Background: an optimization exercise with open tools, aiming at small area and a short achievable clock period. Do not read the settings as production practice.
RTL that was checked went through simulation tests only; none was proved equivalent to the original.
Some runs may be left out. An edit can pass the tests and still lose a function that they never use.
The RTL of runs 2 to 6, 12 and 13 was laid out without a check of its function.
Power and IR drop assume default switching activity.

$ cat flow/config.mk
export PLATFORM = sky130hd
export DESIGN_NAME = cnn_top_with_pool
export DESIGN_NICKNAME = cnn_top_with_pool
export VERILOG_FILES = /design/flow/design.v
export SDC_FILE = /design/flow/constraint.sdc
export NUM_CORES = 4
export LEC_CHECK = 0
export CAP_MARGIN = 20
export CORE_MARGIN = 2
export CORE_UTILIZATION = 40
export SLEW_MARGIN = 20
$ cat flow/constraint.sdc
create_clock -name core_clock -period 4.0 [get_ports {clk}]
set_input_delay 0.8000 -clock core_clock [delete_from_list [all_inputs] [get_ports {clk}]]
set_output_delay 0.8000 -clock core_clock [all_outputs]
set_load 0.01 [all_outputs]
$ cat flow/design.v
module linebuffer_3x3 #
(
    parameter DATA_W = 8,
    parameter IMG_W  = 8      
)
(
    input  wire                     clk,
    input  wire                     rst,
    input  wire                     in_valid,
    input  wire signed [DATA_W-1:0] pixel_in,
    output reg                      out_valid,
    output reg signed [DATA_W-1:0]  p00, p01, p02,
    output reg signed [DATA_W-1:0]  p10, p11, p12,
    output reg signed [DATA_W-1:0]  p20, p21, p22
);
    reg signed [DATA_W-1:0] line1 [0:IMG_W-1];
    reg signed [DATA_W-1:0] line2 [0:IMG_W-1];
    integer i;
    reg [15:0] col;  
    always @(posedge clk) begin
        if (rst) begin
            for (i=0; i<IMG_W; i=i+1) begin
                line1[i] <= 0;
                line2[i] <= 0;
            end
            col <= 0;
            out_valid <= 0;
            p00 <= 0; p01 <= 0; p02 <= 0;
            p10 <= 0; p11 <= 0; p12 <= 0;
            p20 <= 0; p21 <= 0; p22 <= 0;
        end
        else if (in_valid) begin
            line2[col] <= line1[col];
            line1[col] <= pixel_in;
            if (col >= 2) begin
                p00 <= line2[col-2];
                p01 <= line2[col-1];
                p02 <= line2[col];
                p10 <= line1[col-2];
                p11 <= line1[col-1];
                p12 <= line1[col];
                p20 <= 0;  
                p21 <= 0;
                p22 <= 0;
                out_valid <= 1'b1;
            end else begin
                out_valid <= 1'b0;
            end
            if (col == IMG_W-1)
                col <= 0;
            else
                col <= col + 1;
        end else begin
            out_valid <= 0;
        end
    end
endmodule
module conv3x3_single_ch #
(
    parameter DATA_W = 8,
    parameter FRAC   = 4,
    parameter W00=0,parameter W01=0,parameter W02=0,
    parameter W10=0,parameter W11=0,parameter W12=0,
    parameter W20=0,parameter W21=0,parameter W22=0,
    parameter BIAS=0
)
(
    input  wire                     clk,
    input  wire                     rst,
    input  wire                     in_valid,
    input  wire signed [DATA_W-1:0] p00,p01,p02,p10,p11,p12,p20,p21,p22,
    output reg  signed [DATA_W-1:0] out_data,
    output reg                      out_valid
);
    reg signed [DATA_W+12:0] acc;
    reg signed [DATA_W+7:0]  prod;
    always @(posedge clk) begin
        if (rst) begin
            out_valid<=0; out_data<=0;
        end else if (in_valid) begin
            acc=0;
            prod=p00*W00; acc=acc+prod;
            prod=p01*W01; acc=acc+prod;
            prod=p02*W02; acc=acc+prod;
            prod=p10*W10; acc=acc+prod;
            prod=p11*W11; acc=acc+prod;
            prod=p12*W12; acc=acc+prod;
            prod=p20*W20; acc=acc+prod;
            prod=p21*W21; acc=acc+prod;
            prod=p22*W22; acc=acc+prod;
            acc=acc+(BIAS<<<FRAC);
            out_data<=acc>>>FRAC;
            out_valid<=1;
        end else
            out_valid<=0;
    end
endmodule
module batchnorm_scale_shift #
(
    parameter DATA_W = 8,
    parameter FRAC   = 4,
    parameter GAMMA  = (1<<FRAC),  
    parameter BETA   = 0           
)
(
    input  wire                     clk,
    input  wire                     rst,
    input  wire signed [DATA_W-1:0] in_data,
    input  wire                     in_valid,
    output reg  signed [DATA_W-1:0] out_data,
    output reg                      out_valid
);
    reg signed [DATA_W+7:0] mult, res;
    always @(posedge clk) begin
        if (rst) begin
            out_data  <= 0;
            out_valid <= 0;
        end else begin
            if (in_valid) begin
                mult = in_data * GAMMA;
                res  = (mult >>> FRAC) + BETA;
                out_data <= res[DATA_W-1:0];
                out_valid <= 1'b1;
            end else
                out_valid <= 1'b0;
        end
    end
endmodule
module leaky_relu #
(
    parameter DATA_W = 8,
    parameter FRAC   = 4,
    parameter A_NUM  = 1,
    parameter A_DEN  = 4
)
(
    input  wire                     clk,
    input  wire                     rst,
    input  wire signed [DATA_W-1:0] in_data,
    input  wire                     in_valid,
    output reg  signed [DATA_W-1:0] out_data,
    output reg                      out_valid
);
    reg signed [DATA_W+7:0] prod;
    reg signed [DATA_W+7:0] scaled;    
    always @(posedge clk) begin
        if (rst) begin
            out_data  <= 0;
            out_valid <= 0;
        end
        else begin
            if (in_valid) begin
                if (in_data[DATA_W-1] == 1'b0) begin
                    out_data <= in_data;
                end
                else begin
                    prod = in_data * A_NUM;
                    if (A_DEN == 1)
                        scaled = prod;
                    else if (A_DEN == 2)
                        scaled = prod >>> 1;
                    else if (A_DEN == 4)
                        scaled = prod >>> 2;
                    else
                        scaled = prod / A_DEN;
                    out_data <= scaled[DATA_W-1:0];
                end
                out_valid <= 1'b1;
            end
            else begin
                out_valid <= 1'b0;
            end
        end
    end
endmodule
module linebuffer_2x2 #
(
    parameter DATA_W = 8,
    parameter IMG_W  = 8
)
(
    input  wire                     clk,
    input  wire                     rst,
    input  wire                     in_valid,
    input  wire signed [DATA_W-1:0] pixel_in,
    output reg                      out_valid,
    output reg signed [DATA_W-1:0]  p00, p01,
    output reg signed [DATA_W-1:0]  p10, p11
);
    reg signed [DATA_W-1:0] linebuf [0:IMG_W-1];
    integer i;
    reg [15:0] col;
    reg row_valid;
    always @(posedge clk) begin
        if (rst) begin
            col <= 0;
            out_valid <= 0;
            for (i=0;i<IMG_W;i=i+1)
                linebuf[i] <= 0;
        end else if (in_valid) begin
            if (col < IMG_W)
                col <= col + 1;
            else
                col <= 1;
            if (row_valid && col >= 2) begin
                p00 <= linebuf[col-2];
                p01 <= linebuf[col-1];
                p10 <= pixel_in;
                p11 <= pixel_in;  
                out_valid <= 1;
            end else begin
                out_valid <= 0;
            end
            linebuf[col-1] <= pixel_in;
        end else begin
            out_valid <= 0;
        end
    end
    always @(posedge clk) begin
        if (rst)
            row_valid <= 0;
        else if (in_valid && col == IMG_W)
            row_valid <= 1;
    end
endmodule
module maxpool2x2 #
(
    parameter DATA_W = 8
)
(
    input  wire                     clk,
    input  wire                     rst,
    input  wire                     in_valid,
    input  wire signed [DATA_W-1:0] p00,
    input  wire signed [DATA_W-1:0] p01,
    input  wire signed [DATA_W-1:0] p10,
    input  wire signed [DATA_W-1:0] p11,
    output reg  signed [DATA_W-1:0] out_data,
    output reg                      out_valid
);
    reg signed [DATA_W-1:0] max1;
    reg signed [DATA_W-1:0] max2;
    always @(posedge clk) begin
        if (rst) begin
            out_valid <= 1'b0;
            out_data  <= {DATA_W{1'b0}};
            max1 <= {DATA_W{1'b0}};
            max2 <= {DATA_W{1'b0}};
        end else begin
            if (in_valid) begin
                if (p00 > p01) max1 <= p00;
                else           max1 <= p01;
                if (p10 > p11) max2 <= p10;
                else           max2 <= p11;
                if ( (p00 > p01 ? p00 : p01) > (p10 > p11 ? p10 : p11) )
                    out_data <= (p00 > p01 ? p00 : p01);
                else
                    out_data <= (p10 > p11 ? p10 : p11);
                out_valid <= 1'b1;
            end else begin
                out_valid <= 1'b0;
            end
        end
    end
endmodule
module cnn_top_with_pool #
(
    parameter DATA_W = 8,
    parameter FRAC   = 4,
    parameter IMG_W  = 32
)
(
    input  wire                     clk,
    input  wire                     rst,
    input  wire                     in_valid,
    input  wire signed [DATA_W-1:0] pixel_in,
    output reg                      out_valid,
    output reg signed [DATA_W-1:0]  out_data
);
    wire lb_valid;
    wire signed [DATA_W-1:0] p00,p01,p02,p10,p11,p12,p20,p21,p22;
    linebuffer_3x3 #(.DATA_W(DATA_W), .IMG_W(IMG_W)) lb (
        .clk(clk), .rst(rst),
        .in_valid(in_valid), .pixel_in(pixel_in),
        .out_valid(lb_valid),
        .p00(p00),.p01(p01),.p02(p02),
        .p10(p10),.p11(p11),.p12(p12),
        .p20(p20),.p21(p21),.p22(p22)
    );
    wire conv_in_valid = lb_valid;
    wire conv_out_valid;
    wire signed [DATA_W-1:0] conv_out_data;
    conv3x3_single_ch #(
        .DATA_W(DATA_W), .FRAC(FRAC),
        .W00(0),  .W01(-16), .W02(0),
        .W10(-16),.W11(64),  .W12(-16),
        .W20(0),  .W21(-16), .W22(0),
        .BIAS(0)
    ) conv (
        .clk(clk), .rst(rst), .in_valid(conv_in_valid),
        .p00(p00),.p01(p01),.p02(p02),
        .p10(p10),.p11(p11),.p12(p12),
        .p20(p20),.p21(p21),.p22(p22),
        .out_data(conv_out_data), .out_valid(conv_out_valid)
    );
    wire bn_in_valid = conv_out_valid;
    wire bn_out_valid;
    wire signed [DATA_W-1:0] bn_out_data;
    batchnorm_scale_shift #(
        .DATA_W(DATA_W), .FRAC(FRAC),
        .GAMMA(24), .BETA(4)
    ) bn (
        .clk(clk), .rst(rst),
        .in_data(conv_out_data), .in_valid(bn_in_valid),
        .out_data(bn_out_data), .out_valid(bn_out_valid)
    );
    wire relu_in_valid = bn_out_valid;
    wire relu_out_valid;
    wire signed [DATA_W-1:0] relu_out_data;
    leaky_relu #(
        .DATA_W(DATA_W), .FRAC(FRAC),
        .A_NUM(1), .A_DEN(4)
    ) lrelu (
        .clk(clk), .rst(rst),
        .in_data(bn_out_data), .in_valid(relu_in_valid),
        .out_data(relu_out_data), .out_valid(relu_out_valid)
    );
    wire lb2_valid;
    wire signed [DATA_W-1:0] pb00,pb01,pb10,pb11;
    linebuffer_2x2 #(.DATA_W(DATA_W), .IMG_W(IMG_W)) pool_lb (
        .clk(clk), .rst(rst),
        .in_valid(relu_out_valid),
        .pixel_in(relu_out_data),
        .out_valid(lb2_valid),
        .p00(pb00), .p01(pb01),
        .p10(pb10), .p11(pb11)
    );
    wire pool_in_valid = lb2_valid;
    wire pool_out_valid;
    wire signed [DATA_W-1:0] pool_out_data;
    maxpool2x2 #(.DATA_W(DATA_W)) pool (
        .clk(clk), .rst(rst),
        .in_valid(pool_in_valid),
        .p00(pb00), .p01(pb01),
        .p10(pb10), .p11(pb11),
        .out_data(pool_out_data), .out_valid(pool_out_valid)
    );
    always @(posedge clk) begin
        if (rst) begin
            out_valid     <= 0;
            out_data      <= 0;
        end else begin
            if (pool_out_valid) begin
                out_valid <= 1'b1;
                out_data  <= pool_out_data;
            end else begin
                out_valid <= 1'b0;
            end
        end
    end
endmodule
$ cat flow/run.sh
#!/bin/bash
# synth_recipe.tcl (not shown) runs the flow's synth.tcl, then flattens the netlist and writes it again
# the make line also repeats each setting of config.mk as NAME=value (left out here)
make -C /OpenROAD-flow-scripts/flow DESIGN_CONFIG=/design/flow/config.mk WORK_HOME=/design/flow/orfs CLKGATE_MAP_FILE= SYNTH_SCRIPT=/design/flow/synth_recipe.tcl finish
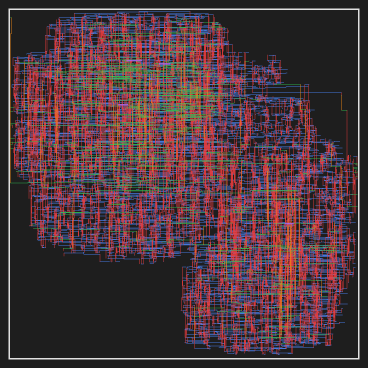
**Above:** run 1 (wiring by layer).
Drawn at 1 px/um.
Key: orange = M4 [wire length 3840 um]; blue = M1 [wire length 54.9 mm]; red = M2 [wire length 63.0 mm]; green = M3 [wire length 10700 um]; purple = M5 [wire length 39.6 um]

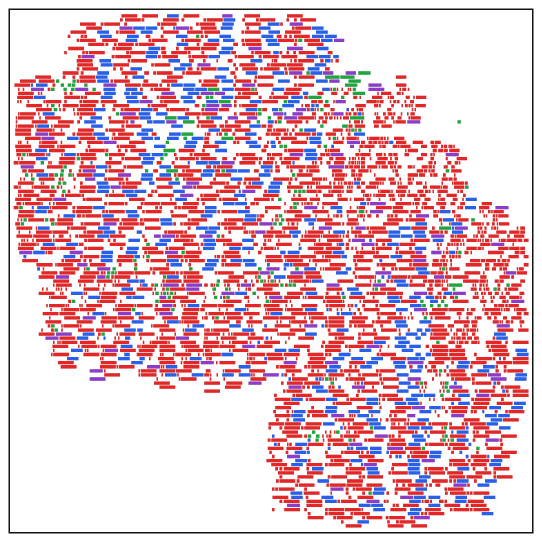
**Above:** run 1 (sizing map).
Drawn at 1.5 px/um.
Key: blue = x2 [cells 531, share 16%, most used mux4_2]; purple = x6 and larger [cells 150, share 4.4%, most used clkbuf_16]; green = x3 and x4 [cells 187, share 5.5%, most used buf_4]; red = x1 and smaller [cells 2549, share 75%, most used edfxtp_1]
final setup margin: 429 ps
Area growth, synth to finish: 12.8%

==> results.sh, run 1 <==
export IMPL_synth_cells=3315
export IMPL_antenna_found_initial=6
export IMPL_synth_area_um2=47300
export IMPL_post_cts_buffers=0
export IMPL_pwr_share_seq_pct=45.9
export IMPL_place_gp_congestion=0.856
export IMPL_drtIter0Drc=3004
export IMPL_ir_worst_vdd_v=0.000353
export IMPL_finalWirelength_um=132000
export IMPL_synth_top_cell_area_share_pct=50.2
export IMPL_crit_start="lb.p01[0]"
export IMPL_synth_seq_cells=907
export IMPL_synthFlopType="edfxtp_1"
export IMPL_floorplan_rows=126
export IMPL_pwr_share_comb_pct=13.6
export IMPL_synth_most_common_cell="edfxtp_1"
export IMPL_synth_warnings=7
export IMPL_initial_core_util_pct=40.2
export IMPL_antenna_left=0
export IMPL_reg2reg_slack_ps=430
export IMPL_yosysSeqAreaShare_pct=55.1
export IMPL_worstReg2RegEnd="conv.out_data[7]"
export IMPL_pwr_share_clk_pct=40.5
export IMPL_slew_viol_final=0
export IMPL_critPathMaxFanout=4
export IMPL_power_density_nw_per_um2=441
export IMPL_cts_htree_levels=3
export IMPL_fin_area_um2=53400
export IMPL_grt_setup_unrepaired="no"
export IMPL_via_count=29200
export IMPL_drive_gt1_share_pct=25.4
export IMPL_crit_slowest_cell="or4_4"
export IMPL_synth_cell_types=63
export IMPL_internal_power_mw=17.5
export IMPL_hold_viol=0
export IMPL_slew_headroom_pct=28.2
export IMPL_hold_start="lb.p12[7]"
export IMPL_cts_sinks=907
export IMPL_fin_nets=3416
export IMPL_cp_num_cells=12
export IMPL_cts_inserted_buffers=99
export IMPL_drc=0
export IMPL_synth_area_leaders="edfxtp_1 50%, mux4_2 19%, dfxtp_1 4.9%"
export IMPL_fill_cells=10200
export IMPL_clock_latency_ps=700
export IMPL_cts_tree="yes"
export IMPL_fin_crit_ps=3570
export IMPL_place_area_um2=50000
export IMPL_hold_class="reg2reg"
export IMPL_status="complete, no violations"
export IMPL_grt_max_degree=119
export IMPL_core_um2=118000
export IMPL_reg2regPathDepth=12
export IMPL_clock_skew_ps=41.0
export IMPL_die_w_um=348
export IMPL_start_kind="flip-flop"
export IMPL_routedWlPerCell_um=26.7
export IMPL_ys_top_cells_by_count="792 x edfxtp_1, 406 x mux4_2, 367 x nor2_1"
export IMPL_synth_edf_count=792
export IMPL_cp_num_buf_inv=1
export IMPL_crit_end="conv.out_data[7]"
export IMPL_grt_pass1_vias=29100
export IMPL_design_die_area_um2=121000
export IMPL_grt_usage_pct=21.9
export IMPL_syn_area_per_cell_um2=14.3
export IMPL_synthArstFlopShare_pct=0
export IMPL_worst_endpoint_required_ps=4590
export IMPL_power_leakage_nw=19.5
export IMPL_cts_hold_buffers=0
export IMPL_crit_arrival_ps=4160
export IMPL_clockBufferDepth=3
export IMPL_cp_end_kind="flip-flop"
export IMPL_total_power_mw=23.5
export IMPL_crit_chain="or4_4 > nor2_1 > xor2_1 > fa_1 > inv_1 > fa_1 > ha_1 > o21ai_0 > o21bai_1 > a21oi_1 > or4_1 > o2111ai_1"
export IMPL_path_clk_slew_ps=60
export IMPL_finalSetupViolCount=0
export IMPL_grt_overflow=0
export IMPL_firstDrtPassIters=6
export IMPL_place_ws_ps=437
export IMPL_hpwl_um=87500
export IMPL_post_route_period_util_pct=89.3
export IMPL_p_sw_mw=6.01
export IMPL_synth_area_leader_cell="edfxtp_1"
export IMPL_portBuffers=19
export IMPL_ctsResizeCount=0
export IMPL_timing_rr_start="lb.p01[0]"
export IMPL_switching_share_pct=25.6
export IMPL_tns_ps=0
export IMPL_maxCapViolCount=0
export IMPL_syn_nets=3397
export IMPL_tightest_slew_ps=1070
export IMPL_routed_via_density=5.89
export IMPL_grt_pass1_wl_um=198000
export IMPL_critPathKind="reg2reg"
export IMPL_critPathTopFamily="simple AND/OR/NAND/NOR gates"
export IMPL_max_freq_mhz=280
export IMPL_cts_root_buf="clkbuf_16"
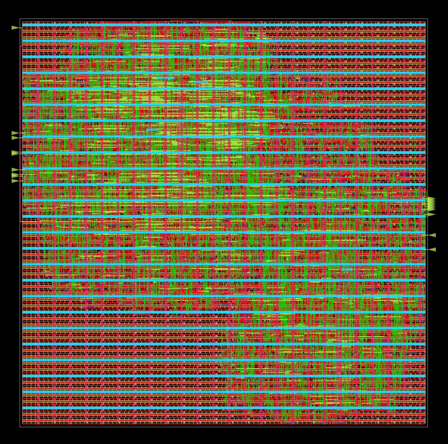
**Above:** run 1 (full-chip view from the flow's report step).
I/O Pins: 20
Die Y: 348 um

## run 1: sequential cells by signal (all words and copies together), names as in the netlist, 16 cells and up, named ones only
register / count
lb.col: 16
pool_lb.linebuf: 256
lb.line1: 256
lb.line2: 256
pool_lb.col: 16
## run 1: metal layers
| layer | share of wire, % | wire (um) | global-route usage [%] | vias up |
|---|---|---|---|---|
| li1 | - | - | - | 12700 |
| met1 | 41 | 54900 | 30.3 | 15100 |
| met2 | 48 | 63000 | 35.3 | 1177 |
| met3 | 8.1 | 10700 | 4.40 | 230 |
| met4 | 2.9 | 3840 | 6.36 | 8 |
| met5 | 0.029 | 39 | 0 | - |
## run 1: power groups by stage
stage,sequential (mW),combinational [mW],clock (mW)
finish,10.8,3.20,9.54
floorplan,10.9,2.15,0
global placement,11.0,3.19,0
CTS,10.8,3.21,9.69
global route,10.8,3.39,10.0
detailed placement,11.0,3.19,0
## run 1: final cells by class
class / count / area (um^2) / share of cell area, %
well taps: 1536 / 1920 / 3.60
flip-flops and latches: 907 / 26100 / 48.9
repair buffers: 202 / 1870 / 3.50
diodes: 1 / 2.50 / 0.00469
clock inverters: 64 / 757 / 1.42
inverters: 66 / 248 / 0.464
clock buffers: 120 / 2630 / 4.92
multi-input cells: 2058 / 19900 / 37.2
## run 1: stage by stage
stage | std cells | hold WS (ps) | utilization [%]
floorplan | 3315 | 436 | -
global placement | 4769 | 448 | 42.5
detailed placement | 4769 | 456 | 42.5
CTS | 4953 | 464 | 45.4
global route | 4953 | 502 | 45.4
finish | 4954 | 463 | 45.4
## run 1: cell families after synthesis
group                      share of synthesized area, %
adders and majority gates                          2.10
xor gates and xnor gates                           1.11
and+or+nand+nor                                    13.3
buffers and inverters                              3.19
muxes                                              22.6
AOI/OAI and AO/OA                                  2.53
DFF                                                55.1
## run 1: worst register-to-register path, cell delays in order (launching register included)
cell and delay, ps:
dfxtp_1 330, or4_4 550, nor2_1 130, xor2_1 230, fa_1 420, inv_1 90
fa_1 410, ha_1 340, o21ai_0 90, o21bai_1 130, a21oi_1 120, or4_1 530
o2111ai_1 120
## run 1: layout by cell type, fill, tap and decap left out, drive strengths merged, types with 6 or more instances in the layout
cell,Yosys,final
ha,57,57
nor2,377,377
nand3,38,38
and2,260,260
mux2i,106,106
a211oi,16,16
o211ai,29,29
buf,99,185
clkinvlp,0,6
clkbuf,185,120
a222oi,11,11
nor2b,7,7
dfxtp,115,115
a21o,7,7
xnor2,28,28
inv,65,70
bufinv,0,14
nand2b,45,45
nand4,8,8
edfxtp,792,792
a21oi,33,33
mux2,36,36
o21ai,21,21
nor3,16,16
a22o,8,8
nor4,9,9
fa,14,14
a31oi,8,8
nand4b,8,8
or2,33,33
clkinv,1,40
and3,263,263
mux4,406,406
nand2,133,133
xor2,32,32
clkdlybuf4s50,0,17
o221ai,10,10
## run 1: worst min-delay path by stage
stage	depth (start not counted)	slack, ps	end
2_1_floorplan	2	440	pool_lb.out_valid
3_3_place_gp	2	450	lb.p12[7]
3_5_place_dp	2	460	lb.p12[7]
4_1_cts	2	460	lb.p12[7]
5_1_grt	2	500	lb.p11[5]
6_report	2	460	lb.p12[7]
==> run 2: changes to the inputs <==
--- a/flow/design.v
+++ b/flow/design.v
@@ -278,84 +278,106 @@
     output reg signed [DATA_W-1:0]  out_data
 );
-    wire lb_valid;
-    wire signed [DATA_W-1:0] p00,p01,p02,p10,p11,p12,p20,p21,p22;
-    linebuffer_3x3 #(.DATA_W(DATA_W), .IMG_W(IMG_W)) lb (
-        .clk(clk), .rst(rst),
-        .in_valid(in_valid), .pixel_in(pixel_in),
-        .out_valid(lb_valid),
-        .p00(p00),.p01(p01),.p02(p02),
-        .p10(p10),.p11(p11),.p12(p12),
-        .p20(p20),.p21(p21),.p22(p22)
-    );
-    wire conv_in_valid = lb_valid;
-    wire conv_out_valid;
-    wire signed [DATA_W-1:0] conv_out_data;
-    conv3x3_single_ch #(
-        .DATA_W(DATA_W), .FRAC(FRAC),
-        .W00(0),  .W01(-16), .W02(0),
-        .W10(-16),.W11(64),  .W12(-16),
-        .W20(0),  .W21(-16), .W22(0),
-        .BIAS(0)
-    ) conv (
-        .clk(clk), .rst(rst), .in_valid(conv_in_valid),
-        .p00(p00),.p01(p01),.p02(p02),
-        .p10(p10),.p11(p11),.p12(p12),
-        .p20(p20),.p21(p21),.p22(p22),
-        .out_data(conv_out_data), .out_valid(conv_out_valid)
-    );
-    wire bn_in_valid = conv_out_valid;
-    wire bn_out_valid;
-    wire signed [DATA_W-1:0] bn_out_data;
-    batchnorm_scale_shift #(
-        .DATA_W(DATA_W), .FRAC(FRAC),
-        .GAMMA(24), .BETA(4)
-    ) bn (
-        .clk(clk), .rst(rst),
-        .in_data(conv_out_data), .in_valid(bn_in_valid),
-        .out_data(bn_out_data), .out_valid(bn_out_valid)
-    );
-    wire relu_in_valid = bn_out_valid;
-    wire relu_out_valid;
-    wire signed [DATA_W-1:0] relu_out_data;
-    leaky_relu #(
-        .DATA_W(DATA_W), .FRAC(FRAC),
-        .A_NUM(1), .A_DEN(4)
-    ) lrelu (
-        .clk(clk), .rst(rst),
-        .in_data(bn_out_data), .in_valid(relu_in_valid),
-        .out_data(relu_out_data), .out_valid(relu_out_valid)
-    );
-    wire lb2_valid;
-    wire signed [DATA_W-1:0] pb00,pb01,pb10,pb11;
-    linebuffer_2x2 #(.DATA_W(DATA_W), .IMG_W(IMG_W)) pool_lb (
-        .clk(clk), .rst(rst),
-        .in_valid(relu_out_valid),
-        .pixel_in(relu_out_data),
-        .out_valid(lb2_valid),
-        .p00(pb00), .p01(pb01),
-        .p10(pb10), .p11(pb11)
-    );
-    wire pool_in_valid = lb2_valid;
-    wire pool_out_valid;
-    wire signed [DATA_W-1:0] pool_out_data;
-    maxpool2x2 #(.DATA_W(DATA_W)) pool (
-        .clk(clk), .rst(rst),
-        .in_valid(pool_in_valid),
-        .p00(pb00), .p01(pb01),
-        .p10(pb10), .p11(pb11),
-        .out_data(pool_out_data), .out_valid(pool_out_valid)
-    );
+    integer i;
+    reg  [4:0] col;           
+    reg        row1;          
+    reg  [7:0] p0;
+    reg        v0;            
+    reg        fe0;           
+    reg        m0;            
     always @(posedge clk) begin
+        p0 <= pixel_in;
         if (rst) begin
-            out_valid     <= 0;
-            out_data      <= 0;
+            col  <= 5'd0;
+            row1 <= 1'b0;
+            v0   <= 1'b0;
+            fe0  <= 1'b0;
         end else begin
-            if (pool_out_valid) begin
-                out_valid <= 1'b1;
-                out_data  <= pool_out_data;
-            end else begin
-                out_valid <= 1'b0;
+            v0  <= in_valid;
+            fe0 <= in_valid & (|col[4:1]);
+            if (in_valid) begin
+                col <= col + 5'd1;
+                if (&col) row1 <= 1'b1;
             end
         end
+        m0 <= row1;
+    end
+    reg  [7:0] x1, x2;        
+    reg  [7:0] y1;            
+    reg  [7:0] a1;            
+    reg        fe1, m1;
+    always @(posedge clk) begin
+        if (v0) begin
+            x1 <= p0;
+            x2 <= x1;
+        end
+        y1 <= p0 + x1;
+        a1 <= {x1[5:0], 2'b00} - x2;
+        m1 <= m0;
+        if (rst) fe1 <= 1'b0;
+        else     fe1 <= fe0;
+    end
+    reg  [7:0] yl [0:29];     
+    reg  [7:0] c2;
+    reg        fe2;
+    wire [7:0] yold = yl[29] & {8{m1}};
+    always @(posedge clk) begin
+        if (fe1) begin
+            yl[0] <= y1;
+            for (i = 1; i < 30; i = i + 1)
+                yl[i] <= yl[i-1];
+        end
+        c2 <= a1 - yold;
+        if (rst) fe2 <= 1'b0;
+        else     fe2 <= fe1;
+    end
+    reg  [7:0] b3;
+    reg        fe3;
+    always @(posedge clk) begin
+        b3 <= c2 + {c2[7], c2[7:1]} + 8'd4;
+        if (rst) fe3 <= 1'b0;
+        else     fe3 <= fe2;
+    end
+    reg  signed [7:0] f4;
+    reg        fe4;
+    always @(posedge clk) begin
+        f4 <= b3[7] ? {b3[7], b3[7], b3[7:2]} : b3;
+        if (rst) fe4 <= 1'b0;
+        else     fe4 <= fe3;
+    end
+    reg  [4:0] d;             
+    reg        any;           
+    reg        row2;          
+    reg        push;          
+    reg        res;           
+    reg  signed [7:0] fl [0:30];     
+    reg  signed [7:0] q;             
+    wire signed [7:0] fa = fl[29];
+    wire signed [7:0] fb = fl[30];
+    wire signed [7:0] qa = (f4 > fa) ? f4 : fa;
+    wire signed [7:0] qb = (f4 > fb) ? f4 : fb;
+    always @(posedge clk) begin
+        if (rst) begin
+            d    <= 5'd31;
+            any  <= 1'b0;
+            row2 <= 1'b0;
+            push <= 1'b1;
+            res  <= 1'b0;
+        end else if (fe4) begin
+            d    <= d + 5'd1;
+            any  <= 1'b1;
+            if (any && (&d)) row2 <= 1'b1;
+            push <= ~(&d);
+            res  <= ~(&d) & (row2 | (any & (&d)));
+        end
+        if (fe4 && push) begin
+            fl[0] <= f4;
+            for (i = 1; i < 31; i = i + 1)
+                fl[i] <= fl[i-1];
+        end
+        if (fe4)
+            q <= push ? qa : qb;
+        out_data <= (f4 > q) ? f4 : q;
+        if (rst) out_valid <= 1'b0;
+        else     out_valid <= fe4 & res;
     end
 endmodule
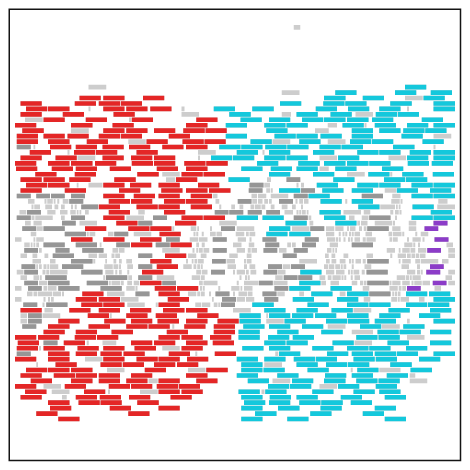
**Above:** run 2 (sequential cells colored by netlist name).
Drawn at 2 px/um. Other sequential cells in the stronger gray, the rest of the logic in the fainter gray.
Key: cyan = fl [sequential cells 248]; purple = out_data [sequential cells 8, where middle right]; red = yl [sequential cells 240]
Seq. pwr: 7.08 mW
Finished Core Util: 46.4%
fraction of area in registers: 76.3%
register area: 17000 um^2

==> run 2 against run 1 <==
Still clean. Combinational power decreased by 66%. Wire length decreased by 82%. Sequential power decreased by 34%. First-iteration DRC count decreased by 79%. Utilization increased by 1.0 points. Non-clock buffer count decreased by 176. Register-to-register slack improved by 1100 ps. Worst hold slack got worse by 130 ps. Power decreased by 45%. Critical endpoint is now fl[27][0]. Largest power group unchanged.
==> results.sh, run 2 <==
export IMPL_crit_arrival_ps=2680
export IMPL_ir_worst_vdd_v=0.000390
export IMPL_post_cts_buffers=0
export IMPL_power_density_nw_per_um2=586
export IMPL_switching_share_pct=21.3
export IMPL_path_clk_slew_ps=60
export IMPL_hpwl_um=12200
export IMPL_grt_setup_unrepaired="no"
export IMPL_tightest_slew_ps=849
export IMPL_cts_sinks=592
export IMPL_yosysSeqAreaShare_pct=87.0
export IMPL_critPathTopFamily="flip-flops"
export IMPL_fin_nets=1085
export IMPL_post_route_period_util_pct=62.0
export IMPL_grt_usage_pct=9.53
export IMPL_cts_htree_levels=2
export IMPL_total_power_mw=13.0
export IMPL_power_leakage_nw=7.49
export IMPL_holdWs_ps=336
export IMPL_pwr_share_clk_pct=37.3
export IMPL_ys_top_cells_by_count="512 x edfxtp_1, 80 x dfxtp_1, 60 x ha_1"
export IMPL_hold_viol=0
export IMPL_crit_chain="and2_4 > buf_4"
export IMPL_finalWirelength_um=23700
export IMPL_place_area_um2=20500
export IMPL_cts_tree="yes"
export IMPL_top_regs="fl (248), yl (240)"
export IMPL_clockBufferDepth=3
export IMPL_reg2reg_slack_ps=1520
export IMPL_num_io_pins=20
export IMPL_via_count=7737
export IMPL_critPathKind="reg2reg"
export IMPL_synth_top_cell_area_share_pct=78.8
export IMPL_slew_headroom_pct=43.4
export IMPL_pwr_share_comb_pct=8.4
export IMPL_portBuffers=19
export IMPL_p_sw_mw=2.78
export IMPL_pwr_share_seq_pct=54.3
export IMPL_design_die_area_um2=50600
export IMPL_antenna_left=0
export IMPL_cp_end_kind="flip-flop"
export IMPL_grt_pass1_wl_um=39000
export IMPL_drtIter0Drc=623
export IMPL_grt_max_degree=83
export IMPL_start_kind="flip-flop"
export IMPL_firstDrtPassIters=4
export IMPL_ctsResizeCount=0
export IMPL_slew_viol_final=0
export IMPL_fin_area_um2=22200
export IMPL_synth_area_leaders="edfxtp_1 79%, dfxtp_1 8.2%, ha_1 3.8%"
export IMPL_status="complete, no violations"
export IMPL_tns_ps=0
export IMPL_worst_endpoint_required_ps=4200
export IMPL_critPathMaxFanout=51
export IMPL_synth_cell_types=43
export IMPL_synth_area_um2=19500
export IMPL_drc=0
export IMPL_clock_skew_ps=16.3
export IMPL_clock_latency_ps=570
export IMPL_max_freq_mhz=403
export IMPL_cp_num_buf_inv=1
export IMPL_synth_area_leader_cell="edfxtp_1"
export IMPL_floorplan_rows=80
export IMPL_synth_edf_count=512
export IMPL_grt_overflow=0
export IMPL_grt_pass1_vias=7635
export IMPL_largest_reg_flops=248
export IMPL_synthArstFlopShare_pct=0
export IMPL_drive_gt1_share_pct=9.85
export IMPL_final_common_cell="edfxtp_1"
export IMPL_routed_via_density=4.63
export IMPL_synth_cells=939
export IMPL_initial_core_util_pct=40.7
export IMPL_syn_area_per_cell_um2=20.8
export IMPL_largest_register="fl"
export IMPL_place_gp_congestion=0.778
export IMPL_hold_class="reg2reg"
export IMPL_internal_power_mw=10.3
export IMPL_cts_root_buf="clkbuf_16"
export IMPL_synthFlopType="edfxtp_1"
export IMPL_fin_crit_ps=2480
export IMPL_diodes=0
export IMPL_syn_to_final_growth_pct=14.0
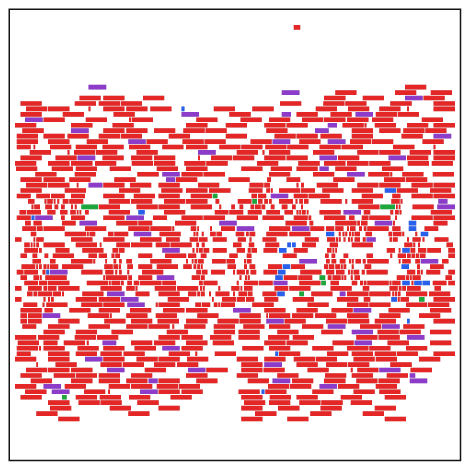
**Above:** run 2 (sizing map).
Drawn at 2 px/um.
Key: purple = x6 and larger [cells 70, share 6.6%, most used clkbuf_16]; red = x1 and smaller [cells 952, share 90%, most used edfxtp_1]; blue = x2 [cells 25, share 2.4%, most used mux2_2]; green = x3 and x4 [cells 9, share 0.85%, most used buf_4]

run 2: area by class of cell:
class / count / area (um^2)
tap: 615 / 769
sequential: 592 / 17000
inverter: 48 / 180
fill: 3937 / 25700
clock buffer: 81 / 1540
timing repair buffer: 26 / 293
multi-input combinational: 290 / 2330
clock inverter: 19 / 154
run 2: logic make-up after synthesis:
logic type	synth area share [%]
AND/OR/NAND/NOR	2.44
AO/OA/AOI/OAI	2.67
buffers and inverters	1.12
XOR/XNOR	1.44
flip-flops	87.0
multiplexers	1.21
adder cells (fa/ha/maj)	4.15
run 2: worst reg2reg max path, stage by stage, from the launching register on:
cell     delay [ps]
dfxtp_1         750
and2_4          710
buf_4           620
run 2: layer usage:
metal	vias up	GRT usage (%)	routed length [um]
li1	3716	-	-
met1	3842	14.6	12200
met2	125	12.9	9670
met3	54	2.41	1210
met4	0	3.74	555
met5	-	0	0
run 2: per-stage QoR:
| stage | worst slack [ps] | std cells | util, % |
|---|---|---|---|
| after global placement | 1620 | 1571 | 42.9 |
| final | 1520 | 1671 | 46.4 |
| after global routing | 1330 | 1671 | 46.4 |
| after CTS | 1500 | 1671 | 46.4 |
| after detailed placement | 1500 | 1571 | 42.9 |
| after floorplan | 423 | 939 | - |
run 2: final timing paths:
check	from	endpoint	cells past startpoint
setup / recovery	push	fl[27][0]	2
hold / removal	m0	m1	0
setup reg to reg	push	fl[27][0]	2
hold reg to reg	m0	m1	0
run 2: power by group through the flow:
| stage | combinational [mW] | sequential [mW] | clock (mW) |
|---|---|---|---|
| after floorplan | 0.836 | 7.17 | 0 |
| after global placement | 1.08 | 7.21 | 0 |
| after detailed placement | 1.10 | 7.21 | 0 |
| after CTS | 1.11 | 7.08 | 5.05 |
| after global routing | 1.25 | 7.10 | 5.29 |
| final | 1.10 | 7.08 | 4.87 |
==> run 3: changes to the inputs <==
--- a/flow/config.mk
+++ b/flow/config.mk
@@ -6,6 +6,8 @@
 export NUM_CORES = 4
 export LEC_CHECK = 0
+export ABC_CLOCK_PERIOD_IN_PS = 1800
 export CAP_MARGIN = 20
 export CORE_MARGIN = 2
 export CORE_UTILIZATION = 40
+export SETUP_SLACK_MARGIN = 2.2
 export SLEW_MARGIN = 20
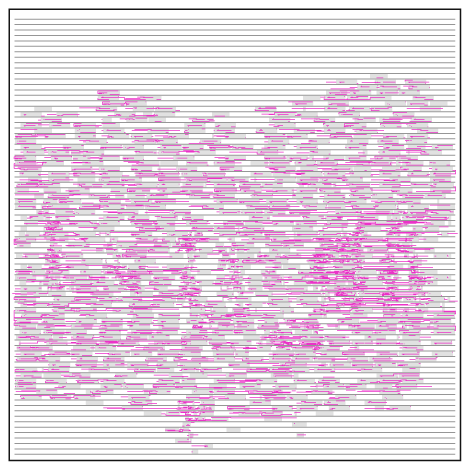
**Above:** run 3 (signal wires on met1).
Drawn at 2 px/um. Supply wires on this layer in gray. Cells faint in the background.
The layer holds 51% of the routed length. The longest straight run is 38.9 um. The layer carries 13000 um of wire.

==> run 3 against run 2 <==
Global-route usage increased by 0.49 points. First-iteration DRC count is 20% lower. Sequential share of layout area fell by 2.6 points. Worst hold slack lost 9.3 ps. Highest routed layer unchanged. Largest cell class unchanged. Clock skew up 2.6 ps. Still clean on timing, DRC and antenna. Setup slack better by 410 ps. Utilization up 1.7 points. Critical path depth up 6. Clock power up 5.7%. Non-clock buffer count rose by 37. Largest power group unchanged. Flip-flop and latch count unchanged. Synthesized cell count is the same.
==> results.sh, run 3 <==
export IMPL_via_count=7887
export IMPL_cts_hold_buffers=0
export IMPL_design_die_area_um2=50600
export IMPL_grt_pass1_wl_um=40800
export IMPL_timing_rr_start="fl[30][5]"
export IMPL_fp_dieH_um=225
export IMPL_grt_setup_unrepaired="yes"
export IMPL_hold_viol=0
export IMPL_cts_root_buf="clkbuf_16"
export IMPL_cts_tree="yes"
export IMPL_synth_most_common_cell="edfxtp_1"
export IMPL_syn_to_final_growth_pct=18.2
export IMPL_fill_cells=3872
export IMPL_routed_via_density=4.61
export IMPL_place_gp_congestion=0.739
export IMPL_maxCapViolCount=0
export IMPL_cts_inserted_buffers=55
export IMPL_worstReg2RegEnd="q[6]"
export IMPL_holdWs_ps=327
export IMPL_max_freq_mhz=483
export IMPL_synth_area_um2=19500
export IMPL_place_inst=1573
export IMPL_reg2reg_slack_ps=1930
export IMPL_fin_nets=1126
export IMPL_synth_warnings=3
export IMPL_start_kind="flip-flop"
export IMPL_synth_cell_types=43
export IMPL_path_clk_slew_ps=60
export IMPL_hpwl_um=12500
export IMPL_synthArstFlopShare_pct=0
export IMPL_clock_latency_ps=580
export IMPL_multi_input_area_um2=2710
export IMPL_largest_register="fl"
export IMPL_synthFlopType="edfxtp_1"
export IMPL_reg2regPathDepth=8
export IMPL_final_cells=1712
export IMPL_tightest_slew_ps=900
export IMPL_syn_nets=1013
export IMPL_holdPathStages=0
export IMPL_synth_seq_cells=592
export IMPL_finalSetupViolCount=0
export IMPL_final_common_cell="edfxtp_1"
export IMPL_synth_area_leaders="edfxtp_1 79%, dfxtp_1 8.2%, ha_1 3.8%"
export IMPL_holdPathEnd="m1"
export IMPL_critPathMaxFanout=8
export IMPL_power_leakage_nw=7.82
export IMPL_status="complete, no violations"
export IMPL_top_regs="fl (248), yl (240)"
export IMPL_hold_class="reg2reg"
export IMPL_antenna_found_initial=0
export IMPL_ir_worst_vdd_v=0.000361
export IMPL_final_seq_area_um2=17000
export IMPL_portBuffers=19
export IMPL_post_route_period_util_pct=51.7
export IMPL_synth_top_cell_area_share_pct=78.8
export IMPL_initial_core_util_pct=40.7
export IMPL_layout_common_cells="512 x edfxtp_1, 63 x dfxtp_1, 57 x clkbuf_16, 47 x ha_1, 41 x inv_1"
export IMPL_slew_headroom_pct=40.0
export IMPL_worst_endpoint_required_ps=4310
export IMPL_crit_arrival_ps=2380
export IMPL_cts_sinks=592
export IMPL_tns_ps=0
export IMPL_grt_usage_pct=10.0
export IMPL_slew_viol_final=0
export IMPL_floorplan_rows=80
export IMPL_antenna_left=0
export IMPL_yosysSeqAreaShare_pct=87.0
export IMPL_power_density_nw_per_um2=592
export IMPL_cts_htree_levels=2
export IMPL_diodes=0
export IMPL_ys_top_cells_by_count="512 x edfxtp_1, 80 x dfxtp_1, 60 x ha_1"
export IMPL_syn_area_per_cell_um2=20.8
export IMPL_drive_gt1_share_pct=20.9
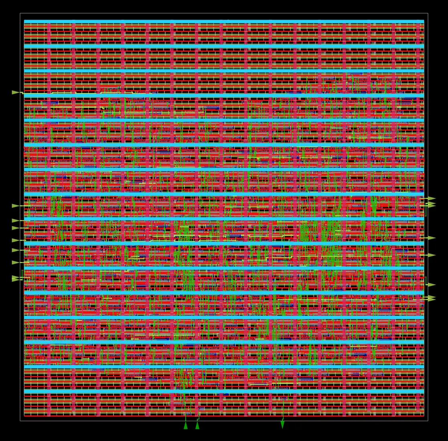
**Above:** run 3 (full-chip view from the flow's report step).
final WL: 25200 um
post-route cell area: 23100 um^2

## run 3: worst max-delay path by stage
stage                    from        end  slack, ps  depth (start not counted)
finish              fl[30][5]       q[6]       1930                          8
global route        fl[29][4]       q[4]       1860                          9
CTS                 fl[30][5]       q[3]       1940                          8
detailed placement       push   fl[4][2]       1540                          2
global placement         push  fl[29][0]       1630                          2
floorplan                 fe4   fl[0][0]       1140                          3
## run 3: cell type report
cell class	instances	share of cell area [%]
inverters	48	0.792
clock inverters	19	0.933
repair buffers	63	2.48
flip-flops and latches	592	73.8
well taps	615	3.34
multi-input cells	292	11.7
clock buffers	83	6.95
## run 3: timing repair
item,4_1_cts,5_1_grt
resized for setup,78,39
cloned,2,0
endpoints found under the setup margin,397,104
pin swaps,29,38
setup buffers,26,9
## run 3: metrics by stage
stage | instance area [um^2] | setup slack, ps | utilization [%] | total power [mW]
floorplan | 19600 | 1140 | - | 8.08
global placement | 20600 | 1630 | 43.1 | 8.36
detailed placement | 20600 | 1540 | 43.1 | 8.38
CTS | 22800 | 1940 | 47.6 | 13.7
global route | 23100 | 1860 | 48.1 | 14.3
finish | 23100 | 1930 | 48.1 | 13.7
## run 3: where the power goes
group / total, mW / switching [mW] / leakage [nW] / internal, mW
Combinational: 1.39 / 0.618 / 1.65 / 0.769
Sequential: 7.12 / 0.203 / 5.28 / 6.92
Clock: 5.15 / 2.12 / 0.888 / 3.03
## run 3: routing by layer
layer  vias to the layer above  part of all wire [%]  wire length, um  GRT usage (%)
li1                       3806                     -                -              -
met2                       103                    42            10600           14.1
met4                         0                   2.4              598           3.59
met3                        50                   4.0              999           2.48
met1                      3928                    51            13000           15.1
met5                         -                     0                0              0
## run 3: logic make-up (layout without fill, tap and decap cells)
logic type	after synthesis	after routing	synth area share (%)
multiplexers	22	22	1.21
AO/OA/AOI/OAI	74	74	2.67
AND/OR/NAND/NOR	99	101	2.44
buffers and inverters	57	213	1.12
flip-flops	592	592	87.0
XOR/XNOR	32	32	1.44
adder cells (fa/ha/maj)	63	63	4.15
## run 3: critical path: stages (launching register included)
cell       delay [ps]
edfxtp_1          370
inv_2              60
ha_4              260
and3_4            180
o2111ai_2          90
and3_4            190
a211o_4           380
o221ai_2          230
a21oi_2            50
==> run 4: changes to the inputs <==
--- a/flow/design.v
+++ b/flow/design.v
@@ -351,9 +351,8 @@
     reg        res;           
     reg  signed [7:0] fl [0:30];     
-    reg  signed [7:0] q;             
-    wire signed [7:0] fa = fl[29];
-    wire signed [7:0] fb = fl[30];
-    wire signed [7:0] qa = (f4 > fa) ? f4 : fa;
-    wire signed [7:0] qb = (f4 > fb) ? f4 : fb;
+    reg  signed [7:0] f1;            
+    reg  signed [7:0] g5;            
+    reg  signed [7:0] f5;
+    reg        v5;
     always @(posedge clk) begin
         if (rst) begin
@@ -376,8 +375,14 @@
         end
         if (fe4)
-            q <= push ? qa : qb;
-        out_data <= (f4 > q) ? f4 : q;
+            f1 <= f4;
+        g5 <= (f1 > fl[30]) ? f1 : fl[30];
+        f5 <= f4;
+        if (rst) v5 <= 1'b0;
+        else     v5 <= fe4 & res;
+    end
+    always @(posedge clk) begin
+        out_data <= (f5 > g5) ? f5 : g5;
         if (rst) out_valid <= 1'b0;
-        else     out_valid <= fe4 & res;
+        else     out_valid <= v5;
     end
 endmodule
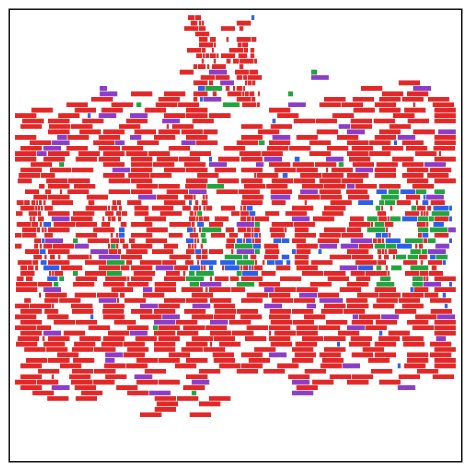
**Above:** run 4 (sizing map).
Drawn at 2 px/um.
Key: purple = x6 and larger [cells 85, share 7.9%, most used clkbuf_16]; green = x3 and x4 [cells 67, share 6.3%, most used buf_4]; red = x1 and smaller [cells 848, share 79%, most used edfxtp_1]; blue = x2 [cells 70, share 6.5%, most used clkinv_2]
final setup margin: 2060 ps
Area growth, synth to finish: 18.2%
layout buffer count excluding clock buffers: 47

==> run 4 against run 3 <==
Flip-flop and latch count is 17 higher. Sequential power rose by 2%. Die area is 0.54% higher. Power rose by 1.0%. Synthesized cell count shrank 2.0%. Final area grew 0.54%. Critical endpoint is now c2[6]. Largest power group unchanged. Global-route usage fell by 0.30 points. Worst hold slack improved by 27 ps. Clock skew is 3.8 ps higher.
==> results.sh, run 4 <==
export IMPL_status="complete, no violations"
export IMPL_cp_num_buf_inv=0
export IMPL_via_count=7737
export IMPL_hold_start="m0"
export IMPL_drtIter0Drc=589
export IMPL_floorplan_rows=81
export IMPL_diodes=0
export IMPL_grt_max_degree=58
export IMPL_tightest_slew_ps=818
export IMPL_cts_htree_levels=2
export IMPL_cp_end_kind="flip-flop"
export IMPL_final_seq_area_um2=17300
export IMPL_reg2regPathDepth=8
export IMPL_final_cells=1692
export IMPL_cts_tree="yes"
export IMPL_cts_inserted_buffers=57
export IMPL_holdPathEnd="m1"
export IMPL_grt_setup_unrepaired="yes"
export IMPL_firstDrtPassIters=4
export IMPL_hpwl_um=12200
export IMPL_grt_pass1_wl_um=39500
export IMPL_clockBufferDepth=3
export IMPL_drive_gt1_share_pct=20.7
export IMPL_place_area_um2=20700
export IMPL_fp_dieH_um=226
export IMPL_grt_overflow=0
export IMPL_cts_sinks=609
export IMPL_synthArstFlopShare_pct=0
export IMPL_place_gp_congestion=0.743
export IMPL_clock_skew_ps=22.6
export IMPL_cts_root_buf="clkbuf_16"
export IMPL_worstReg2RegEnd="c2[6]"
export IMPL_synth_area_um2=19600
export IMPL_multi_input_area_um2=2470
export IMPL_place_inst=1563
export IMPL_wl_met3_um=1000
export IMPL_synth_edf_count=512
export IMPL_clock_latency_ps=610
export IMPL_die_w_um=226
export IMPL_hold_class="reg2reg"
export IMPL_fin_area_um2=23200
export IMPL_hold_viol=0
export IMPL_drc=0
export IMPL_antenna_found_initial=0
export IMPL_synth_seq_cells=609
export IMPL_tns_ps=0
export IMPL_largest_register="fl"
export IMPL_holdPathStages=0
export IMPL_reg2reg_slack_ps=2060
export IMPL_critPathMaxFanout=2
export IMPL_routedWlPerCell_um=14.8
export IMPL_maxUsedRoutingLayer="met4"
export IMPL_timing_rr_start="yl[29][0]"
export IMPL_drt_met1_wl_um=12600
export IMPL_portBuffers=19
export IMPL_post_route_period_util_pct=48.5
export IMPL_finalWirelength_um=25000
export IMPL_syn_nets=986
export IMPL_grt_usage_pct=9.72
export IMPL_fill_cells=3943
export IMPL_crit_arrival_ps=2410
export IMPL_layout_common_cells="512 x edfxtp_1, 85 x dfxtp_1, 57 x clkbuf_16, 48 x inv_1, 37 x ha_1"
export IMPL_crit_chain="and2_4 > ha_4 > fa_2 > nor2b_2 > o21ai_2 > a21boi_2 > nor4_1 > a311o_1"
export IMPL_critPathKind="reg2reg"
export IMPL_power_leakage_nw=7.89
export IMPL_final_common_cell="edfxtp_1"
export IMPL_design_die_area_um2=50900
export IMPL_synth_top_cell_area_share_pct=78.3
export IMPL_antenna_left=0
export IMPL_ys_top_cells_by_count="512 x edfxtp_1, 97 x dfxtp_1, 52 x ha_1"
export IMPL_grt_pass1_vias=7698
export IMPL_synthFlopType="edfxtp_1"
export IMPL_worst_endpoint_required_ps=4470
export IMPL_start_kind="flip-flop"
export IMPL_slew_viol_final=0
export IMPL_met2_length_um=10800
export IMPL_crit_slowest_cell="edfxtp_1"
export IMPL_core_um2=48600
export IMPL_ir_worst_vdd_v=0.000337
export IMPL_syn_area_per_cell_um2=21.3
export IMPL_routed_via_density=4.57
export IMPL_maxCapViolCount=0
export IMPL_finalSetupViolCount=0
export IMPL_synth_cell_types=47
export IMPL_initial_core_util_pct=40.3
export IMPL_yosysSeqAreaShare_pct=88.2
export IMPL_path_clk_slew_ps=60
export IMPL_slew_headroom_pct=45.4
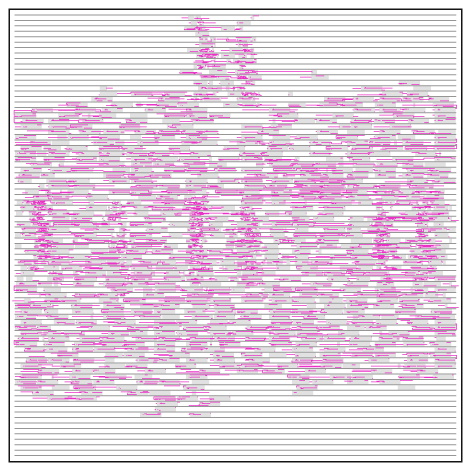
**Above:** run 4 (signal wires on met1).
Drawn at 2 px/um. Supply wires on this layer in gray. Cells faint in the background.
1062 nets have wire on it. The layer carries 12600 um of wire. The layer holds 50% of the routed length.

## run 4: changes by cell type after synthesis, sizes merged, moves of 3 or more
cell    delta
a21oi     -10
mux2i      -7
dfxtp     +17
xnor2      -7
mux2       +8
ha         -8
nor2       -8
o221ai     -7
nor4       +3
a21boi     +3
## run 4: through the flow
stage	power [mW]	setup slack (ps)
4_1_cts	13.9	2040
2_1_floorplan	7.94	1140
3_3_place_gp	8.21	1890
3_5_place_dp	8.24	1850
5_1_grt	14.4	2010
6_report	13.8	2060
## run 4: how the worst max path moves through the flow
stage | cells past startpoint | startpoint | end | slack [ps]
after floorplan | 3 | fe4 | fl[0][0] | 1140
after global placement | 2 | rst | d[1] | 1890
after detailed placement | 2 | rst | d[1] | 1850
after CTS | 9 | c2[1] | b3[7] | 2040
after global routing | 9 | c2[1] | b3[7] | 2010
final | 8 | yl[29][0] | c2[6] | 2060
## run 4: layout make-up
type                    instances  share of cell area, %
well taps                     622                   3.36
flip-flops and latches        609                   74.8
clock inverters                33                   1.65
multi-input cells             256                   10.6
clock buffers                  75                   6.79
inverters                      50                  0.809
repair buffers                 47                   2.00
## run 4: cells by family after synthesis
family                   count (synthesis)  synth area share [%]
AO/OA/AOI/OAI                           54                  1.94
XOR/XNOR                                25                  1.12
adder cells (fa/ha/maj)                 55                  3.62
buffers and inverters                   57                  1.13
flip-flops                             609                  88.2
multiplexers                            23                  1.46
AND/OR/NAND/NOR                         97                  2.51
## run 4: report_power, final
part	switching (mW)	leakage, nW	internal (mW)	total (mW)
Sequential	0.167	5.42	7.10	7.27
Combinational	0.477	1.51	0.583	1.06
Clock	2.23	0.961	3.24	5.47
Total	2.88	7.89	10.9	13.8
## run 4: worst reg2reg max path: stages (launching register included)
cell and delay, ps:
edfxtp_1 370, and2_4 170, ha_4 170, fa_2 360
nor2b_2 140, o21ai_2 80, a21boi_2 160, nor4_1 70
a311o_1 290
## run 4: layer usage
layer  vias up  GRT usage (%)
li1       3697              -
met4         0           4.36
met3        48           2.46
met2       120           13.7
met5         -              0
met1      3872           14.2
## run 4: repair_timing
action                                  4_1_cts  5_1_grt
hold buffers                                  0        0
pin swaps                                    15       21
endpoints found under the setup margin      252       92
gates resized for setup                      60       46
cloned                                        2        1
buffers inserted                              9        9
==> run 5: changes to the inputs <==
--- a/flow/config.mk
+++ b/flow/config.mk
@@ -6,8 +6,10 @@
 export NUM_CORES = 4
 export LEC_CHECK = 0
-export ABC_CLOCK_PERIOD_IN_PS = 1800
+export ABC_CLOCK_PERIOD_IN_PS = 1600
 export CAP_MARGIN = 20
 export CORE_MARGIN = 2
-export CORE_UTILIZATION = 40
-export SETUP_SLACK_MARGIN = 2.2
+export CORE_UTILIZATION = 60
+export CTS_CLUSTER_DIAMETER = 60
+export CTS_CLUSTER_SIZE = 30
+export SETUP_SLACK_MARGIN = 2.4
 export SLEW_MARGIN = 20
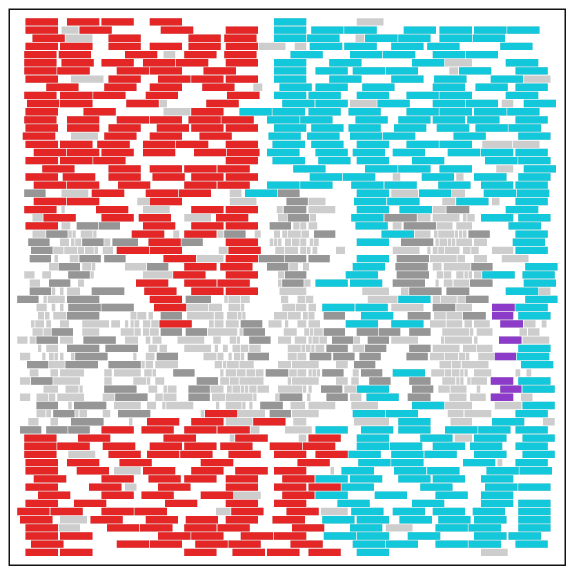
**Above:** run 5 (sequential cells colored by netlist name).
Drawn at 3 px/um. Other sequential cells in the stronger gray, the rest of the logic in the fainter gray.
Key: purple = out_data [sequential cells 8, where middle right]; red = yl [sequential cells 240]; cyan = fl [sequential cells 248]
Another 113 sequential cells are not colored.

==> run 5 against run 4 <==
Critical path depth rose by 1. Cell count fell by 12%. Setup slack got worse by 17 ps. Largest cell class unchanged. Utilization rose by 22 points. Sequential power barely moved. Fmax fell by 0.88%. Critical path type unchanged. Non-clock buffer count rose by 18. Worst hold slack improved by 0.57 ps. Still clean on timing, DRC and antenna. Final area fell by 2.4%.
==> results.sh, run 5 <==
export IMPL_cpPeakStageDelay_ps=360
export IMPL_tns_ps=0
export IMPL_yosysSeqAreaShare_pct=88.2
export IMPL_synth_seq_cells=609
export IMPL_syn_to_final_growth_pct=15.4
export IMPL_fp_dieH_um=185
export IMPL_critPathMaxFanout=2
export IMPL_final_cells=1485
export IMPL_cts_hold_buffers=0
export IMPL_final_seq_area_um2=17300
export IMPL_maxCapViolCount=0
export IMPL_critPathTopFamily="adder cells"
export IMPL_drive_gt1_share_pct=22.9
export IMPL_diodes=0
export IMPL_synth_most_common_cell="edfxtp_1"
export IMPL_cp_num_buf_inv=1
export IMPL_holdPathEnd="m1"
export IMPL_finalSetupViolCount=0
export IMPL_place_inst=1379
export IMPL_final_common_cell="edfxtp_1"
export IMPL_timing_rr_start="c2[2]"
export IMPL_final_util_pct=69.9
export IMPL_clock_skew_ps=18.0
export IMPL_routedWlPerCell_um=17.0
export IMPL_place_area_um2=20600
export IMPL_fin_area_um2=22600
export IMPL_grt_pass1_vias=7610
export IMPL_critPathKind="reg2reg"
export IMPL_die_w_um=185
export IMPL_status="complete, no violations"
export IMPL_post_route_period_util_pct=48.9
export IMPL_drtIter0Drc=702
export IMPL_layout_common_cells="512 x edfxtp_1, 77 x dfxtp_1, 39 x inv_1, 38 x clkbuf_16, 33 x buf_4"
export IMPL_initial_core_util_pct=60.6
export IMPL_start_kind="flip-flop"
export IMPL_antenna_found_initial=0
export IMPL_grt_usage_pct=14.7
export IMPL_cts_root_buf="clkbuf_16"
export IMPL_hpwl_um=12500
export IMPL_worst_endpoint_required_ps=4410
export IMPL_core_um2=32400
export IMPL_top_regs="fl (248), yl (240)"
export IMPL_largest_register="fl"
export IMPL_num_io_pins=20
export IMPL_hold_viol=0
export IMPL_synth_cells=920
export IMPL_place_gp_congestion=0.812
export IMPL_cts_tree="yes"
export IMPL_clock_latency_ps=530
export IMPL_synth_area_leaders="edfxtp_1 78%, dfxtp_1 9.9%, ha_1 3.3%"
export IMPL_power_leakage_nw=7.69
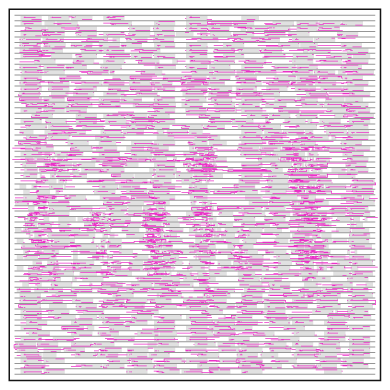
**Above:** run 5 (signal wires on met1).
Drawn at 2 px/um. Supply wires on this layer in gray. Cells faint in the background.
The longest straight run is 38.4 um. The wires run mostly horizontal. The layer holds 47% of the routed length. The layer carries 12000 um of wire.

[run 5: cell counts after synthesis]
Identical to the previous run, type by type.
[run 5: worst max path at each step]
stage                     to   from  depth (start not counted)  slack [ps]
finish                 b3[7]  c2[2]                          9        2040
floorplan           fl[0][0]    fe4                          3        1140
CTS                    b3[7]  c2[2]                          9        2030
global route           b3[7]  c2[1]                          9        1960
detailed placement      d[1]    rst                          2        1830
global placement        d[1]    rst                          2        1920
[run 5: per-stage QoR]
step	total power, mW	setup WS, ps
after global routing	13.0	1960
after global placement	8.27	1920
after floorplan	8.03	1140
after CTS	12.6	2030
final	12.5	2040
after detailed placement	8.32	1830
[run 5: cell type report]
cell class / count / share of cell area, %
clock inverter: 23 / 1.37
sequential: 609 / 76.6
inverter: 50 / 0.829
multi-input combinational: 256 / 11.5
tap: 442 / 2.44
timing repair buffer: 65 / 3.01
clock buffer: 40 / 4.18
[run 5: logic make-up after synthesis]
family | share of synthesized area, %
xor gates and xnor gates | 1.12
buffers and inverters | 1.13
muxes | 1.46
DFF | 88.2
AOI/OAI and AO/OA | 1.94
and+or+nand+nor | 2.51
adders and majority gates | 3.62
[run 5: routing by layer]
metal | vias to the layer above | global-route usage [%] | wire (um)
met1 | 3848 | 21.5 | 12000
met3 | 43 | 2.65 | 942
met4 | 0 | 4.70 | 551
met5 | - | 0 | 0
li1 | 3675 | - | -
met2 | 130 | 23.0 | 11800
[run 5: power breakdown]
part / switching, mW / leakage [nW] / total [mW] / internal (mW)
Sequential: 0.174 / 5.42 / 7.27 / 7.09
Combinational: 0.514 / 1.65 / 1.21 / 0.693
Clock: 2.10 / 0.611 / 4.07 / 1.97
Total: 2.78 / 7.69 / 12.5 / 9.76
[run 5: repair_timing]
| action | CTS | global route |
|---|---|---|
| setup endpoints to repair | 407 | 202 |
| cloned | 3 | 1 |
| pin swaps | 33 | 26 |
| gates resized for setup | 77 | 54 |
| setup buffers | 30 | 9 |
==> run 6: changes to the inputs <==
--- a/flow/config.mk
+++ b/flow/config.mk
@@ -11,5 +11,5 @@
 export CORE_UTILIZATION = 60
 export CTS_CLUSTER_DIAMETER = 60
-export CTS_CLUSTER_SIZE = 30
+export CTS_CLUSTER_SIZE = 50
 export SETUP_SLACK_MARGIN = 2.4
 export SLEW_MARGIN = 20
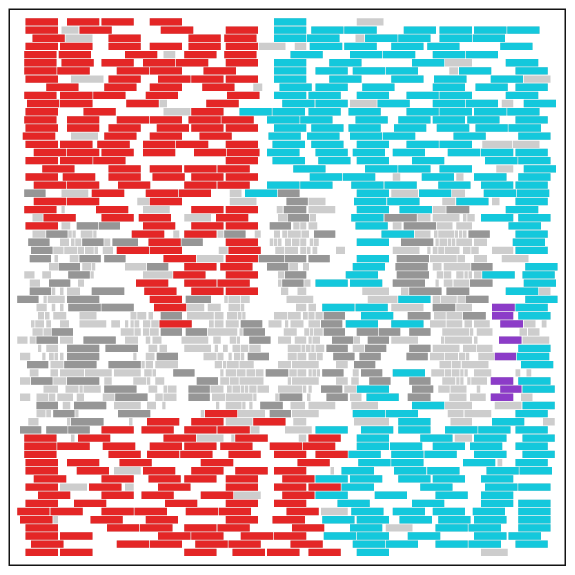
**Above:** run 6 (sequential cells colored by netlist name).
Drawn at 3 px/um. Other sequential cells in the stronger gray, the rest of the logic in the fainter gray.
Key: purple = out_data [sequential cells 8, where middle right]; red = yl [sequential cells 240]; cyan = fl [sequential cells 248]
Another 113 sequential cells are not colored.

==> run 6 against run 5 <==
Sequential share of layout area is 0.20 points higher. First-iteration DRC count is 3.6% lower. Critical path type unchanged. Still clean on timing, DRC and antenna. Critical endpoint unchanged. Via count hardly changed.
==> results.sh, run 6 <==
export IMPL_reg2reg_slack_ps=2030
export IMPL_final_cells=1483
export IMPL_cts_tree="yes"
export IMPL_power_density_nw_per_um2=553
export IMPL_portBuffers=19
export IMPL_fin_nets=1082
export IMPL_tightest_slew_ps=765
export IMPL_hold_class="reg2reg"
export IMPL_synthFlopType="edfxtp_1"
export IMPL_timing_rr_start="c2[2]"
export IMPL_largest_reg_flops=248
export IMPL_syn_nets=986
export IMPL_ir_worst_vdd_v=0.000367
export IMPL_routed_via_density=5.18
export IMPL_cts_inserted_buffers=36
export IMPL_finalWirelength_um=25300
export IMPL_crit_arrival_ps=2380
export IMPL_design_die_area_um2=34200
export IMPL_status="complete, no violations"
export IMPL_largest_register="fl"
export IMPL_place_gp_congestion=0.812
export IMPL_worstReg2RegEnd="b3[7]"
export IMPL_slew_viol_final=0
export IMPL_holdPathEnd="m1"
export IMPL_cts_sinks=609
export IMPL_initial_core_util_pct=60.6
export IMPL_synth_warnings=3
export IMPL_place_inst=1379
export IMPL_max_freq_mhz=509
export IMPL_grt_overflow=0
export IMPL_synth_seq_cells=609
export IMPL_drc=0
export IMPL_grt_pass1_vias=7631
export IMPL_start_kind="flip-flop"
export IMPL_synth_area_leader_cell="edfxtp_1"
export IMPL_grt_pass1_wl_um=39600
export IMPL_layout_common_cells="512 x edfxtp_1, 77 x dfxtp_1, 39 x inv_1, 38 x clkbuf_16, 34 x ha_1"
export IMPL_via_count=7689
export IMPL_clockBufferDepth=3
export IMPL_cts_root_buf="clkbuf_16"
export IMPL_cp_end_kind="flip-flop"
export IMPL_syn_area_per_cell_um2=21.3
export IMPL_firstDrtPassIters=5
export IMPL_num_io_pins=20
export IMPL_path_clk_slew_ps=100
export IMPL_maxCapViolCount=0
export IMPL_holdPathStages=0
export IMPL_reg2regPathDepth=9
export IMPL_hold_start="m0"
export IMPL_synth_top_cell_area_share_pct=78.3
export IMPL_final_seq_area_um2=17300
export IMPL_hold_viol=0
export IMPL_grt_max_degree=110
export IMPL_fp_dieH_um=185
export IMPL_worst_endpoint_required_ps=4410
export IMPL_antenna_left=0
export IMPL_ys_top_cells_by_count="512 x edfxtp_1, 97 x dfxtp_1, 52 x ha_1"
export IMPL_synth_area_um2=19600
export IMPL_fin_crit_ps=1970
export IMPL_holdWs_ps=366
export IMPL_critPathKind="reg2reg"
export IMPL_place_ws_ps=1830
export IMPL_yosysSeqAreaShare_pct=88.2
export IMPL_synth_most_common_cell="edfxtp_1"
export IMPL_final_util_pct=69.8
export IMPL_diodes=0
export IMPL_synth_area_leaders="edfxtp_1 78%, dfxtp_1 9.9%, ha_1 3.3%"
export IMPL_slew_headroom_pct=48.9
export IMPL_top_regs="fl (248), yl (240)"
export IMPL_floorplan_rows=66
export IMPL_multi_input_area_um2=2590
export IMPL_fill_cells=2038
export IMPL_antenna_found_initial=0
export IMPL_syn_to_final_growth_pct=15.1
export IMPL_cts_hold_buffers=0
export IMPL_tns_ps=0
export IMPL_power_leakage_nw=7.66
export IMPL_grt_setup_unrepaired="yes"
export IMPL_grt_usage_pct=14.8
export IMPL_die_w_um=185
export IMPL_synth_edf_count=512
export IMPL_finalSetupViolCount=0
export IMPL_post_route_period_util_pct=49.1
export IMPL_cts_htree_levels=2
export IMPL_hpwl_um=12500
export IMPL_clock_skew_ps=18.9
export IMPL_synth_cell_types=47
export IMPL_core_um2=32400
export IMPL_fin_ws_ps=2030
export IMPL_drive_gt1_share_pct=22.5
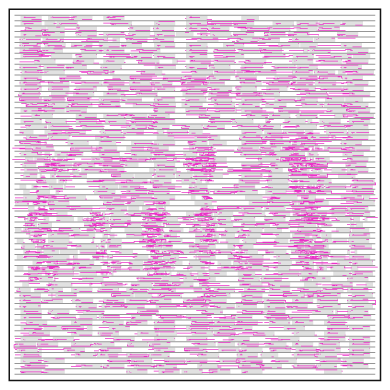
**Above:** run 6 (signal wires on met1).
Drawn at 2 px/um. Supply wires on this layer in gray. Cells faint in the background.
The wires run mostly horizontal. 1052 nets have wire on it. The layer holds 48% of the routed length. The layer carries 12100 um of wire.

==> run 6: worst max-delay path by stage <==
stage               startpoint  endpoint  slack, ps  cells past startpoint
floorplan                  fe4  fl[0][0]       1140                      3
CTS                      c2[2]     b3[7]       2040                      9
global placement           rst      d[1]       1920                      2
finish                   c2[2]     b3[7]       2030                      9
global route             c2[1]     b3[7]       1950                      9
detailed placement         rst      d[1]       1830                      2
==> run 6: cell families after synthesis <==
kind of cell | Yosys count | synth area share, %
buffers and inverters | 57 | 1.13
AOI/OAI and AO/OA | 54 | 1.94
adders and majority gates | 55 | 3.62
xor gates and xnor gates | 25 | 1.12
and+or+nand+nor | 97 | 2.51
DFF | 609 | 88.2
muxes | 23 | 1.46
==> run 6: through the flow <==
| step | area, um^2 | power, mW |
|---|---|---|
| global route | 22600 | 13.0 |
| finish | 22600 | 12.5 |
| CTS | 22300 | 12.5 |
| global placement | 20600 | 8.27 |
| detailed placement | 20600 | 8.32 |
| floorplan | 19800 | 8.03 |
==> run 6: cell type report <==
cell class	count	area share, %
inverter	50	0.831
sequential	609	76.8
clock inverter	23	1.33
multi-input combinational	256	11.5
tap	442	2.45
timing repair buffer	63	2.95
clock buffer	40	4.15
==> run 6: metal layers <==
metal / vias up / part of all wire (%) / global-route usage (%)
met5: - / 0 / 0
met4: 0 / 1.9 / 4.70
met3: 37 / 3.5 / 2.63
met2: 115 / 47 / 23.3
met1: 3867 / 48 / 21.4
li1: 3670 / - / -
==> run 6: power by group <==
| part | internal, mW | switching [mW] |
|---|---|---|
| Clock | 1.94 | 2.07 |
| Combinational | 0.688 | 0.519 |
| Sequential | 7.09 | 0.174 |
| Total | 9.72 | 2.76 |
==> run 6: repair_timing <==
action	in CTS	in global routing
setup buffers	28	9
gates cloned	3	1
endpoints found under the setup margin	407	202
resized for setup	76	52
pin swaps	30	28
==> run 6: worst max-delay path, stage by stage, from the launching register on <==
cell and delay [ps]:
dfxtp_2 350, ha_4 270, ha_4 130, inv_2 30, fa_2 360, nor2b_4 130, o21ai_2 70, a21boi_2 180
nor4_2 50, a311o_1 280
==> run 7: changes to the inputs <==
--- a/flow/design.v
+++ b/flow/design.v
@@ -279,4 +279,26 @@
 );
     integer i;
+    function gt;
+        input [7:0] a, b;
+        reg   [7:0] ua, ub, g0, e0;
+        reg   [3:0] g1, e1;
+        reg   [1:0] g2, e2;
+        integer j;
+        begin
+            ua = {~a[7], a[6:0]};
+            ub = {~b[7], b[6:0]};
+            g0 = ua & ~ub;
+            e0 = ~(ua ^ ub);
+            for (j = 0; j < 4; j = j + 1) begin
+                g1[j] = g0[2*j+1] | (e0[2*j+1] & g0[2*j]);
+                e1[j] = e0[2*j+1] & e0[2*j];
+            end
+            for (j = 0; j < 2; j = j + 1) begin
+                g2[j] = g1[2*j+1] | (e1[2*j+1] & g1[2*j]);
+                e2[j] = e1[2*j+1] & e1[2*j];
+            end
+            gt = g2[1] | (e2[1] & g2[0]);
+        end
+    endfunction
     reg  [4:0] col;           
     reg        row1;          
@@ -303,6 +325,8 @@
     end
     reg  [7:0] x1, x2;        
-    reg  [7:0] y1;            
-    reg  [7:0] a1;            
+    reg  [4:0] yl1;           
+    reg  [3:0] yh1;           
+    reg  [4:0] al1;           
+    reg  [3:0] ah1;           
     reg        fe1, m1;
     always @(posedge clk) begin
@@ -311,13 +335,17 @@
             x2 <= x1;
         end
-        y1 <= p0 + x1;
-        a1 <= {x1[5:0], 2'b00} - x2;
-        m1 <= m0;
+        yl1 <= {1'b0, p0[3:0]} + {1'b0, x1[3:0]};
+        yh1 <= p0[7:4] + x1[7:4];
+        al1 <= {1'b0, x1[1:0], 2'b00} - {1'b0, x2[3:0]};
+        ah1 <= x1[5:2] - x2[7:4];
+        m1  <= m0;
         if (rst) fe1 <= 1'b0;
         else     fe1 <= fe0;
     end
     reg  [7:0] yl [0:29];     
-    reg  [7:0] c2;
+    reg  [4:0] cl2;           
+    reg  [3:0] ch2;           
     reg        fe2;
+    wire [7:0] y1   = {yh1 + {3'b000, yl1[4]}, yl1[3:0]};
     wire [7:0] yold = yl[29] & {8{m1}};
     always @(posedge clk) begin
@@ -327,19 +355,29 @@
                 yl[i] <= yl[i-1];
         end
-        c2 <= a1 - yold;
+        cl2 <= {1'b0, al1[3:0]} - {1'b0, yold[3:0]};
+        ch2 <= ah1 - yold[7:4] - {3'b000, al1[4]};
         if (rst) fe2 <= 1'b0;
         else     fe2 <= fe1;
     end
-    reg  [7:0] b3;
+    reg  [3:0] bl3;           
+    reg  [1:0] bc3;           
+    reg  [3:0] bh3;           
     reg        fe3;
-    always @(posedge clk) begin
-        b3 <= c2 + {c2[7], c2[7:1]} + 8'd4;
+    wire [3:0] chm  = ch2 - 4'd1;
+    wire [3:0] hs0  = ch2 + {ch2[3], ch2[3:1]};
+    wire [3:0] hs1  = chm + {chm[3], chm[3:1]};
+    wire       c4   = ch2[0] ^ cl2[4];
+    wire [5:0] blo  = {2'b00, cl2[3:0]} + {2'b00, c4, cl2[3:1]} + 6'd4;
+    always @(posedge clk) begin
+        bl3 <= blo[3:0];
+        bc3 <= blo[5:4];
+        bh3 <= cl2[4] ? hs1 : hs0;
         if (rst) fe3 <= 1'b0;
         else     fe3 <= fe2;
     end
-    reg  signed [7:0] f4;
+    reg  [7:0] b4;
     reg        fe4;
     always @(posedge clk) begin
-        f4 <= b3[7] ? {b3[7], b3[7], b3[7:2]} : b3;
+        b4 <= {bh3 + {2'b00, bc3}, bl3};
         if (rst) fe4 <= 1'b0;
         else     fe4 <= fe3;
@@ -355,4 +393,5 @@
     reg  signed [7:0] f5;
     reg        v5;
+    wire signed [7:0] f4 = b4[7] ? {b4[7], b4[7], b4[7:2]} : b4;
     always @(posedge clk) begin
         if (rst) begin
@@ -376,5 +415,5 @@
         if (fe4)
             f1 <= f4;
-        g5 <= (f1 > fl[30]) ? f1 : fl[30];
+        g5 <= gt(f1, fl[30]) ? f1 : fl[30];
         f5 <= f4;
         if (rst) v5 <= 1'b0;
@@ -382,5 +421,5 @@
     end
     always @(posedge clk) begin
-        out_data <= (f5 > g5) ? f5 : g5;
+        out_data <= gt(f5, g5) ? f5 : g5;
         if (rst) out_valid <= 1'b0;
         else     out_valid <= v5;
--- a/flow/config.mk
+++ b/flow/config.mk
@@ -11,5 +11,5 @@
 export CORE_UTILIZATION = 60
 export CTS_CLUSTER_DIAMETER = 60
-export CTS_CLUSTER_SIZE = 50
+export CTS_CLUSTER_SIZE = 30
 export SETUP_SLACK_MARGIN = 2.4
 export SLEW_MARGIN = 20
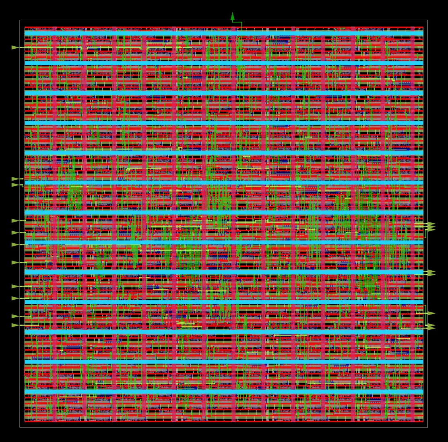
**Above:** run 7 (full-chip view from the flow's report step).
Die Wd: 186 um
Finished Core Util: 69.2%
die area: 34500 um^2

==> run 7 against run 6 <==
Still clean. Clock skew grew 0.66 ps. Final area fell by 0.32%. Fmax up 5.3%. Utilization shrank 0.57 points. Setup slack gained 98 ps. Register-to-register slack improved by 98 ps. Sequential share of layout area rose by 0.74 points. Die area grew 0.83%. Largest cell class unchanged.
==> results.sh, run 7 <==
export IMPL_status="complete, no violations"
export IMPL_drive_gt1_share_pct=18.5
export IMPL_reg2regPathDepth=7
export IMPL_synthAdderAreaFrac_pct=4.68
export IMPL_floorplan_rows=66
export IMPL_finalWirelength_um=24600
export IMPL_num_io_pins=20
export IMPL_critPathMaxFanout=8
export IMPL_crit_end="g5[5]"
export IMPL_critPathKind="reg2reg"
export IMPL_pwr_share_seq_pct=58.3
export IMPL_grt_pass1_wl_um=39100
export IMPL_syn_to_final_growth_pct=13.7
export IMPL_max_freq_mhz=536
export IMPL_met2_usage_pct=23.6
export IMPL_grt_pass1_vias=7551
export IMPL_synth_compound_area_share_pct=1.70
export IMPL_grt_overflow=0
export IMPL_diodes=0
export IMPL_grt_use_met1_pct=20.3
export IMPL_synthMuxAreaShare_pct=1.30
export IMPL_crit_arrival_ps=2280
export IMPL_final_cells=1448
export IMPL_internal_power_mw=9.76
export IMPL_synthArstFlopShare_pct=0
export IMPL_power_leakage_nw=7.66
export IMPL_place_ws_ps=1820
export IMPL_synth_edf_count=512
export IMPL_place_gp_congestion=0.771
export IMPL_grt_max_degree=121
export IMPL_synth_area_leader_cell="edfxtp_1"
export IMPL_synth_top_cell_area_share_pct=77.7
export IMPL_path_clk_slew_ps=90
export IMPL_synth_xor_area_share_pct=1.55
export IMPL_ir_worst_vdd_v=0.000382
export IMPL_finalSetupViolCount=0
export IMPL_crit_start="fl[30][2]"
export IMPL_cts_htree_levels=2
export IMPL_reg2reg_slack_ps=2130
export IMPL_final_common_cell="edfxtp_1"
export IMPL_cts_inserted_buffers=37
export IMPL_syn_area_per_cell_um2=21.9
export IMPL_tightest_slew_ps=717
export IMPL_synth_cells=905
export IMPL_antenna_left=0
export IMPL_fill_cells=2057
export IMPL_clock_latency_ps=540
export IMPL_synth_top_family_by_area="adder cells"
export IMPL_place_inst=1365
export IMPL_core_um2=32500
export IMPL_via_count=7465
export IMPL_top_usage_layer="met2"
export IMPL_drc=0
export IMPL_syn_nets=984
export IMPL_fin_ws_ps=2130
export IMPL_cts_sinks=614
export IMPL_cts_root_buf="clkbuf_16"
export IMPL_grt_setup_unrepaired="yes"
export IMPL_p_sw_mw=2.82
export IMPL_pwr_share_clk_pct=32.2
export IMPL_cts_hold_buffers=0
export IMPL_slew_headroom_pct=52.2
export IMPL_layout_common_cells="512 x edfxtp_1, 80 x dfxtp_1, 46 x inv_1, 42 x ha_1, 38 x clkbuf_16"
export IMPL_fin_crit_ps=1870
export IMPL_antenna_found_initial=0
export IMPL_hpwl_um=12800
export IMPL_worstReg2RegEnd="g5[5]"
export IMPL_routedWlPerCell_um=17.0
export IMPL_synth_most_common_cell="edfxtp_1"
export IMPL_initial_core_util_pct=60.8
export IMPL_clockBufferDepth=3
export IMPL_worst_endpoint_required_ps=4410
export IMPL_fin_area_um2=22500
export IMPL_power_density_nw_per_um2=559
export IMPL_clock_skew_ps=19.6
export IMPL_post_route_period_util_pct=46.7
export IMPL_synth_warnings=3
export IMPL_largest_reg_flops=248
export IMPL_hold_class="reg2reg"
export IMPL_synth_cell_types=36
export IMPL_firstDrtPassIters=4
export IMPL_largest_register="fl"
export IMPL_place_area_um2=20700
export IMPL_synth_simple_gate_area_share_pct=1.61
export IMPL_timing_rr_start="fl[30][2]"
export IMPL_tns_ps=0
export IMPL_switching_share_pct=22.4
export IMPL_drtIter0Drc=439
export IMPL_cp_end_kind="flip-flop"
export IMPL_hold_viol=0
export IMPL_yosysSeqAreaShare_pct=88.0
export IMPL_start_kind="flip-flop"
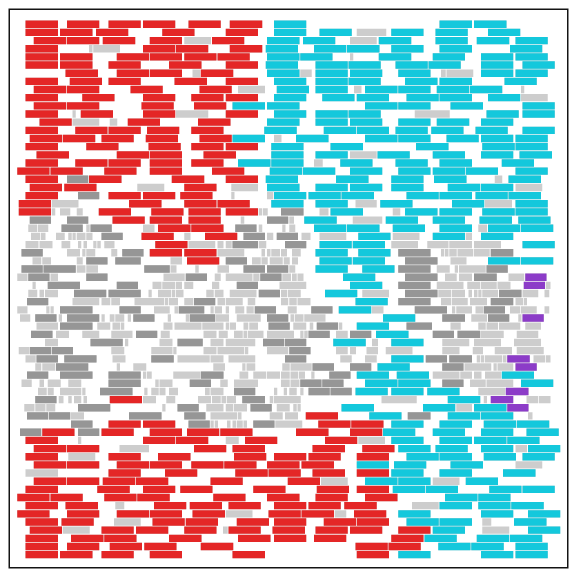
**Above:** run 7 (sequential cells colored by netlist name).
Drawn at 3 px/um. Other sequential cells in the stronger gray, the rest of the logic in the fainter gray.
Key: red = yl [sequential cells 240]; cyan = fl [sequential cells 248]; purple = out_data [sequential cells 8]
Another 118 sequential cells are not colored.
fraction of area in registers: 77.6%
register area: 17500 um^2
Seq. pwr: 7.33 mW

[run 7: cell types whose count changed in the layout (fill, tap and decap cells not counted), sizes merged, moves of 7 or more]
| cell | before | now |
|---|---|---|
| buf | 51 | 28 |
| nor2 | 26 | 10 |
| inv | 61 | 68 |
| fa | 3 | 10 |
[run 7: cell families (layout without fill, tap and decap cells)]
| logic type | count (synthesis) | count (layout) |
|---|---|---|
| buf+inv | 62 | 161 |
| flops | 614 | 614 |
| mux | 23 | 23 |
| fa+ha+maj | 68 | 68 |
| xor+xnor | 35 | 35 |
| compound gates | 44 | 44 |
| simple gates | 59 | 61 |
[run 7: worst min-delay path by stage]
stage           start    end  slack [ps]  cells after the start
3_5_place_dp   bl3[1]  b4[1]         320                      0
4_1_cts            m0     m1         330                      0
6_report           m0     m1         330                      0
5_1_grt            m0     m1         340                      0
2_1_floorplan      m0     m1         310                      0
3_3_place_gp   bl3[2]  b4[2]         320                      0
[run 7: layer usage]
layer / wire [um] / part of all wire (%) / up-vias
li1: - / - / 3533
met1: 11300 / 46 / 3773
met2: 11700 / 47 / 104
met3: 765 / 3.1 / 55
met4: 831 / 3.4 / 0
met5: 0 / 0 / -
[run 7: critical path: stages (launching register included)]
cell and delay, ps:
edfxtp_1 440, inv_2 100, ha_4 210, and4b_1 210, a211oi_2 240, o211ai_4 110, buf_12 160, mux2_4 290
[run 7: per-stage QoR]
| step | total power, mW | hold WS (ps) |
|---|---|---|
| after global placement | 8.32 | 316 |
| after floorplan | 8.07 | 310 |
| final | 12.6 | 332 |
| after global routing | 13.1 | 339 |
| after detailed placement | 8.38 | 316 |
| after CTS | 12.6 | 334 |
[run 7: cell type report]
cell class / count / area [um^2] / area share, %
Tap cell: 442 / 553 / 2.46
Sequential cell: 614 / 17500 / 77.6
Timing Repair Buffer: 40 / 502 / 2.23
Inverter: 56 / 218 / 0.967
Clock inverter: 24 / 303 / 1.35
Multi-Input combinational cell: 231 / 2510 / 11.2
Clock buffer: 41 / 962 / 4.27
[run 7: timing repair]
action / 4_1_cts / 5_1_grt
setup endpoints to repair: 392 / 63
cloned: 4 / 0
resized for setup: 82 / 35
buffers inserted: 12 / 2
pin swaps: 17 / 15
[run 7: power by group through the flow]
stage,Sequential (mW),Combinational (mW),Clock [mW]
2_1_floorplan,7.42,0.653,0
4_1_cts,7.32,1.07,4.20
6_report,7.33,1.20,4.04
3_5_place_dp,7.45,0.936,0
3_3_place_gp,7.44,0.883,0
5_1_grt,7.36,1.34,4.44
==> run 8: changes to the inputs <==
--- a/flow/design.v
+++ b/flow/design.v
@@ -390,6 +390,5 @@
     reg  signed [7:0] fl [0:30];     
     reg  signed [7:0] f1;            
-    reg  signed [7:0] g5;            
-    reg  signed [7:0] f5;
+    reg  signed [7:0] a5, b5, f5;    
     reg        v5;
     wire signed [7:0] f4 = b4[7] ? {b4[7], b4[7], b4[7:2]} : b4;
@@ -415,13 +414,22 @@
         if (fe4)
             f1 <= f4;
-        g5 <= gt(f1, fl[30]) ? f1 : fl[30];
+        a5 <= f1;
+        b5 <= fl[30];
         f5 <= f4;
         if (rst) v5 <= 1'b0;
         else     v5 <= fe4 & res;
     end
+    reg  signed [7:0] g6, f6;
+    reg        v6;
     always @(posedge clk) begin
-        out_data <= gt(f5, g5) ? f5 : g5;
+        g6 <= gt(a5, b5) ? a5 : b5;
+        f6 <= f5;
+        if (rst) v6 <= 1'b0;
+        else     v6 <= v5;
+    end
+    always @(posedge clk) begin
+        out_data <= gt(f6, g6) ? f6 : g6;
         if (rst) out_valid <= 1'b0;
-        else     out_valid <= v5;
+        else     out_valid <= v6;
     end
 endmodule
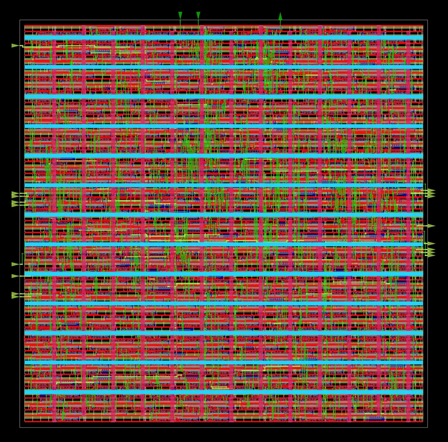
**Above:** run 8 (full-chip view from the flow's report step).
Row Count: 67
Finished Core Util: 68.5%
Die Wd: 188 um
Finished Layout Cells: 1466

==> run 8 against run 7 <==
Still clean on timing, DRC and antenna. Setup slack gained 89 ps. Die area increased by 2.1%. Count of clock-buffer cells in the layout down 3. Power increased by 1.4%. Non-clock buffer count grew 1. Clock power grew 2%. Combinational power is 16% lower. Critical endpoint is now out_data[5]. Largest cell class unchanged.
==> results.sh, run 8 <==
export IMPL_status="complete, no violations"
export IMPL_slew_headroom_pct=43.5
export IMPL_start_kind="flip-flop"
export IMPL_synth_edf_count=512
export IMPL_switching_share_pct=22.3
export IMPL_pwr_share_clk_pct=32.4
export IMPL_pwr_share_seq_pct=59.7
export IMPL_diodes=0
export IMPL_largest_reg_flops=248
export IMPL_syn_nets=994
export IMPL_hold_viol=0
export IMPL_final_common_cell="edfxtp_1"
export IMPL_via_count=7425
export IMPL_finalWirelength_um=24600
export IMPL_reg2reg_slack_ps=2250
export IMPL_slew_viol_final=0
export IMPL_synth_area_leader_cell="edfxtp_1"
export IMPL_cts_tree="yes"
export IMPL_cp_num_buf_inv=1
export IMPL_ys_top_cells_by_count="512 x edfxtp_1, 127 x dfxtp_1, 56 x ha_1"
export IMPL_clockBufferDepth=3
export IMPL_p_sw_mw=2.84
export IMPL_syn_area_per_cell_um2=22.0
export IMPL_cpPeakStageDelay_ps=330
export IMPL_synthFlopType="edfxtp_1"
export IMPL_finalSetupViolCount=0
export IMPL_drc=0
export IMPL_critPathKind="reg2out"
export IMPL_hpwl_um=12900
export IMPL_num_io_pins=20
export IMPL_synth_area_um2=20200
export IMPL_power_leakage_nw=7.78
export IMPL_synth_area_leaders="edfxtp_1 76%, dfxtp_1 13%, ha_1 3.5%"
export IMPL_yosysSeqAreaShare_pct=88.6
export IMPL_crit_chain="buf_6"
export IMPL_grt_pass1_vias=7653
export IMPL_hold_class="reg2reg"
export IMPL_power_density_nw_per_um2=558
export IMPL_largest_register="fl"
export IMPL_worst_endpoint_required_ps=3200
export IMPL_grt_usage_pct=14.3
export IMPL_antenna_left=0
export IMPL_synth_cell_types=35
export IMPL_critPathTopFamily="flip-flops"
export IMPL_clock_skew_ps=17.0
export IMPL_synth_top_cell_area_share_pct=76.0
export IMPL_cts_inserted_buffers=37
export IMPL_grt_setup_unrepaired="yes"
export IMPL_place_area_um2=21200
export IMPL_cts_hold_buffers=0
export IMPL_fin_area_um2=22800
export IMPL_maxCapViolCount=0
export IMPL_cp_end_kind="output port"
export IMPL_synth_warnings=3
export IMPL_core_um2=33400
export IMPL_portBuffers=19
export IMPL_ir_worst_vdd_v=0.000401
export IMPL_grt_overflow=0
export IMPL_antenna_found_initial=0
export IMPL_tightest_slew_ps=846
export IMPL_cts_sinks=639
export IMPL_fin_crit_ps=1780
export IMPL_synth_most_common_cell="edfxtp_1"
export IMPL_max_freq_mhz=562
export IMPL_drtIter0Drc=512
export IMPL_cts_htree_levels=2
export IMPL_initial_core_util_pct=60.6
export IMPL_tns_ps=0
export IMPL_drive_gt1_share_pct=19.4
export IMPL_routed_via_density=5.06
export IMPL_cts_root_buf="clkbuf_16"
export IMPL_pwr_share_comb_pct=7.9
export IMPL_syn_to_final_growth_pct=13.0
export IMPL_grt_max_degree=64
export IMPL_fill_cells=2139
export IMPL_firstDrtPassIters=4
export IMPL_clock_latency_ps=540
export IMPL_synthArstFlopShare_pct=0
export IMPL_top_regs="fl (248), yl (240)"
export IMPL_layout_common_cells="512 x edfxtp_1, 98 x dfxtp_1, 43 x ha_1, 37 x clkbuf_16, 33 x inv_1"
export IMPL_grt_pass1_wl_um=40100
export IMPL_design_die_area_um2=35200
export IMPL_place_gp_congestion=0.734
export IMPL_critPathMaxFanout=1
export IMPL_synth_cells=917
export IMPL_post_route_period_util_pct=44.4
export IMPL_crit_arrival_ps=980
export IMPL_routedWlPerCell_um=16.8
export IMPL_synth_seq_cells=639
export IMPL_internal_power_mw=9.91
export IMPL_crit_slowest_cell="dfxtp_2"
export IMPL_path_clk_slew_ps=100
export IMPL_fin_nets=1069
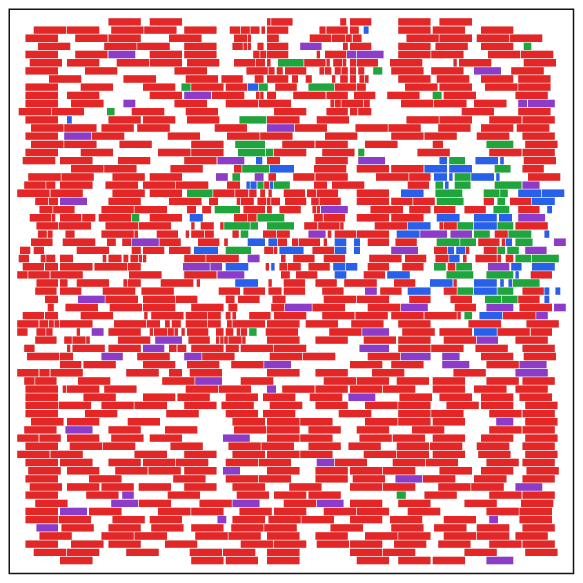
**Above:** run 8 (sizing map).
Drawn at 3 px/um.
Key: purple = x6 and larger [cells 71, share 7.0%, most used clkbuf_16]; red = x1 and smaller [cells 821, share 81%, most used edfxtp_1]; blue = x2 [cells 64, share 6.3%, most used dfxtp_2]; green = x3 and x4 [cells 62, share 6.1%, most used mux2_4]

==> run 8: cell count changes in the layout (fill, tap and decap cells not counted), sizes merged, moves of 2 or more <==
| cell | change |
|---|---|
| buf | +3 |
| dfxtp | +25 |
| inv | -6 |
| xnor2 | -2 |
| bufbuf | -2 |
| ha | -2 |
| clkbuf | -3 |
==> run 8: worst reg2reg max path, cell delays in order, from the launching register on <==
cell	delay (ps)
dfxtp_2	350
inv_2	40
ha_4	200
and4b_1	210
a211oi_2	250
o211ai_4	130
buf_12	160
mux2_4	290
==> run 8: metrics by stage <==
| step | power [mW] | setup slack [ps] | hold slack, ps | cells | util, % |
|---|---|---|---|---|---|
| 6_report | 12.8 | 2220 | 324 | 1466 | 68.5 |
| 5_1_grt | 13.3 | 2180 | 332 | 1466 | 68.5 |
| 4_1_cts | 12.8 | 2180 | 324 | 1462 | 68.0 |
| 3_5_place_dp | 8.59 | 1820 | 315 | 1384 | 63.4 |
| 3_3_place_gp | 8.54 | 1950 | 313 | 1384 | 63.4 |
| 2_1_floorplan | 8.29 | 1140 | 310 | 917 | - |
==> run 8: cells by family after synthesis <==
kind of cell               count (synthesis)  synth area share (%)
AOI/OAI and AO/OA                         44                  1.66
and+or+nand+nor                           59                  1.55
muxes                                     23                  1.27
adders and majority gates                 66                  4.46
buffers and inverters                     52                 0.965
xor gates and xnor gates                  34                  1.47
DFF                                      639                  88.6
==> run 8: worst paths after layout <==
check | start | to | depth (start not counted)
worst min-delay path | bl3[2] | b4[2] | 0
worst min register to register | bl3[2] | b4[2] | 0
worst max-delay path | out_data[5] | out_data[5] | 1
worst max register to register | b5[2] | g6[1] | 7
==> run 8: area by class of cell <==
type | instances | area [um^2] | share of cell area, %
sequential | 639 | 18000 | 78.7
timing repair buffer | 41 | 450 | 1.97
clock buffer | 38 | 930 | 4.07
multi-input combinational | 228 | 2420 | 10.6
clock inverter | 27 | 333 | 1.46
inverter | 45 | 176 | 0.772
tap | 448 | 561 | 2.45
==> run 8: power groups by stage <==
| stage | combinational, mW | clock [mW] | sequential [mW] |
|---|---|---|---|
| 3_3_place_gp | 0.803 | 0 | 7.74 |
| 2_1_floorplan | 0.577 | 0 | 7.71 |
| 3_5_place_dp | 0.842 | 0 | 7.75 |
| 5_1_grt | 1.12 | 4.52 | 7.65 |
| 6_report | 1.01 | 4.13 | 7.61 |
| 4_1_cts | 0.955 | 4.28 | 7.61 |
==> run 8: layer usage <==
metal / up-vias / routed length [um] / global-route usage, %
met2: 84 / 11500 / 22.6
met4: 0 / 659 / 4.51
met3: 53 / 719 / 2.49
met1: 3713 / 11700 / 20.8
li1: 3575 / - / -
met5: - / 0 / 0
==> run 8: repair_timing <==
| action | 4_1_cts | 5_1_grt |
|---|---|---|
| gates cloned | 2 | 0 |
| pin swaps | 10 | 22 |
| endpoints found under the hold margin | 0 | 0 |
| buffers inserted | 11 | 4 |
| setup endpoints to repair | 460 | 127 |
| resized for setup | 84 | 30 |
==> run 9: changes to the inputs <==
--- a/flow/config.mk
+++ b/flow/config.mk
@@ -12,4 +12,4 @@
 export CTS_CLUSTER_DIAMETER = 60
 export CTS_CLUSTER_SIZE = 30
-export SETUP_SLACK_MARGIN = 2.4
+export SETUP_SLACK_MARGIN = 2.25
 export SLEW_MARGIN = 20
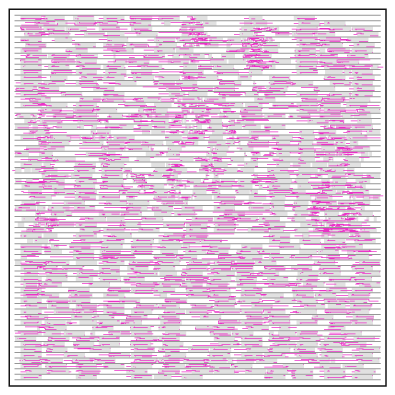
**Above:** run 9 (signal wires on met1).
Drawn at 2 px/um. Supply wires on this layer in gray. Cells faint in the background.
The longest straight run is 38.2 um. The layer carries 11500 um of wire. The wires run mostly horizontal. The layer holds 47% of the routed length. 1025 nets have wire on it.
total number of vias: 7482
GRT met1 Usage: 20.1%
final WL: 24300 um

==> run 9 against run 8 <==
Still clean on timing, DRC and antenna. Synthesized cell count is the same. Utilization decreased by 0.47 points. First-iteration DRC count is 7.8% lower. Sequential power barely moved. Clock power down 1%. Clock skew increased by 1.3 ps. Global-route usage down 0.29 points. Combinational power decreased by 16%. Via count grew 0.77%. Critical path depth did not move. Fmax fell by 1.2%.
==> results.sh, run 9 <==
export IMPL_status="complete, no violations"
export IMPL_final_util_pct=68.0
export IMPL_total_power_mw=12.5
export IMPL_antenna_found_initial=0
export IMPL_pwr_share_seq_pct=60.7
export IMPL_pwr_share_clk_pct=32.5
export IMPL_synthArstFlopShare_pct=0
export IMPL_initial_core_util_pct=60.6
export IMPL_synth_cells=917
export IMPL_drc=0
export IMPL_synthFlopType="edfxtp_1"
export IMPL_hpwl_um=12500
export IMPL_start_kind="flip-flop"
export IMPL_slew_headroom_pct=43.8
export IMPL_largest_register="fl"
export IMPL_switching_share_pct=22.2
export IMPL_routed_via_density=5.14
export IMPL_tightest_slew_ps=842
export IMPL_drive_gt1_share_pct=17.1
export IMPL_layout_common_cells="512 x edfxtp_1, 100 x dfxtp_1, 44 x ha_1, 39 x clkbuf_16, 38 x inv_1"
export IMPL_fin_crit_ps=1800
export IMPL_path_clk_slew_ps=100
export IMPL_fin_nets=1059
export IMPL_place_inst=1383
export IMPL_final_cells=1455
export IMPL_ys_top_cells_by_count="512 x edfxtp_1, 127 x dfxtp_1, 56 x ha_1"
export IMPL_slew_viol_final=0
export IMPL_fin_ws_ps=2200
export IMPL_synth_seq_cells=639
export IMPL_ir_worst_vdd_v=0.000336
export IMPL_p_sw_mw=2.78
export IMPL_syn_to_final_growth_pct=12.2
export IMPL_crit_arrival_ps=1000
export IMPL_power_leakage_nw=7.68
export IMPL_largest_reg_flops=248
export IMPL_cp_num_buf_inv=1
export IMPL_drtIter0Drc=472
export IMPL_synth_area_leaders="edfxtp_1 76%, dfxtp_1 13%, ha_1 3.5%"
export IMPL_diodes=0
export IMPL_die_w_um=188
export IMPL_antenna_left=0
export IMPL_grt_max_degree=90
export IMPL_synth_top_cell_area_share_pct=76.0
export IMPL_synth_cell_types=35
export IMPL_finalSetupViolCount=0
export IMPL_firstDrtPassIters=4
export IMPL_top_usage_layer="met2"
export IMPL_grt_setup_unrepaired="yes"
export IMPL_synth_most_common_cell="edfxtp_1"
export IMPL_synth_warnings=3
export IMPL_pwr_share_comb_pct=6.8
export IMPL_cpPeakStageDelay_ps=360
export IMPL_top_regs="fl (248), yl (240)"
export IMPL_floorplan_rows=67
export IMPL_holdWs_ps=325
export IMPL_final_common_cell="edfxtp_1"
export IMPL_cts_sinks=639
export IMPL_synth_area_um2=20200
export IMPL_clock_latency_ps=530
export IMPL_power_density_nw_per_um2=553
export IMPL_grt_pass1_wl_um=39400
export IMPL_clock_skew_ps=18.2
export IMPL_post_route_period_util_pct=45.0
export IMPL_cp_end_kind="output port"
export IMPL_grt_pass1_vias=7603
export IMPL_yosysSeqAreaShare_pct=88.6
export IMPL_hold_class="reg2reg"
export IMPL_place_area_um2=21000
export IMPL_place_ws_ps=1860
export IMPL_cts_inserted_buffers=36
export IMPL_fin_area_um2=22700
export IMPL_fp_dieH_um=188
export IMPL_hold_viol=0
export IMPL_design_die_area_um2=35200
export IMPL_core_um2=33400
export IMPL_crit_chain="buf_6"
export IMPL_worst_endpoint_required_ps=3200
export IMPL_met2_usage_pct=22.4
export IMPL_syn_nets=994
export IMPL_crit_slowest_cell="dfxtp_2"
export IMPL_maxCapViolCount=0
export IMPL_fill_cells=2164
export IMPL_max_freq_mhz=556
export IMPL_cts_htree_levels=2
export IMPL_critPathMaxFanout=1
export IMPL_cts_hold_buffers=0
export IMPL_clockBufferDepth=3
export IMPL_synth_edf_count=512
export IMPL_met3_usage_pct=2.75
export IMPL_syn_area_per_cell_um2=22.0
export IMPL_tns_ps=0
export IMPL_cts_root_buf="clkbuf_16"
export IMPL_internal_power_mw=9.76
export IMPL_place_gp_congestion=0.724
export IMPL_num_io_pins=20
export IMPL_grt_overflow=0
export IMPL_synth_area_leader_cell="edfxtp_1"
export IMPL_cts_tree="yes"
export IMPL_critPathKind="reg2out"
export IMPL_critPathTopFamily="flip-flops"
export IMPL_portBuffers=19
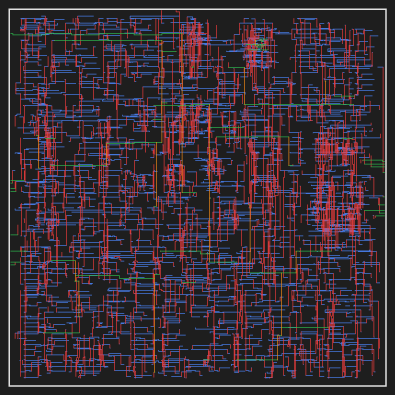
**Above:** run 9 (wiring by layer).
Drawn at 2 px/um.
Key: green = M3 [wire length 720 um]; red = M2 [wire length 11700 um]; orange = M4 [wire length 475 um]; blue = M1 [wire length 11500 um]
Tot GR Track Use: 14.0%
DR WL/cell: 16.7 um

[run 9: cell counts after synthesis]
Identical to the previous run, type by type.
[run 9: path summary, 6_finish.rpt]
kind             start           to  slack (ps)  cells after the start
max          out_valid    out_valid        2200                      1
min             bl3[3]        b4[3]         330                      0
max reg2reg      f6[2]  out_data[1]        2240                      6
min reg2reg     bl3[3]        b4[3]         330                      0
[run 9: power groups by stage]
stage | Clock, mW | Sequential [mW] | Combinational (mW)
3_5_place_dp | 0 | 7.74 | 0.787
5_1_grt | 4.48 | 7.65 | 0.959
3_3_place_gp | 0 | 7.73 | 0.749
4_1_cts | 4.24 | 7.60 | 0.835
2_1_floorplan | 0 | 7.70 | 0.535
6_report | 4.08 | 7.61 | 0.852
[run 9: area by class of cell]
cell class              count  area, um^2  area share (%)
well taps                 448         561            2.47
clock buffers              38         930            4.10
clock inverters            25         324            1.43
multi-input cells         228        2340            10.3
flip-flops and latches    639       18000            79.2
inverters                  45         169           0.744
repair buffers             32         405            1.79
[run 9: kinds of logic after synthesis]
kind of cell / count (synthesis) / share of synthesized area (%)
DFF: 639 / 88.6
adders and majority gates: 66 / 4.46
and+or+nand+nor: 59 / 1.55
buffers and inverters: 52 / 0.965
AOI/OAI and AO/OA: 44 / 1.66
xor gates and xnor gates: 34 / 1.47
muxes: 23 / 1.27
[run 9: repair_timing]
action	in CTS	in global routing
resized for setup	79	26
pin swaps	12	10
setup endpoints to repair	398	162
cloned	2	2
buffers inserted	5	0
[run 9: layer usage]
layer | vias to the layer above | wire (um)
li1 | 3557 | -
met1 | 3800 | 11500
met2 | 82 | 11700
met3 | 43 | 719
met4 | 0 | 475
met5 | - | 0
==> run 10: changes to the inputs <==
--- a/flow/config.mk
+++ b/flow/config.mk
@@ -10,6 +10,7 @@
 export CORE_MARGIN = 2
 export CORE_UTILIZATION = 60
-export CTS_CLUSTER_DIAMETER = 60
-export CTS_CLUSTER_SIZE = 30
-export SETUP_SLACK_MARGIN = 2.25
+export CTS_BUF_LIST = sky130_fd_sc_hd__clkbuf_8 sky130_fd_sc_hd__clkbuf_16
+export CTS_CLUSTER_DIAMETER = 40
+export CTS_CLUSTER_SIZE = 20
+export SETUP_SLACK_MARGIN = 2.4
 export SLEW_MARGIN = 20
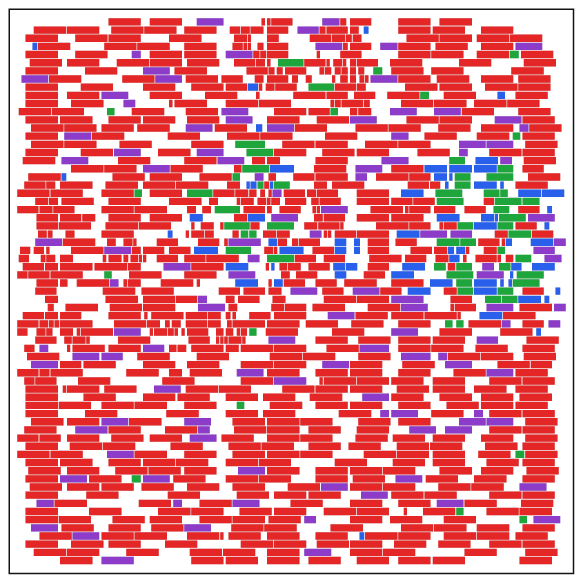
**Above:** run 10 (sizing map).
Drawn at 3 px/um.
Key: green = x3 and x4 [cells 63, share 5.9%, most used mux2_4]; blue = x2 [cells 68, share 6.3%, most used dfxtp_2]; purple = x6 and larger [cells 118, share 11%, most used clkbuf_16]; red = x1 and smaller [cells 825, share 77%, most used edfxtp_1]

==> run 10 against run 9 <==
Largest power group unchanged. Clock power rose by 57%. Count of clock-buffer cells in the layout rose by 36. First-iteration DRC count rose by 4.4%. Area after synthesis did not move. Utilization rose by 3.9 points. Critical path type unchanged. Setup slack improved by 2.3 ps. Cell count rose by 4.6%. Largest cell class unchanged. Highest routed layer unchanged. Global-route usage rose by 0.97 points. Die area did not move. Still clean on timing, DRC and antenna. Power rose by 20%.
==> results.sh, run 10 <==
export IMPL_clock_latency_ps=570
export IMPL_slew_viol_final=0
export IMPL_worst_endpoint_required_ps=3200
export IMPL_firstDrtPassIters=6
export IMPL_synth_edf_count=512
export IMPL_crit_chain="buf_2"
export IMPL_synth_area_leaders="edfxtp_1 76%, dfxtp_1 13%, ha_1 3.5%"
export IMPL_layout_common_cells="512 x edfxtp_1, 98 x dfxtp_1, 76 x clkbuf_16, 44 x ha_1, 38 x inv_1"
export IMPL_synth_area_um2=20200
export IMPL_start_kind="flip-flop"
export IMPL_core_um2=33400
export IMPL_finalSetupViolCount=0
export IMPL_hpwl_um=12900
export IMPL_status="complete, no violations"
export IMPL_clockBufferDepth=3
export IMPL_synth_area_leader_cell="edfxtp_1"
export IMPL_synth_warnings=3
export IMPL_final_cells=1522
export IMPL_grt_overflow=0
export IMPL_synth_seq_cells=639
export IMPL_via_count=7713
export IMPL_synth_most_common_cell="edfxtp_1"
export IMPL_slew_headroom_pct=41.5
export IMPL_hold_class="reg2reg"
export IMPL_critPathMaxFanout=1
export IMPL_final_util_pct=71.9
export IMPL_power_leakage_nw=8.35
export IMPL_cts_sinks=639
export IMPL_place_inst=1384
export IMPL_maxCapViolCount=0
export IMPL_grt_max_degree=64
export IMPL_cp_num_buf_inv=1
export IMPL_clock_skew_ps=22.8
export IMPL_cp_end_kind="output port"
export IMPL_fin_nets=1100
export IMPL_routedWlPerCell_um=16.8
export IMPL_drive_gt1_share_pct=23.2
export IMPL_critPathTopFamily="flip-flops"
export IMPL_antenna_left=0
export IMPL_grt_setup_unrepaired="yes"
export IMPL_holdWs_ps=319
export IMPL_grt_pass1_wl_um=41400
export IMPL_reg2regPathDepth=6
export IMPL_fill_cells=2035
export IMPL_path_clk_slew_ps=70
export IMPL_finalWirelength_um=25600
export IMPL_crit_arrival_ps=1000
export IMPL_cts_tree="yes"
export IMPL_crit_start="out_data[4]"
export IMPL_ir_worst_vdd_v=0.000510
export IMPL_power_density_nw_per_um2=626
export IMPL_floorplan_rows=67
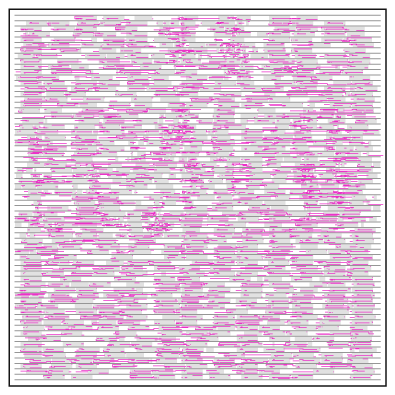
**Above:** run 10 (signal wires on met1).
Drawn at 2 px/um. Supply wires on this layer in gray. Cells faint in the background.
The layer carries 11900 um of wire. The layer holds 46% of the routed length.

==> run 10: changes by cell type in the layout (fill, tap and decap cells not counted), moves of 3 or more <==
cell        delta
clkinv_4       +3
mux2_2        -13
buf_4          +6
fa_1           -3
inv_16         -4
clkbuf_16     +37
inv_8          -3
inv_2          +3
mux2_4        +13
bufinv_16      +5
fa_2           +3
clkinvlp_4     +4
nand2_2        +3
inv_6         +11
==> run 10: final timing paths <==
kind	to	slack [ps]
setup / recovery	out_data[4]	2200
setup reg to reg	g6[4]	2240
hold reg to reg	b4[0]	320
hold / removal	b4[0]	320
==> run 10: layer usage <==
layer  wire [um]  global-route usage, %
met5           0                      0
met4         667                   6.18
met3        1030                   4.04
met2       12000                   22.5
met1       11900                   21.2
==> run 10: area by class of cell <==
type | count | area, um^2 | area share, %
clock inverters | 47 | 518 | 2.16
repair buffers | 41 | 489 | 2.04
inverters | 45 | 176 | 0.736
clock buffers | 74 | 1850 | 7.72
well taps | 448 | 561 | 2.34
multi-input cells | 228 | 2420 | 10.1
flip-flops and latches | 639 | 18000 | 74.9
==> run 10: kinds of logic after synthesis <==
group                    count (synthesis)  synth area share (%)
multiplexers                            23                  1.27
buffers and inverters                   52                 0.965
AND/OR/NAND/NOR                         59                  1.55
AO/OA/AOI/OAI                           44                  1.66
XOR/XNOR                                34                  1.47
flip-flops                             639                  88.6
adder cells (fa/ha/maj)                 66                  4.46
==> run 10: what timing repair did <==
| action | 4_1_cts | 5_1_grt |
|---|---|---|
| gates resized for setup | 80 | 34 |
| pin swaps | 10 | 20 |
| cloned | 2 | 2 |
| buffers inserted | 9 | 4 |
| setup endpoints to repair | 459 | 188 |
==> run 10: where the power goes <==
group / internal [mW] / switching [mW] / leakage (nW)
clock: 3.78 / 2.62 / 1.17
combinational: 0.537 / 0.453 / 1.50
sequential: 7.45 / 0.173 / 5.68
total: 11.8 / 3.25 / 8.35
==> run 10: stage by stage <==
stage          setup WS, ps  area, um^2
5_1_grt                2160       24000
4_1_cts                2170       23800
6_report               2200       24000
3_5_place_dp           1820       21200
3_3_place_gp           1950       21200
2_1_floorplan          1140       20300
==> run 10: worst register-to-register path: stages (launching register included) <==
cell	delay, ps
dfxtp_1	410
ha_4	230
a211o_2	280
o211ai_1	130
o211ai_4	120
buf_12	160
mux2_4	290
==> run 11: changes to the inputs <==
==> flow/flow/run.sh (new file) <==
#!/bin/bash
# The standard layout, except that synthesis leaves the adders to ABC
# instead of mapping them onto the library's half- and full-adder cells.
set -euo pipefail
bash standard.sh ADDER_MAP_FILE= finish > standard_make.log 2>&1
==> flow/standard.sh (new file) <==
#!/bin/bash
# synth_recipe.tcl (not shown) runs the flow's synth.tcl, then flattens the netlist and writes it again
# the make line also repeats each setting of config.mk as NAME=value (left out here)
make -C /OpenROAD-flow-scripts/flow DESIGN_CONFIG=/design/flow/config.mk WORK_HOME=/design/flow/orfs CLKGATE_MAP_FILE= SYNTH_SCRIPT=/design/flow/synth_recipe.tcl "${@:-finish}"
--- a/flow/config.mk
+++ b/flow/config.mk
@@ -10,7 +10,6 @@
 export CORE_MARGIN = 2
 export CORE_UTILIZATION = 60
-export CTS_BUF_LIST = sky130_fd_sc_hd__clkbuf_8 sky130_fd_sc_hd__clkbuf_16
-export CTS_CLUSTER_DIAMETER = 40
-export CTS_CLUSTER_SIZE = 20
+export CTS_CLUSTER_DIAMETER = 60
+export CTS_CLUSTER_SIZE = 30
 export SETUP_SLACK_MARGIN = 2.4
 export SLEW_MARGIN = 20
removed: flow/run.sh
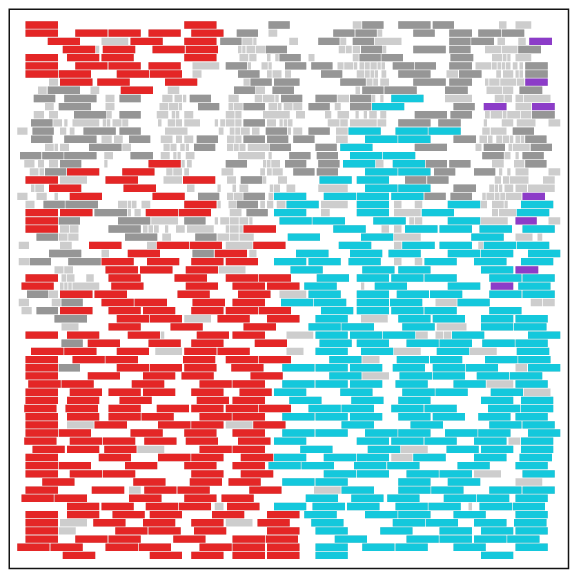
**Above:** run 11 (sequential cells colored by netlist name).
Drawn at 3 px/um. Other sequential cells in the stronger gray, the rest of the logic in the fainter gray.
Key: cyan = fl [sequential cells 248]; red = yl [sequential cells 240]; purple = out_data [sequential cells 8]
Another 143 sequential cells are not colored.

==> run 11 against run 10 <==
Die area decreased by 1.8%. Via count decreased by 1.6%. Sequential share of layout area increased by 5.9 points. Critical endpoint is now out_data[2]. Highest routed layer unchanged.
==> results.sh, run 11 <==
export IMPL_grt_usage_pct=14.5
export IMPL_ir_worst_vdd_v=0.000401
export IMPL_firstDrtPassIters=4
export IMPL_final_seq_area_um2=18000
export IMPL_antenna_left=0
export IMPL_worstReg2RegEnd="out_data[3]"
export IMPL_start_kind="flip-flop"
export IMPL_finalSetupViolCount=0
export IMPL_synthFlopType="edfxtp_1"
export IMPL_final_cells=1474
export IMPL_yosysSeqAreaShare_pct=90.3
export IMPL_synth_warnings=3
export IMPL_grt_max_degree=129
export IMPL_design_die_area_um2=34600
export IMPL_fin_crit_ps=1780
export IMPL_clockBufferDepth=3
export IMPL_layout_common_cells="512 x edfxtp_1, 100 x dfxtp_1, 42 x xnor2_1, 39 x clkbuf_16, 26 x nor2_1"
export IMPL_critPathKind="reg2out"
export IMPL_critPathTopFamily="flip-flops"
export IMPL_cts_htree_levels=2
export IMPL_hold_start="m0"
export IMPL_clock_skew_ps=19.5
export IMPL_hpwl_um=13200
export IMPL_antenna_found_initial=0
export IMPL_maxCapViolCount=0
export IMPL_drc=0
export IMPL_fp_dieH_um=186
export IMPL_synth_area_um2=19800
export IMPL_grt_setup_unrepaired="yes"
export IMPL_initial_core_util_pct=61.0
export IMPL_cts_hold_buffers=0
export IMPL_routedWlPerCell_um=16.8
export IMPL_diodes=0
export IMPL_routed_via_density=5.15
export IMPL_syn_area_per_cell_um2=21.4
export IMPL_total_power_mw=12.1
export IMPL_drtIter0Drc=474
export IMPL_status="complete, no violations"
export IMPL_place_gp_congestion=0.778
export IMPL_hold_viol=0
export IMPL_fin_nets=1018
export IMPL_cts_tree="yes"
export IMPL_max_freq_mhz=563
export IMPL_met2_usage_pct=23.5
export IMPL_crit_slowest_cell="dfxtp_2"
export IMPL_syn_nets=939
export IMPL_place_inst=1388
export IMPL_cts_inserted_buffers=37
export IMPL_synth_cell_types=46
export IMPL_synth_area_leaders="edfxtp_1 77%, dfxtp_1 13%, xnor2_1 1.9%"
export IMPL_hold_class="reg2reg"
export IMPL_final_common_cell="edfxtp_1"
export IMPL_portBuffers=19
export IMPL_top_usage_layer="met2"
export IMPL_tightest_slew_ps=852
export IMPL_met3_usage_pct=2.68
export IMPL_synthArstFlopShare_pct=0
export IMPL_post_route_period_util_pct=44.4
export IMPL_power_density_nw_per_um2=546
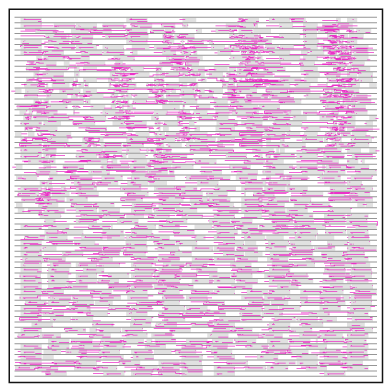
**Above:** run 11 (signal wires on met1).
Drawn at 2 px/um. Supply wires on this layer in gray. Cells faint in the background.
The layer carries 11300 um of wire. The wires run mostly horizontal.
final WL: 24800 um
total number of vias: 7589
GRT met1 Usage: 20.1%

==> run 11: cell count changes in the layout (fill, tap and decap cells not counted), sizes merged, moves of 8 or more <==
cell / previous run / this run
a21oi: 14 / 22
clkbuf: 76 / 41
nand2: 17 / 26
fa: 10 / 0
a21o: 10 / 0
maj3: 0 / 12
ha: 56 / 0
nor2: 10 / 28
inv: 70 / 35
o21ai: 3 / 11
xnor2: 19 / 42
==> run 11: power breakdown <==
group / switching (mW) / internal, mW
Combinational: 0.270 / 0.313
Sequential: 0.179 / 7.40
Clock: 2.11 / 1.84
==> run 11: layer usage <==
metal	part of all wire, %	wire, um
met3	3.2	797
met2	48	11900
met1	46	11300
met4	2.8	699
met5	0	0
==> run 11: how the worst max path moves through the flow <==
stage | from | to | slack, ps | depth (start not counted)
global placement | rst | fe0 | 1960 | 3
global route | out_data[0] | out_data[0] | 2190 | 1
detailed placement | rst | fe0 | 1800 | 3
floorplan | fe4 | fl[0][0] | 1280 | 2
CTS | out_data[0] | out_data[0] | 2200 | 1
finish | out_data[2] | out_data[2] | 2220 | 1
==> run 11: area by class of cell <==
class / instances / share of cell area, %
sequential: 639 / 80.8
multi-input combinational: 259 / 8.77
clock buffer: 40 / 4.31
tap: 442 / 2.49
timing repair buffer: 45 / 2.11
clock inverter: 24 / 1.08
inverter: 25 / 0.422
==> run 11: cell families (layout without fill, tap and decap cells) <==
| logic type | count (synthesis) | count (layout) | share of synthesized area (%) |
|---|---|---|---|
| AND/OR/NAND/NOR | 109 | 111 | 2.77 |
| AO/OA/AOI/OAI | 58 | 58 | 2.09 |
| multiplexers | 16 | 16 | 0.901 |
| flip-flops | 639 | 639 | 90.3 |
| buffers and inverters | 32 | 134 | 0.611 |
| XOR/XNOR | 62 | 62 | 2.74 |
| adder cells (fa/ha/maj) | 12 | 12 | 0.624 |
==> run 11: per-stage QoR <==
stage          instance area (um^2)  worst slack, ps  hold slack [ps]
4_1_cts                       22000             2200              329
5_1_grt                       22200             2190              339
6_report                      22200             2220              323
3_5_place_dp                  20700             1800              312
2_1_floorplan                 19900             1280              310
3_3_place_gp                  20700             1960              315
==> run 11: repair_timing <==
action | 4_1_cts | 5_1_grt
pin swaps | 9 | 13
gates cloned | 2 | 1
setup buffers | 6 | 13
resized for setup | 73 | 35
endpoints found under the setup margin | 219 | 219
==> run 12: changes to the inputs <==
--- a/flow/design.v
+++ b/flow/design.v
@@ -303,18 +303,18 @@
     reg  [4:0] col;           
     reg        row1;          
-    reg  [7:0] p0;
-    reg        v0;            
-    reg        fe0;           
-    reg        m0;            
+    reg  [7:0] x1, x2;        
+    reg  [4:0] yl1;           
+    reg  [3:0] yh1;           
+    reg  [4:0] al1;           
+    reg  [3:0] ah1;           
+    reg        fe1;           
+    reg        m1;            
     always @(posedge clk) begin
-        p0 <= pixel_in;
         if (rst) begin
             col  <= 5'd0;
             row1 <= 1'b0;
-            v0   <= 1'b0;
-            fe0  <= 1'b0;
+            fe1  <= 1'b0;
         end else begin
-            v0  <= in_valid;
-            fe0 <= in_valid & (|col[4:1]);
+            fe1 <= in_valid & (|col[4:1]);
             if (in_valid) begin
                 col <= col + 5'd1;
@@ -322,24 +322,13 @@
             end
         end
-        m0 <= row1;
-    end
-    reg  [7:0] x1, x2;        
-    reg  [4:0] yl1;           
-    reg  [3:0] yh1;           
-    reg  [4:0] al1;           
-    reg  [3:0] ah1;           
-    reg        fe1, m1;
-    always @(posedge clk) begin
-        if (v0) begin
-            x1 <= p0;
+        m1 <= row1;
+        if (in_valid && !rst) begin
+            x1 <= pixel_in;
             x2 <= x1;
         end
-        yl1 <= {1'b0, p0[3:0]} + {1'b0, x1[3:0]};
-        yh1 <= p0[7:4] + x1[7:4];
+        yl1 <= {1'b0, pixel_in[3:0]} + {1'b0, x1[3:0]};
+        yh1 <= pixel_in[7:4] + x1[7:4];
         al1 <= {1'b0, x1[1:0], 2'b00} - {1'b0, x2[3:0]};
         ah1 <= x1[5:2] - x2[7:4];
-        m1  <= m0;
-        if (rst) fe1 <= 1'b0;
-        else     fe1 <= fe0;
     end
     reg  [7:0] yl [0:29];     
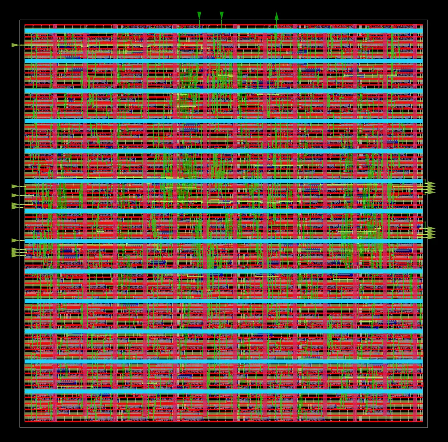
**Above:** run 12 (full-chip view from the flow's report step).
Die Wd: 184 um
final WL: 23300 um

==> run 12 against run 11 <==
Setup slack lost 290 ps. Combinational power rose by 5.1%. Register-to-register slack worse by 370 ps. Worst hold slack better by 4.3 ps. Critical endpoint is now out_data[3]. Flip-flop and latch count fell by 11. Critical path depth is 6 higher.
==> results.sh, run 12 <==
export IMPL_synth_area_leader_cell="edfxtp_1"
export IMPL_floorplan_rows=66
export IMPL_drtIter0Drc=582
export IMPL_drive_gt1_share_pct=15.3
export IMPL_synthArstFlopShare_pct=0
export IMPL_cts_tree="yes"
export IMPL_cts_inserted_buffers=37
export IMPL_total_power_mw=12.0
export IMPL_num_io_pins=20
export IMPL_ir_worst_vdd_v=0.000414
export IMPL_grt_setup_unrepaired="yes"
export IMPL_core_um2=32300
export IMPL_routedWlPerCell_um=16.1
export IMPL_critPathMaxFanout=4
export IMPL_synth_warnings=3
export IMPL_largest_reg_flops=248
export IMPL_design_die_area_um2=34000
export IMPL_worst_endpoint_required_ps=4400
export IMPL_slew_headroom_pct=51.0
export IMPL_critPathKind="reg2reg"
export IMPL_tns_ps=0
export IMPL_ys_top_cells_by_count="512 x edfxtp_1, 116 x dfxtp_1, 40 x xnor2_1"
export IMPL_power_leakage_nw=7.26
export IMPL_firstDrtPassIters=4
export IMPL_slew_viol_final=0
export IMPL_power_density_nw_per_um2=547
export IMPL_cts_htree_levels=2
export IMPL_clock_latency_ps=530
export IMPL_diodes=0
export IMPL_grt_pass1_vias=7115
export IMPL_synth_area_um2=19500
export IMPL_tightest_slew_ps=735
export IMPL_synth_area_leaders="edfxtp_1 79%, dfxtp_1 12%, xnor2_1 1.8%"
export IMPL_hold_viol=0
export IMPL_synth_edf_count=512
export IMPL_syn_nets=912
export IMPL_antenna_left=0
export IMPL_fin_area_um2=22000
export IMPL_via_count=7380
export IMPL_hold_class="reg2reg"
export IMPL_portBuffers=19
export IMPL_clockBufferDepth=3
export IMPL_synth_seq_cells=628
export IMPL_yosysSeqAreaShare_pct=90.6
export IMPL_syn_to_final_growth_pct=12.4
export IMPL_grt_max_degree=150
export IMPL_cts_root_buf="clkbuf_16"
export IMPL_fin_crit_ps=2070
export IMPL_grt_usage_pct=13.6
export IMPL_clock_skew_ps=25.3
export IMPL_layout_common_cells="512 x edfxtp_1, 106 x dfxtp_1, 41 x clkbuf_16, 40 x xnor2_1, 31 x nor2_1"
export IMPL_largest_register="fl"
export IMPL_top_regs="fl (248), yl (240)"
export IMPL_routed_via_density=5.10
export IMPL_place_gp_congestion=0.770
export IMPL_grt_pass1_wl_um=36500
export IMPL_post_route_period_util_pct=51.6
export IMPL_maxCapViolCount=0
export IMPL_cts_sinks=628
export IMPL_fin_nets=989
export IMPL_synthFlopType="edfxtp_1"
export IMPL_grt_overflow=0
export IMPL_final_common_cell="edfxtp_1"
export IMPL_path_clk_slew_ps=80
export IMPL_crit_arrival_ps=2470
export IMPL_cp_end_kind="flip-flop"
export IMPL_status="complete, no violations"
export IMPL_antenna_found_initial=0
export IMPL_syn_area_per_cell_um2=21.7
export IMPL_finalSetupViolCount=0
export IMPL_synth_cells=901
export IMPL_max_freq_mhz=484
export IMPL_drc=0
export IMPL_hpwl_um=11300
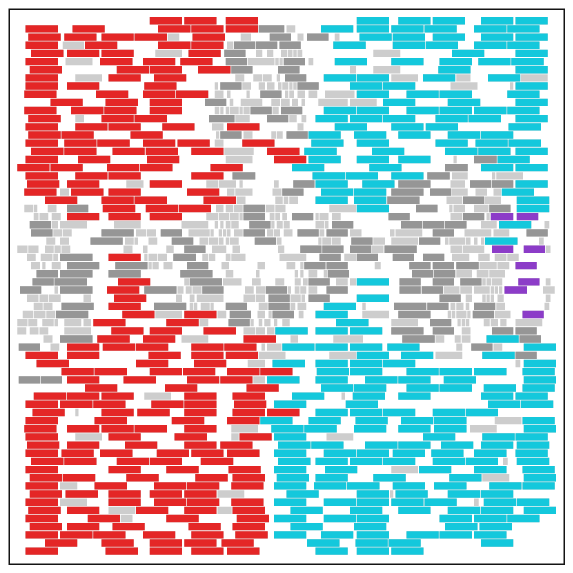
**Above:** run 12 (sequential cells colored by netlist name).
Drawn at 3 px/um. Other sequential cells in the stronger gray, the rest of the logic in the fainter gray.
Key: cyan = fl [sequential cells 248]; purple = out_data [sequential cells 8, where middle right]; red = yl [sequential cells 240]
Another 132 sequential cells are not colored.
Finished Core Util: 68.0%
Seq. pwr: 7.48 mW
register area: 17700 um^2
fraction of area in registers: 80.7%

==> run 12: cell count changes after synthesis, moves of 4 or more <==
cell / before / now
nor3_1: 6 / 1
mux2_1: 10 / 4
nor2_1: 28 / 32
inv_1: 25 / 19
mux2_2: 5 / 13
dfxtp_1: 127 / 116
a21oi_1: 20 / 14
==> run 12: cell families (layout without fill, tap and decap cells) <==
group	Yosys count	count (layout)	share of synthesized area [%]
mux	20	20	1.13
flops	628	628	90.6
buf+inv	26	129	0.499
compound gates	48	48	1.69
xor+xnor	63	63	2.82
simple gates	102	102	2.54
fa+ha+maj	14	14	0.756
==> run 12: metrics by stage <==
stage / hold slack [ps] / setup WS, ps / instances
finish: 328 / 1930 / 1446
global route: 333 / 1880 / 1446
CTS: 330 / 1930 / 1438
detailed placement: 312 / 1410 / 1359
global placement: 317 / 1480 / 1359
floorplan: 310 / 1270 / 901
==> run 12: final timing paths <==
| path | from | to | slack, ps | cells past startpoint |
|---|---|---|---|---|
| max | g6[0] | out_data[3] | 1930 | 7 |
| min | f5[5] | f6[5] | 330 | 0 |
| max reg2reg | g6[0] | out_data[3] | 1930 | 7 |
| min reg2reg | f5[5] | f6[5] | 330 | 0 |
==> run 12: power by group <==
group          total [mW]  switching, mW  internal, mW
Combinational       0.613          0.283         0.329
Sequential           7.48          0.165          7.32
Clock                3.92           2.04          1.88
==> run 12: cell type report <==
class / instances / area (um^2)
inverters: 19 / 71.3
clock buffers: 43 / 990
multi-input cells: 247 / 1890
repair buffers: 45 / 519
clock inverters: 22 / 218
well taps: 442 / 553
flip-flops and latches: 628 / 17700
fillers: 2011 / 10300
==> run 12: critical path, cell delays in order (launching register included) <==
cell and delay, ps:
dfxtp_2 330, nand2b_4 130, maj3_2 300, maj3_2 300, maj3_2 310, o21ai_4 150, buf_6 140, mux2_4 300
==> run 12: timing repair <==
item,in CTS,in global routing
pin swaps,8,6
hold endpoints to repair,0,0
endpoints found under the setup margin,364,266
hold buffers,0,0
resized for setup,52,21
gates cloned,1,3
buffers inserted,13,5
==> run 12: metal layers <==
metal	up-vias	GRT usage (%)	part of all wire (%)
li1	3526	-	-
met1	3723	19.8	47
met2	95	21.3	47
met3	36	2.69	3.4
met4	0	4.06	1.9
met5	-	0	0
==> run 13: changes to the inputs <==
--- a/flow/design.v
+++ b/flow/design.v
@@ -365,21 +365,35 @@
         else     fe3 <= fe2;
     end
-    reg  [7:0] b4;
+    reg  signed [7:0] f4;
     reg        fe4;
+    wire [7:0] b = {bh3 + {2'b00, bc3}, bl3};
     always @(posedge clk) begin
-        b4 <= {bh3 + {2'b00, bc3}, bl3};
+        f4 <= b[7] ? {b[7], b[7], b[7:2]} : b;
         if (rst) fe4 <= 1'b0;
         else     fe4 <= fe3;
     end
+    reg  signed [7:0] fl [0:31];     
+    reg  signed [7:0] f5;
+    reg        c29, c30;      
+    reg        sl5;           
+    reg        fe5;
+    always @(posedge clk) begin
+        f5  <= f4;
+        c29 <= gt(f4, fl[29]);
+        c30 <= gt(f4, fl[30]);
+        if (rst) begin
+            fe5 <= 1'b0;
+            sl5 <= 1'b0;
+        end else begin
+            fe5 <= fe4;
+            sl5 <= fe5;
+        end
+    end
     reg  [4:0] d;             
     reg        any;           
     reg        row2;          
-    reg        push;          
     reg        res;           
-    reg  signed [7:0] fl [0:30];     
-    reg  signed [7:0] f1;            
-    reg  signed [7:0] a5, b5, f5;    
-    reg        v5;
-    wire signed [7:0] f4 = b4[7] ? {b4[7], b4[7], b4[7:2]} : b4;
+    reg  signed [7:0] p6, f6;        
+    reg        v6;
     always @(posedge clk) begin
         if (rst) begin
@@ -387,36 +401,24 @@
             any  <= 1'b0;
             row2 <= 1'b0;
-            push <= 1'b1;
             res  <= 1'b0;
-        end else if (fe4) begin
+        end else if (fe5) begin
             d    <= d + 5'd1;
             any  <= 1'b1;
             if (any && (&d)) row2 <= 1'b1;
-            push <= ~(&d);
             res  <= ~(&d) & (row2 | (any & (&d)));
         end
-        if (fe4 && push) begin
-            fl[0] <= f4;
+        if (fe5) begin
+            fl[0] <= f5;
             for (i = 1; i < 31; i = i + 1)
                 fl[i] <= fl[i-1];
+            fl[31] <= (sl5 ? c29 : c30) ? f5 : fl[30];
         end
-        if (fe4)
-            f1 <= f4;
-        a5 <= f1;
-        b5 <= fl[30];
-        f5 <= f4;
-        if (rst) v5 <= 1'b0;
-        else     v5 <= fe4 & res;
-    end
-    reg  signed [7:0] g6, f6;
-    reg        v6;
-    always @(posedge clk) begin
-        g6 <= gt(a5, b5) ? a5 : b5;
+        p6 <= fl[31];
         f6 <= f5;
         if (rst) v6 <= 1'b0;
-        else     v6 <= v5;
+        else     v6 <= fe5 & res;
     end
     always @(posedge clk) begin
-        out_data <= gt(f6, g6) ? f6 : g6;
+        out_data <= gt(f6, p6) ? f6 : p6;
         if (rst) out_valid <= 1'b0;
         else     out_valid <= v6;
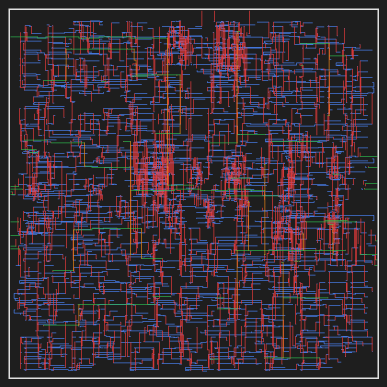
**Above:** run 13 (wiring by layer).
Drawn at 2 px/um.
Key: green = M3 [wire length 785 um]; orange = M4 [wire length 507 um]; blue = M1 [wire length 11500 um]; red = M2 [wire length 11200 um]
DR WL/cell: 17.0 um
final WL: 24000 um
Tot GR Track Use: 14.3%
total number of vias: 7541

==> run 13 against run 12 <==
Still clean on timing, DRC and antenna. Via count grew 2.2%. Register-to-register slack better by 220 ps. Area after synthesis down 0.81%. Flip-flop and latch count is 14 lower. Wire length grew 3.0%. First-iteration DRC count fell by 9.3%. Clock power is essentially flat. Largest power group unchanged.
==> results.sh, run 13 <==
export IMPL_status="complete, no violations"
export IMPL_power_leakage_nw=7.15
export IMPL_place_gp_congestion=0.779
export IMPL_ir_worst_vdd_v=0.000373
export IMPL_worst_endpoint_required_ps=4420
export IMPL_synth_seq_cells=614
export IMPL_top_regs="fl (256), yl (240)"
export IMPL_critPathTopFamily="compound AO/OA/AOI/OAI gates"
export IMPL_internal_power_mw=9.53
export IMPL_synth_top_cell_area_share_pct=79.3
export IMPL_synth_area_leader_cell="edfxtp_1"
export IMPL_crit_arrival_ps=2260
export IMPL_fin_crit_ps=1840
export IMPL_cts_sinks=614
export IMPL_synthFlopType="edfxtp_1"
export IMPL_num_io_pins=20
export IMPL_synth_most_common_cell="edfxtp_1"
export IMPL_ys_top_cells_by_count="512 x edfxtp_1, 102 x dfxtp_1, 45 x xnor2_1"
export IMPL_cp_end_kind="flip-flop"
export IMPL_grt_setup_unrepaired="yes"
export IMPL_max_freq_mhz=543
export IMPL_switching_share_pct=21.4
export IMPL_antenna_left=0
export IMPL_clock_latency_ps=530
export IMPL_synth_compound_area_share_pct=2.23
export IMPL_start_kind="flip-flop"
export IMPL_clock_skew_ps=13.9
export IMPL_drc=0
export IMPL_synth_simple_gate_area_share_pct=2.56
export IMPL_firstDrtPassIters=4
export IMPL_yosysSeqAreaShare_pct=89.9
export IMPL_portBuffers=19
export IMPL_fin_nets=996
export IMPL_pwr_share_comb_pct=6.3
export IMPL_slew_headroom_pct=61.3
export IMPL_diodes=0
export IMPL_cts_tree="yes"
export IMPL_core_um2=31700
export IMPL_grt_max_degree=118
export IMPL_syn_to_final_growth_pct=12.5
export IMPL_synth_edf_count=512
export IMPL_critPathKind="reg2reg"
export IMPL_hpwl_um=12200
export IMPL_largest_register="fl"
export IMPL_tns_ps=0
export IMPL_cts_root_buf="clkbuf_16"
export IMPL_grt_pass1_vias=7384
export IMPL_synth_cells=909
export IMPL_syn_area_per_cell_um2=21.3
export IMPL_drive_gt1_share_pct=16.7
export IMPL_drtIter0Drc=528
export IMPL_final_common_cell="edfxtp_1"
export IMPL_cts_htree_levels=2
export IMPL_synth_area_leaders="edfxtp_1 79%, dfxtp_1 11%, xnor2_1 2.0%"
export IMPL_fp_dieH_um=184
export IMPL_path_clk_slew_ps=90
export IMPL_routed_via_density=5.34
export IMPL_critPathMaxFanout=5
export IMPL_synthMuxAreaShare_pct=0.975
export IMPL_syn_nets=920
export IMPL_synth_xor_area_share_pct=2.80
export IMPL_initial_core_util_pct=61.1
export IMPL_largest_reg_flops=256
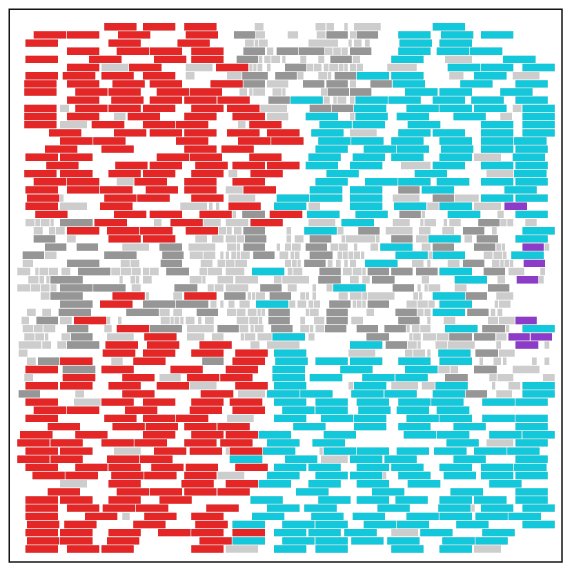
**Above:** run 13 (sequential cells colored by netlist name).
Drawn at 3 px/um. Other sequential cells in the stronger gray, the rest of the logic in the fainter gray.
Key: purple = out_data [sequential cells 8, where middle right]; red = yl [sequential cells 240]; cyan = fl [sequential cells 256]
Another 110 sequential cells are not colored.
Finished Core Util: 68.7%
Seq. pwr: 7.43 mW
fraction of area in registers: 80.0%
register area: 17400 um^2

run 13: changes by cell type in the layout (fill, tap and decap cells not counted), moves of 5 or more:
| cell | before | now |
|---|---|---|
| mux2_2 | 5 | 10 |
| inv_2 | 0 | 6 |
| dfxtp_2 | 8 | 15 |
| mux2_4 | 12 | 5 |
| xor2_1 | 23 | 16 |
| dfxtp_1 | 106 | 85 |
| nor2_1 | 31 | 25 |
| clkinvlp_4 | 1 | 6 |
run 13: timing repair:
action / in CTS / in global routing
cloned: 0 / 1
hold buffers: 0 / 0
buffers inserted: 12 / 4
endpoints found under the setup margin: 322 / 340
hold endpoints to repair: 0 / 0
pin swaps: 8 / 10
gates resized for setup: 58 / 41
run 13: worst reg2reg max path, stage by stage, from the launching register on:
cell      delay (ps)
dfxtp_2          330
inv_2             60
a222oi_1          80
a221o_1          360
maj3_2           320
o21ai_4          250
mux2_4           340
run 13: power by group through the flow:
stage	sequential, mW	combinational [mW]	clock [mW]
floorplan	7.52	0.504	0
global placement	7.55	0.683	0
detailed placement	7.56	0.710	0
CTS	7.43	0.728	4.10
global route	7.48	0.835	4.31
finish	7.43	0.759	3.94
run 13: worst paths after layout:
path,from,end,slack (ps),cells past startpoint
max,p6[2],out_data[1],2160,6
min,fl[31][7],p6[7],350,0
max reg2reg,p6[2],out_data[1],2160,6
min reg2reg,fl[31][7],p6[7],350,0
run 13: per-layer routing:
layer | up-vias | part of all wire (%) | track usage [%]
li1 | 3579 | - | -
met1 | 3831 | 48 | 21.0
met2 | 91 | 47 | 22.0
met3 | 40 | 3.3 | 2.58
met4 | 0 | 2.1 | 4.83
met5 | - | 0 | 0
run 13: kinds of logic after synthesis:
family / after synthesis
AOI/OAI and AO/OA: 63
xor gates and xnor gates: 62
adders and majority gates: 17
buffers and inverters: 35
DFF: 614
muxes: 17
and+or+nand+nor: 101
run 13: metrics by stage:
stage	hold slack [ps]	area (um^2)	setup slack, ps	total power [mW]	std cells
2_1_floorplan	323	19500	1110	8.02	909
3_3_place_gp	327	20200	1720	8.23	1331
3_5_place_dp	330	20200	1660	8.27	1331
4_1_cts	352	21600	2160	12.3	1408
5_1_grt	356	21800	2090	12.6	1413
6_report	350	21800	2160	12.1	1413
run 13: cell type report:
cell class	instances	area (um^2)	share of cell area, %
inverter	29	109	0.499
sequential	614	17400	80.0
clock inverter	26	267	1.22
timing repair buffer	43	467	2.14
clock buffer	39	943	4.33
tap	402	503	2.31
multi-input combinational	260	2070	9.49

## static timing again, ports no longer ideal
The results above use ideal ports. As a check the final layouts listed here were re-extracted and re-timed, cells and wires unchanged. Step 1: set_driving_cell puts a clkbuf_16 on clk and a buf_2 on each other input, an assumption about the parent block. Step 2, shift: input delay + t, output delay - t, t = (earliest + latest rising clock arrival at the registers) / 2. This alone moves slack from input paths to output paths. Three values: no drivers, after step 1, after step 2; two values: the first two.
run | t, ns | slack for setup (ns) | worst slew at a driven data input, ns
run 1 | 0.748 | 0.429 / 0.429 / 0.410 | 0.14
run 2 | 0.613 | 1.518 / 1.518 / 1.518 | 0.03
run 3 | 0.628 | 1.931 / 1.931 / 1.931 | 0.03
run 4 | 0.644 | 2.061 / 2.061 / 1.866 | 0.03
run 5 | 0.580 | 2.043 / 2.043 / 2.043 | 0.03
run 6 | 0.576 | 2.035 / 2.035 / 2.035 | 0.03
run 7 | 0.572 | 2.133 / 2.133 / 2.007 | 0.03
run 8 | 0.577 | 2.222 / 2.172 / 2.006 | 0.03
run 9 | 0.581 | 2.201 / 2.148 / 1.873 | 0.03
run 10 | 0.611 | 2.203 / 2.152 / 2.015 | 0.03
run 11 | 0.575 | 2.224 / 2.172 / 1.968 | 0.03
run 12 | 0.568 | 1.935 / 1.935 / 1.863 | 0.03
run 13 | 0.575 | 2.158 / 2.158 / 1.926 | 0.03
After both steps every run listed still meets setup and hold. For run 9, which loses most, drivers alone change the setup slack by -0.053 ns; drivers and shift together by -0.328 ns.
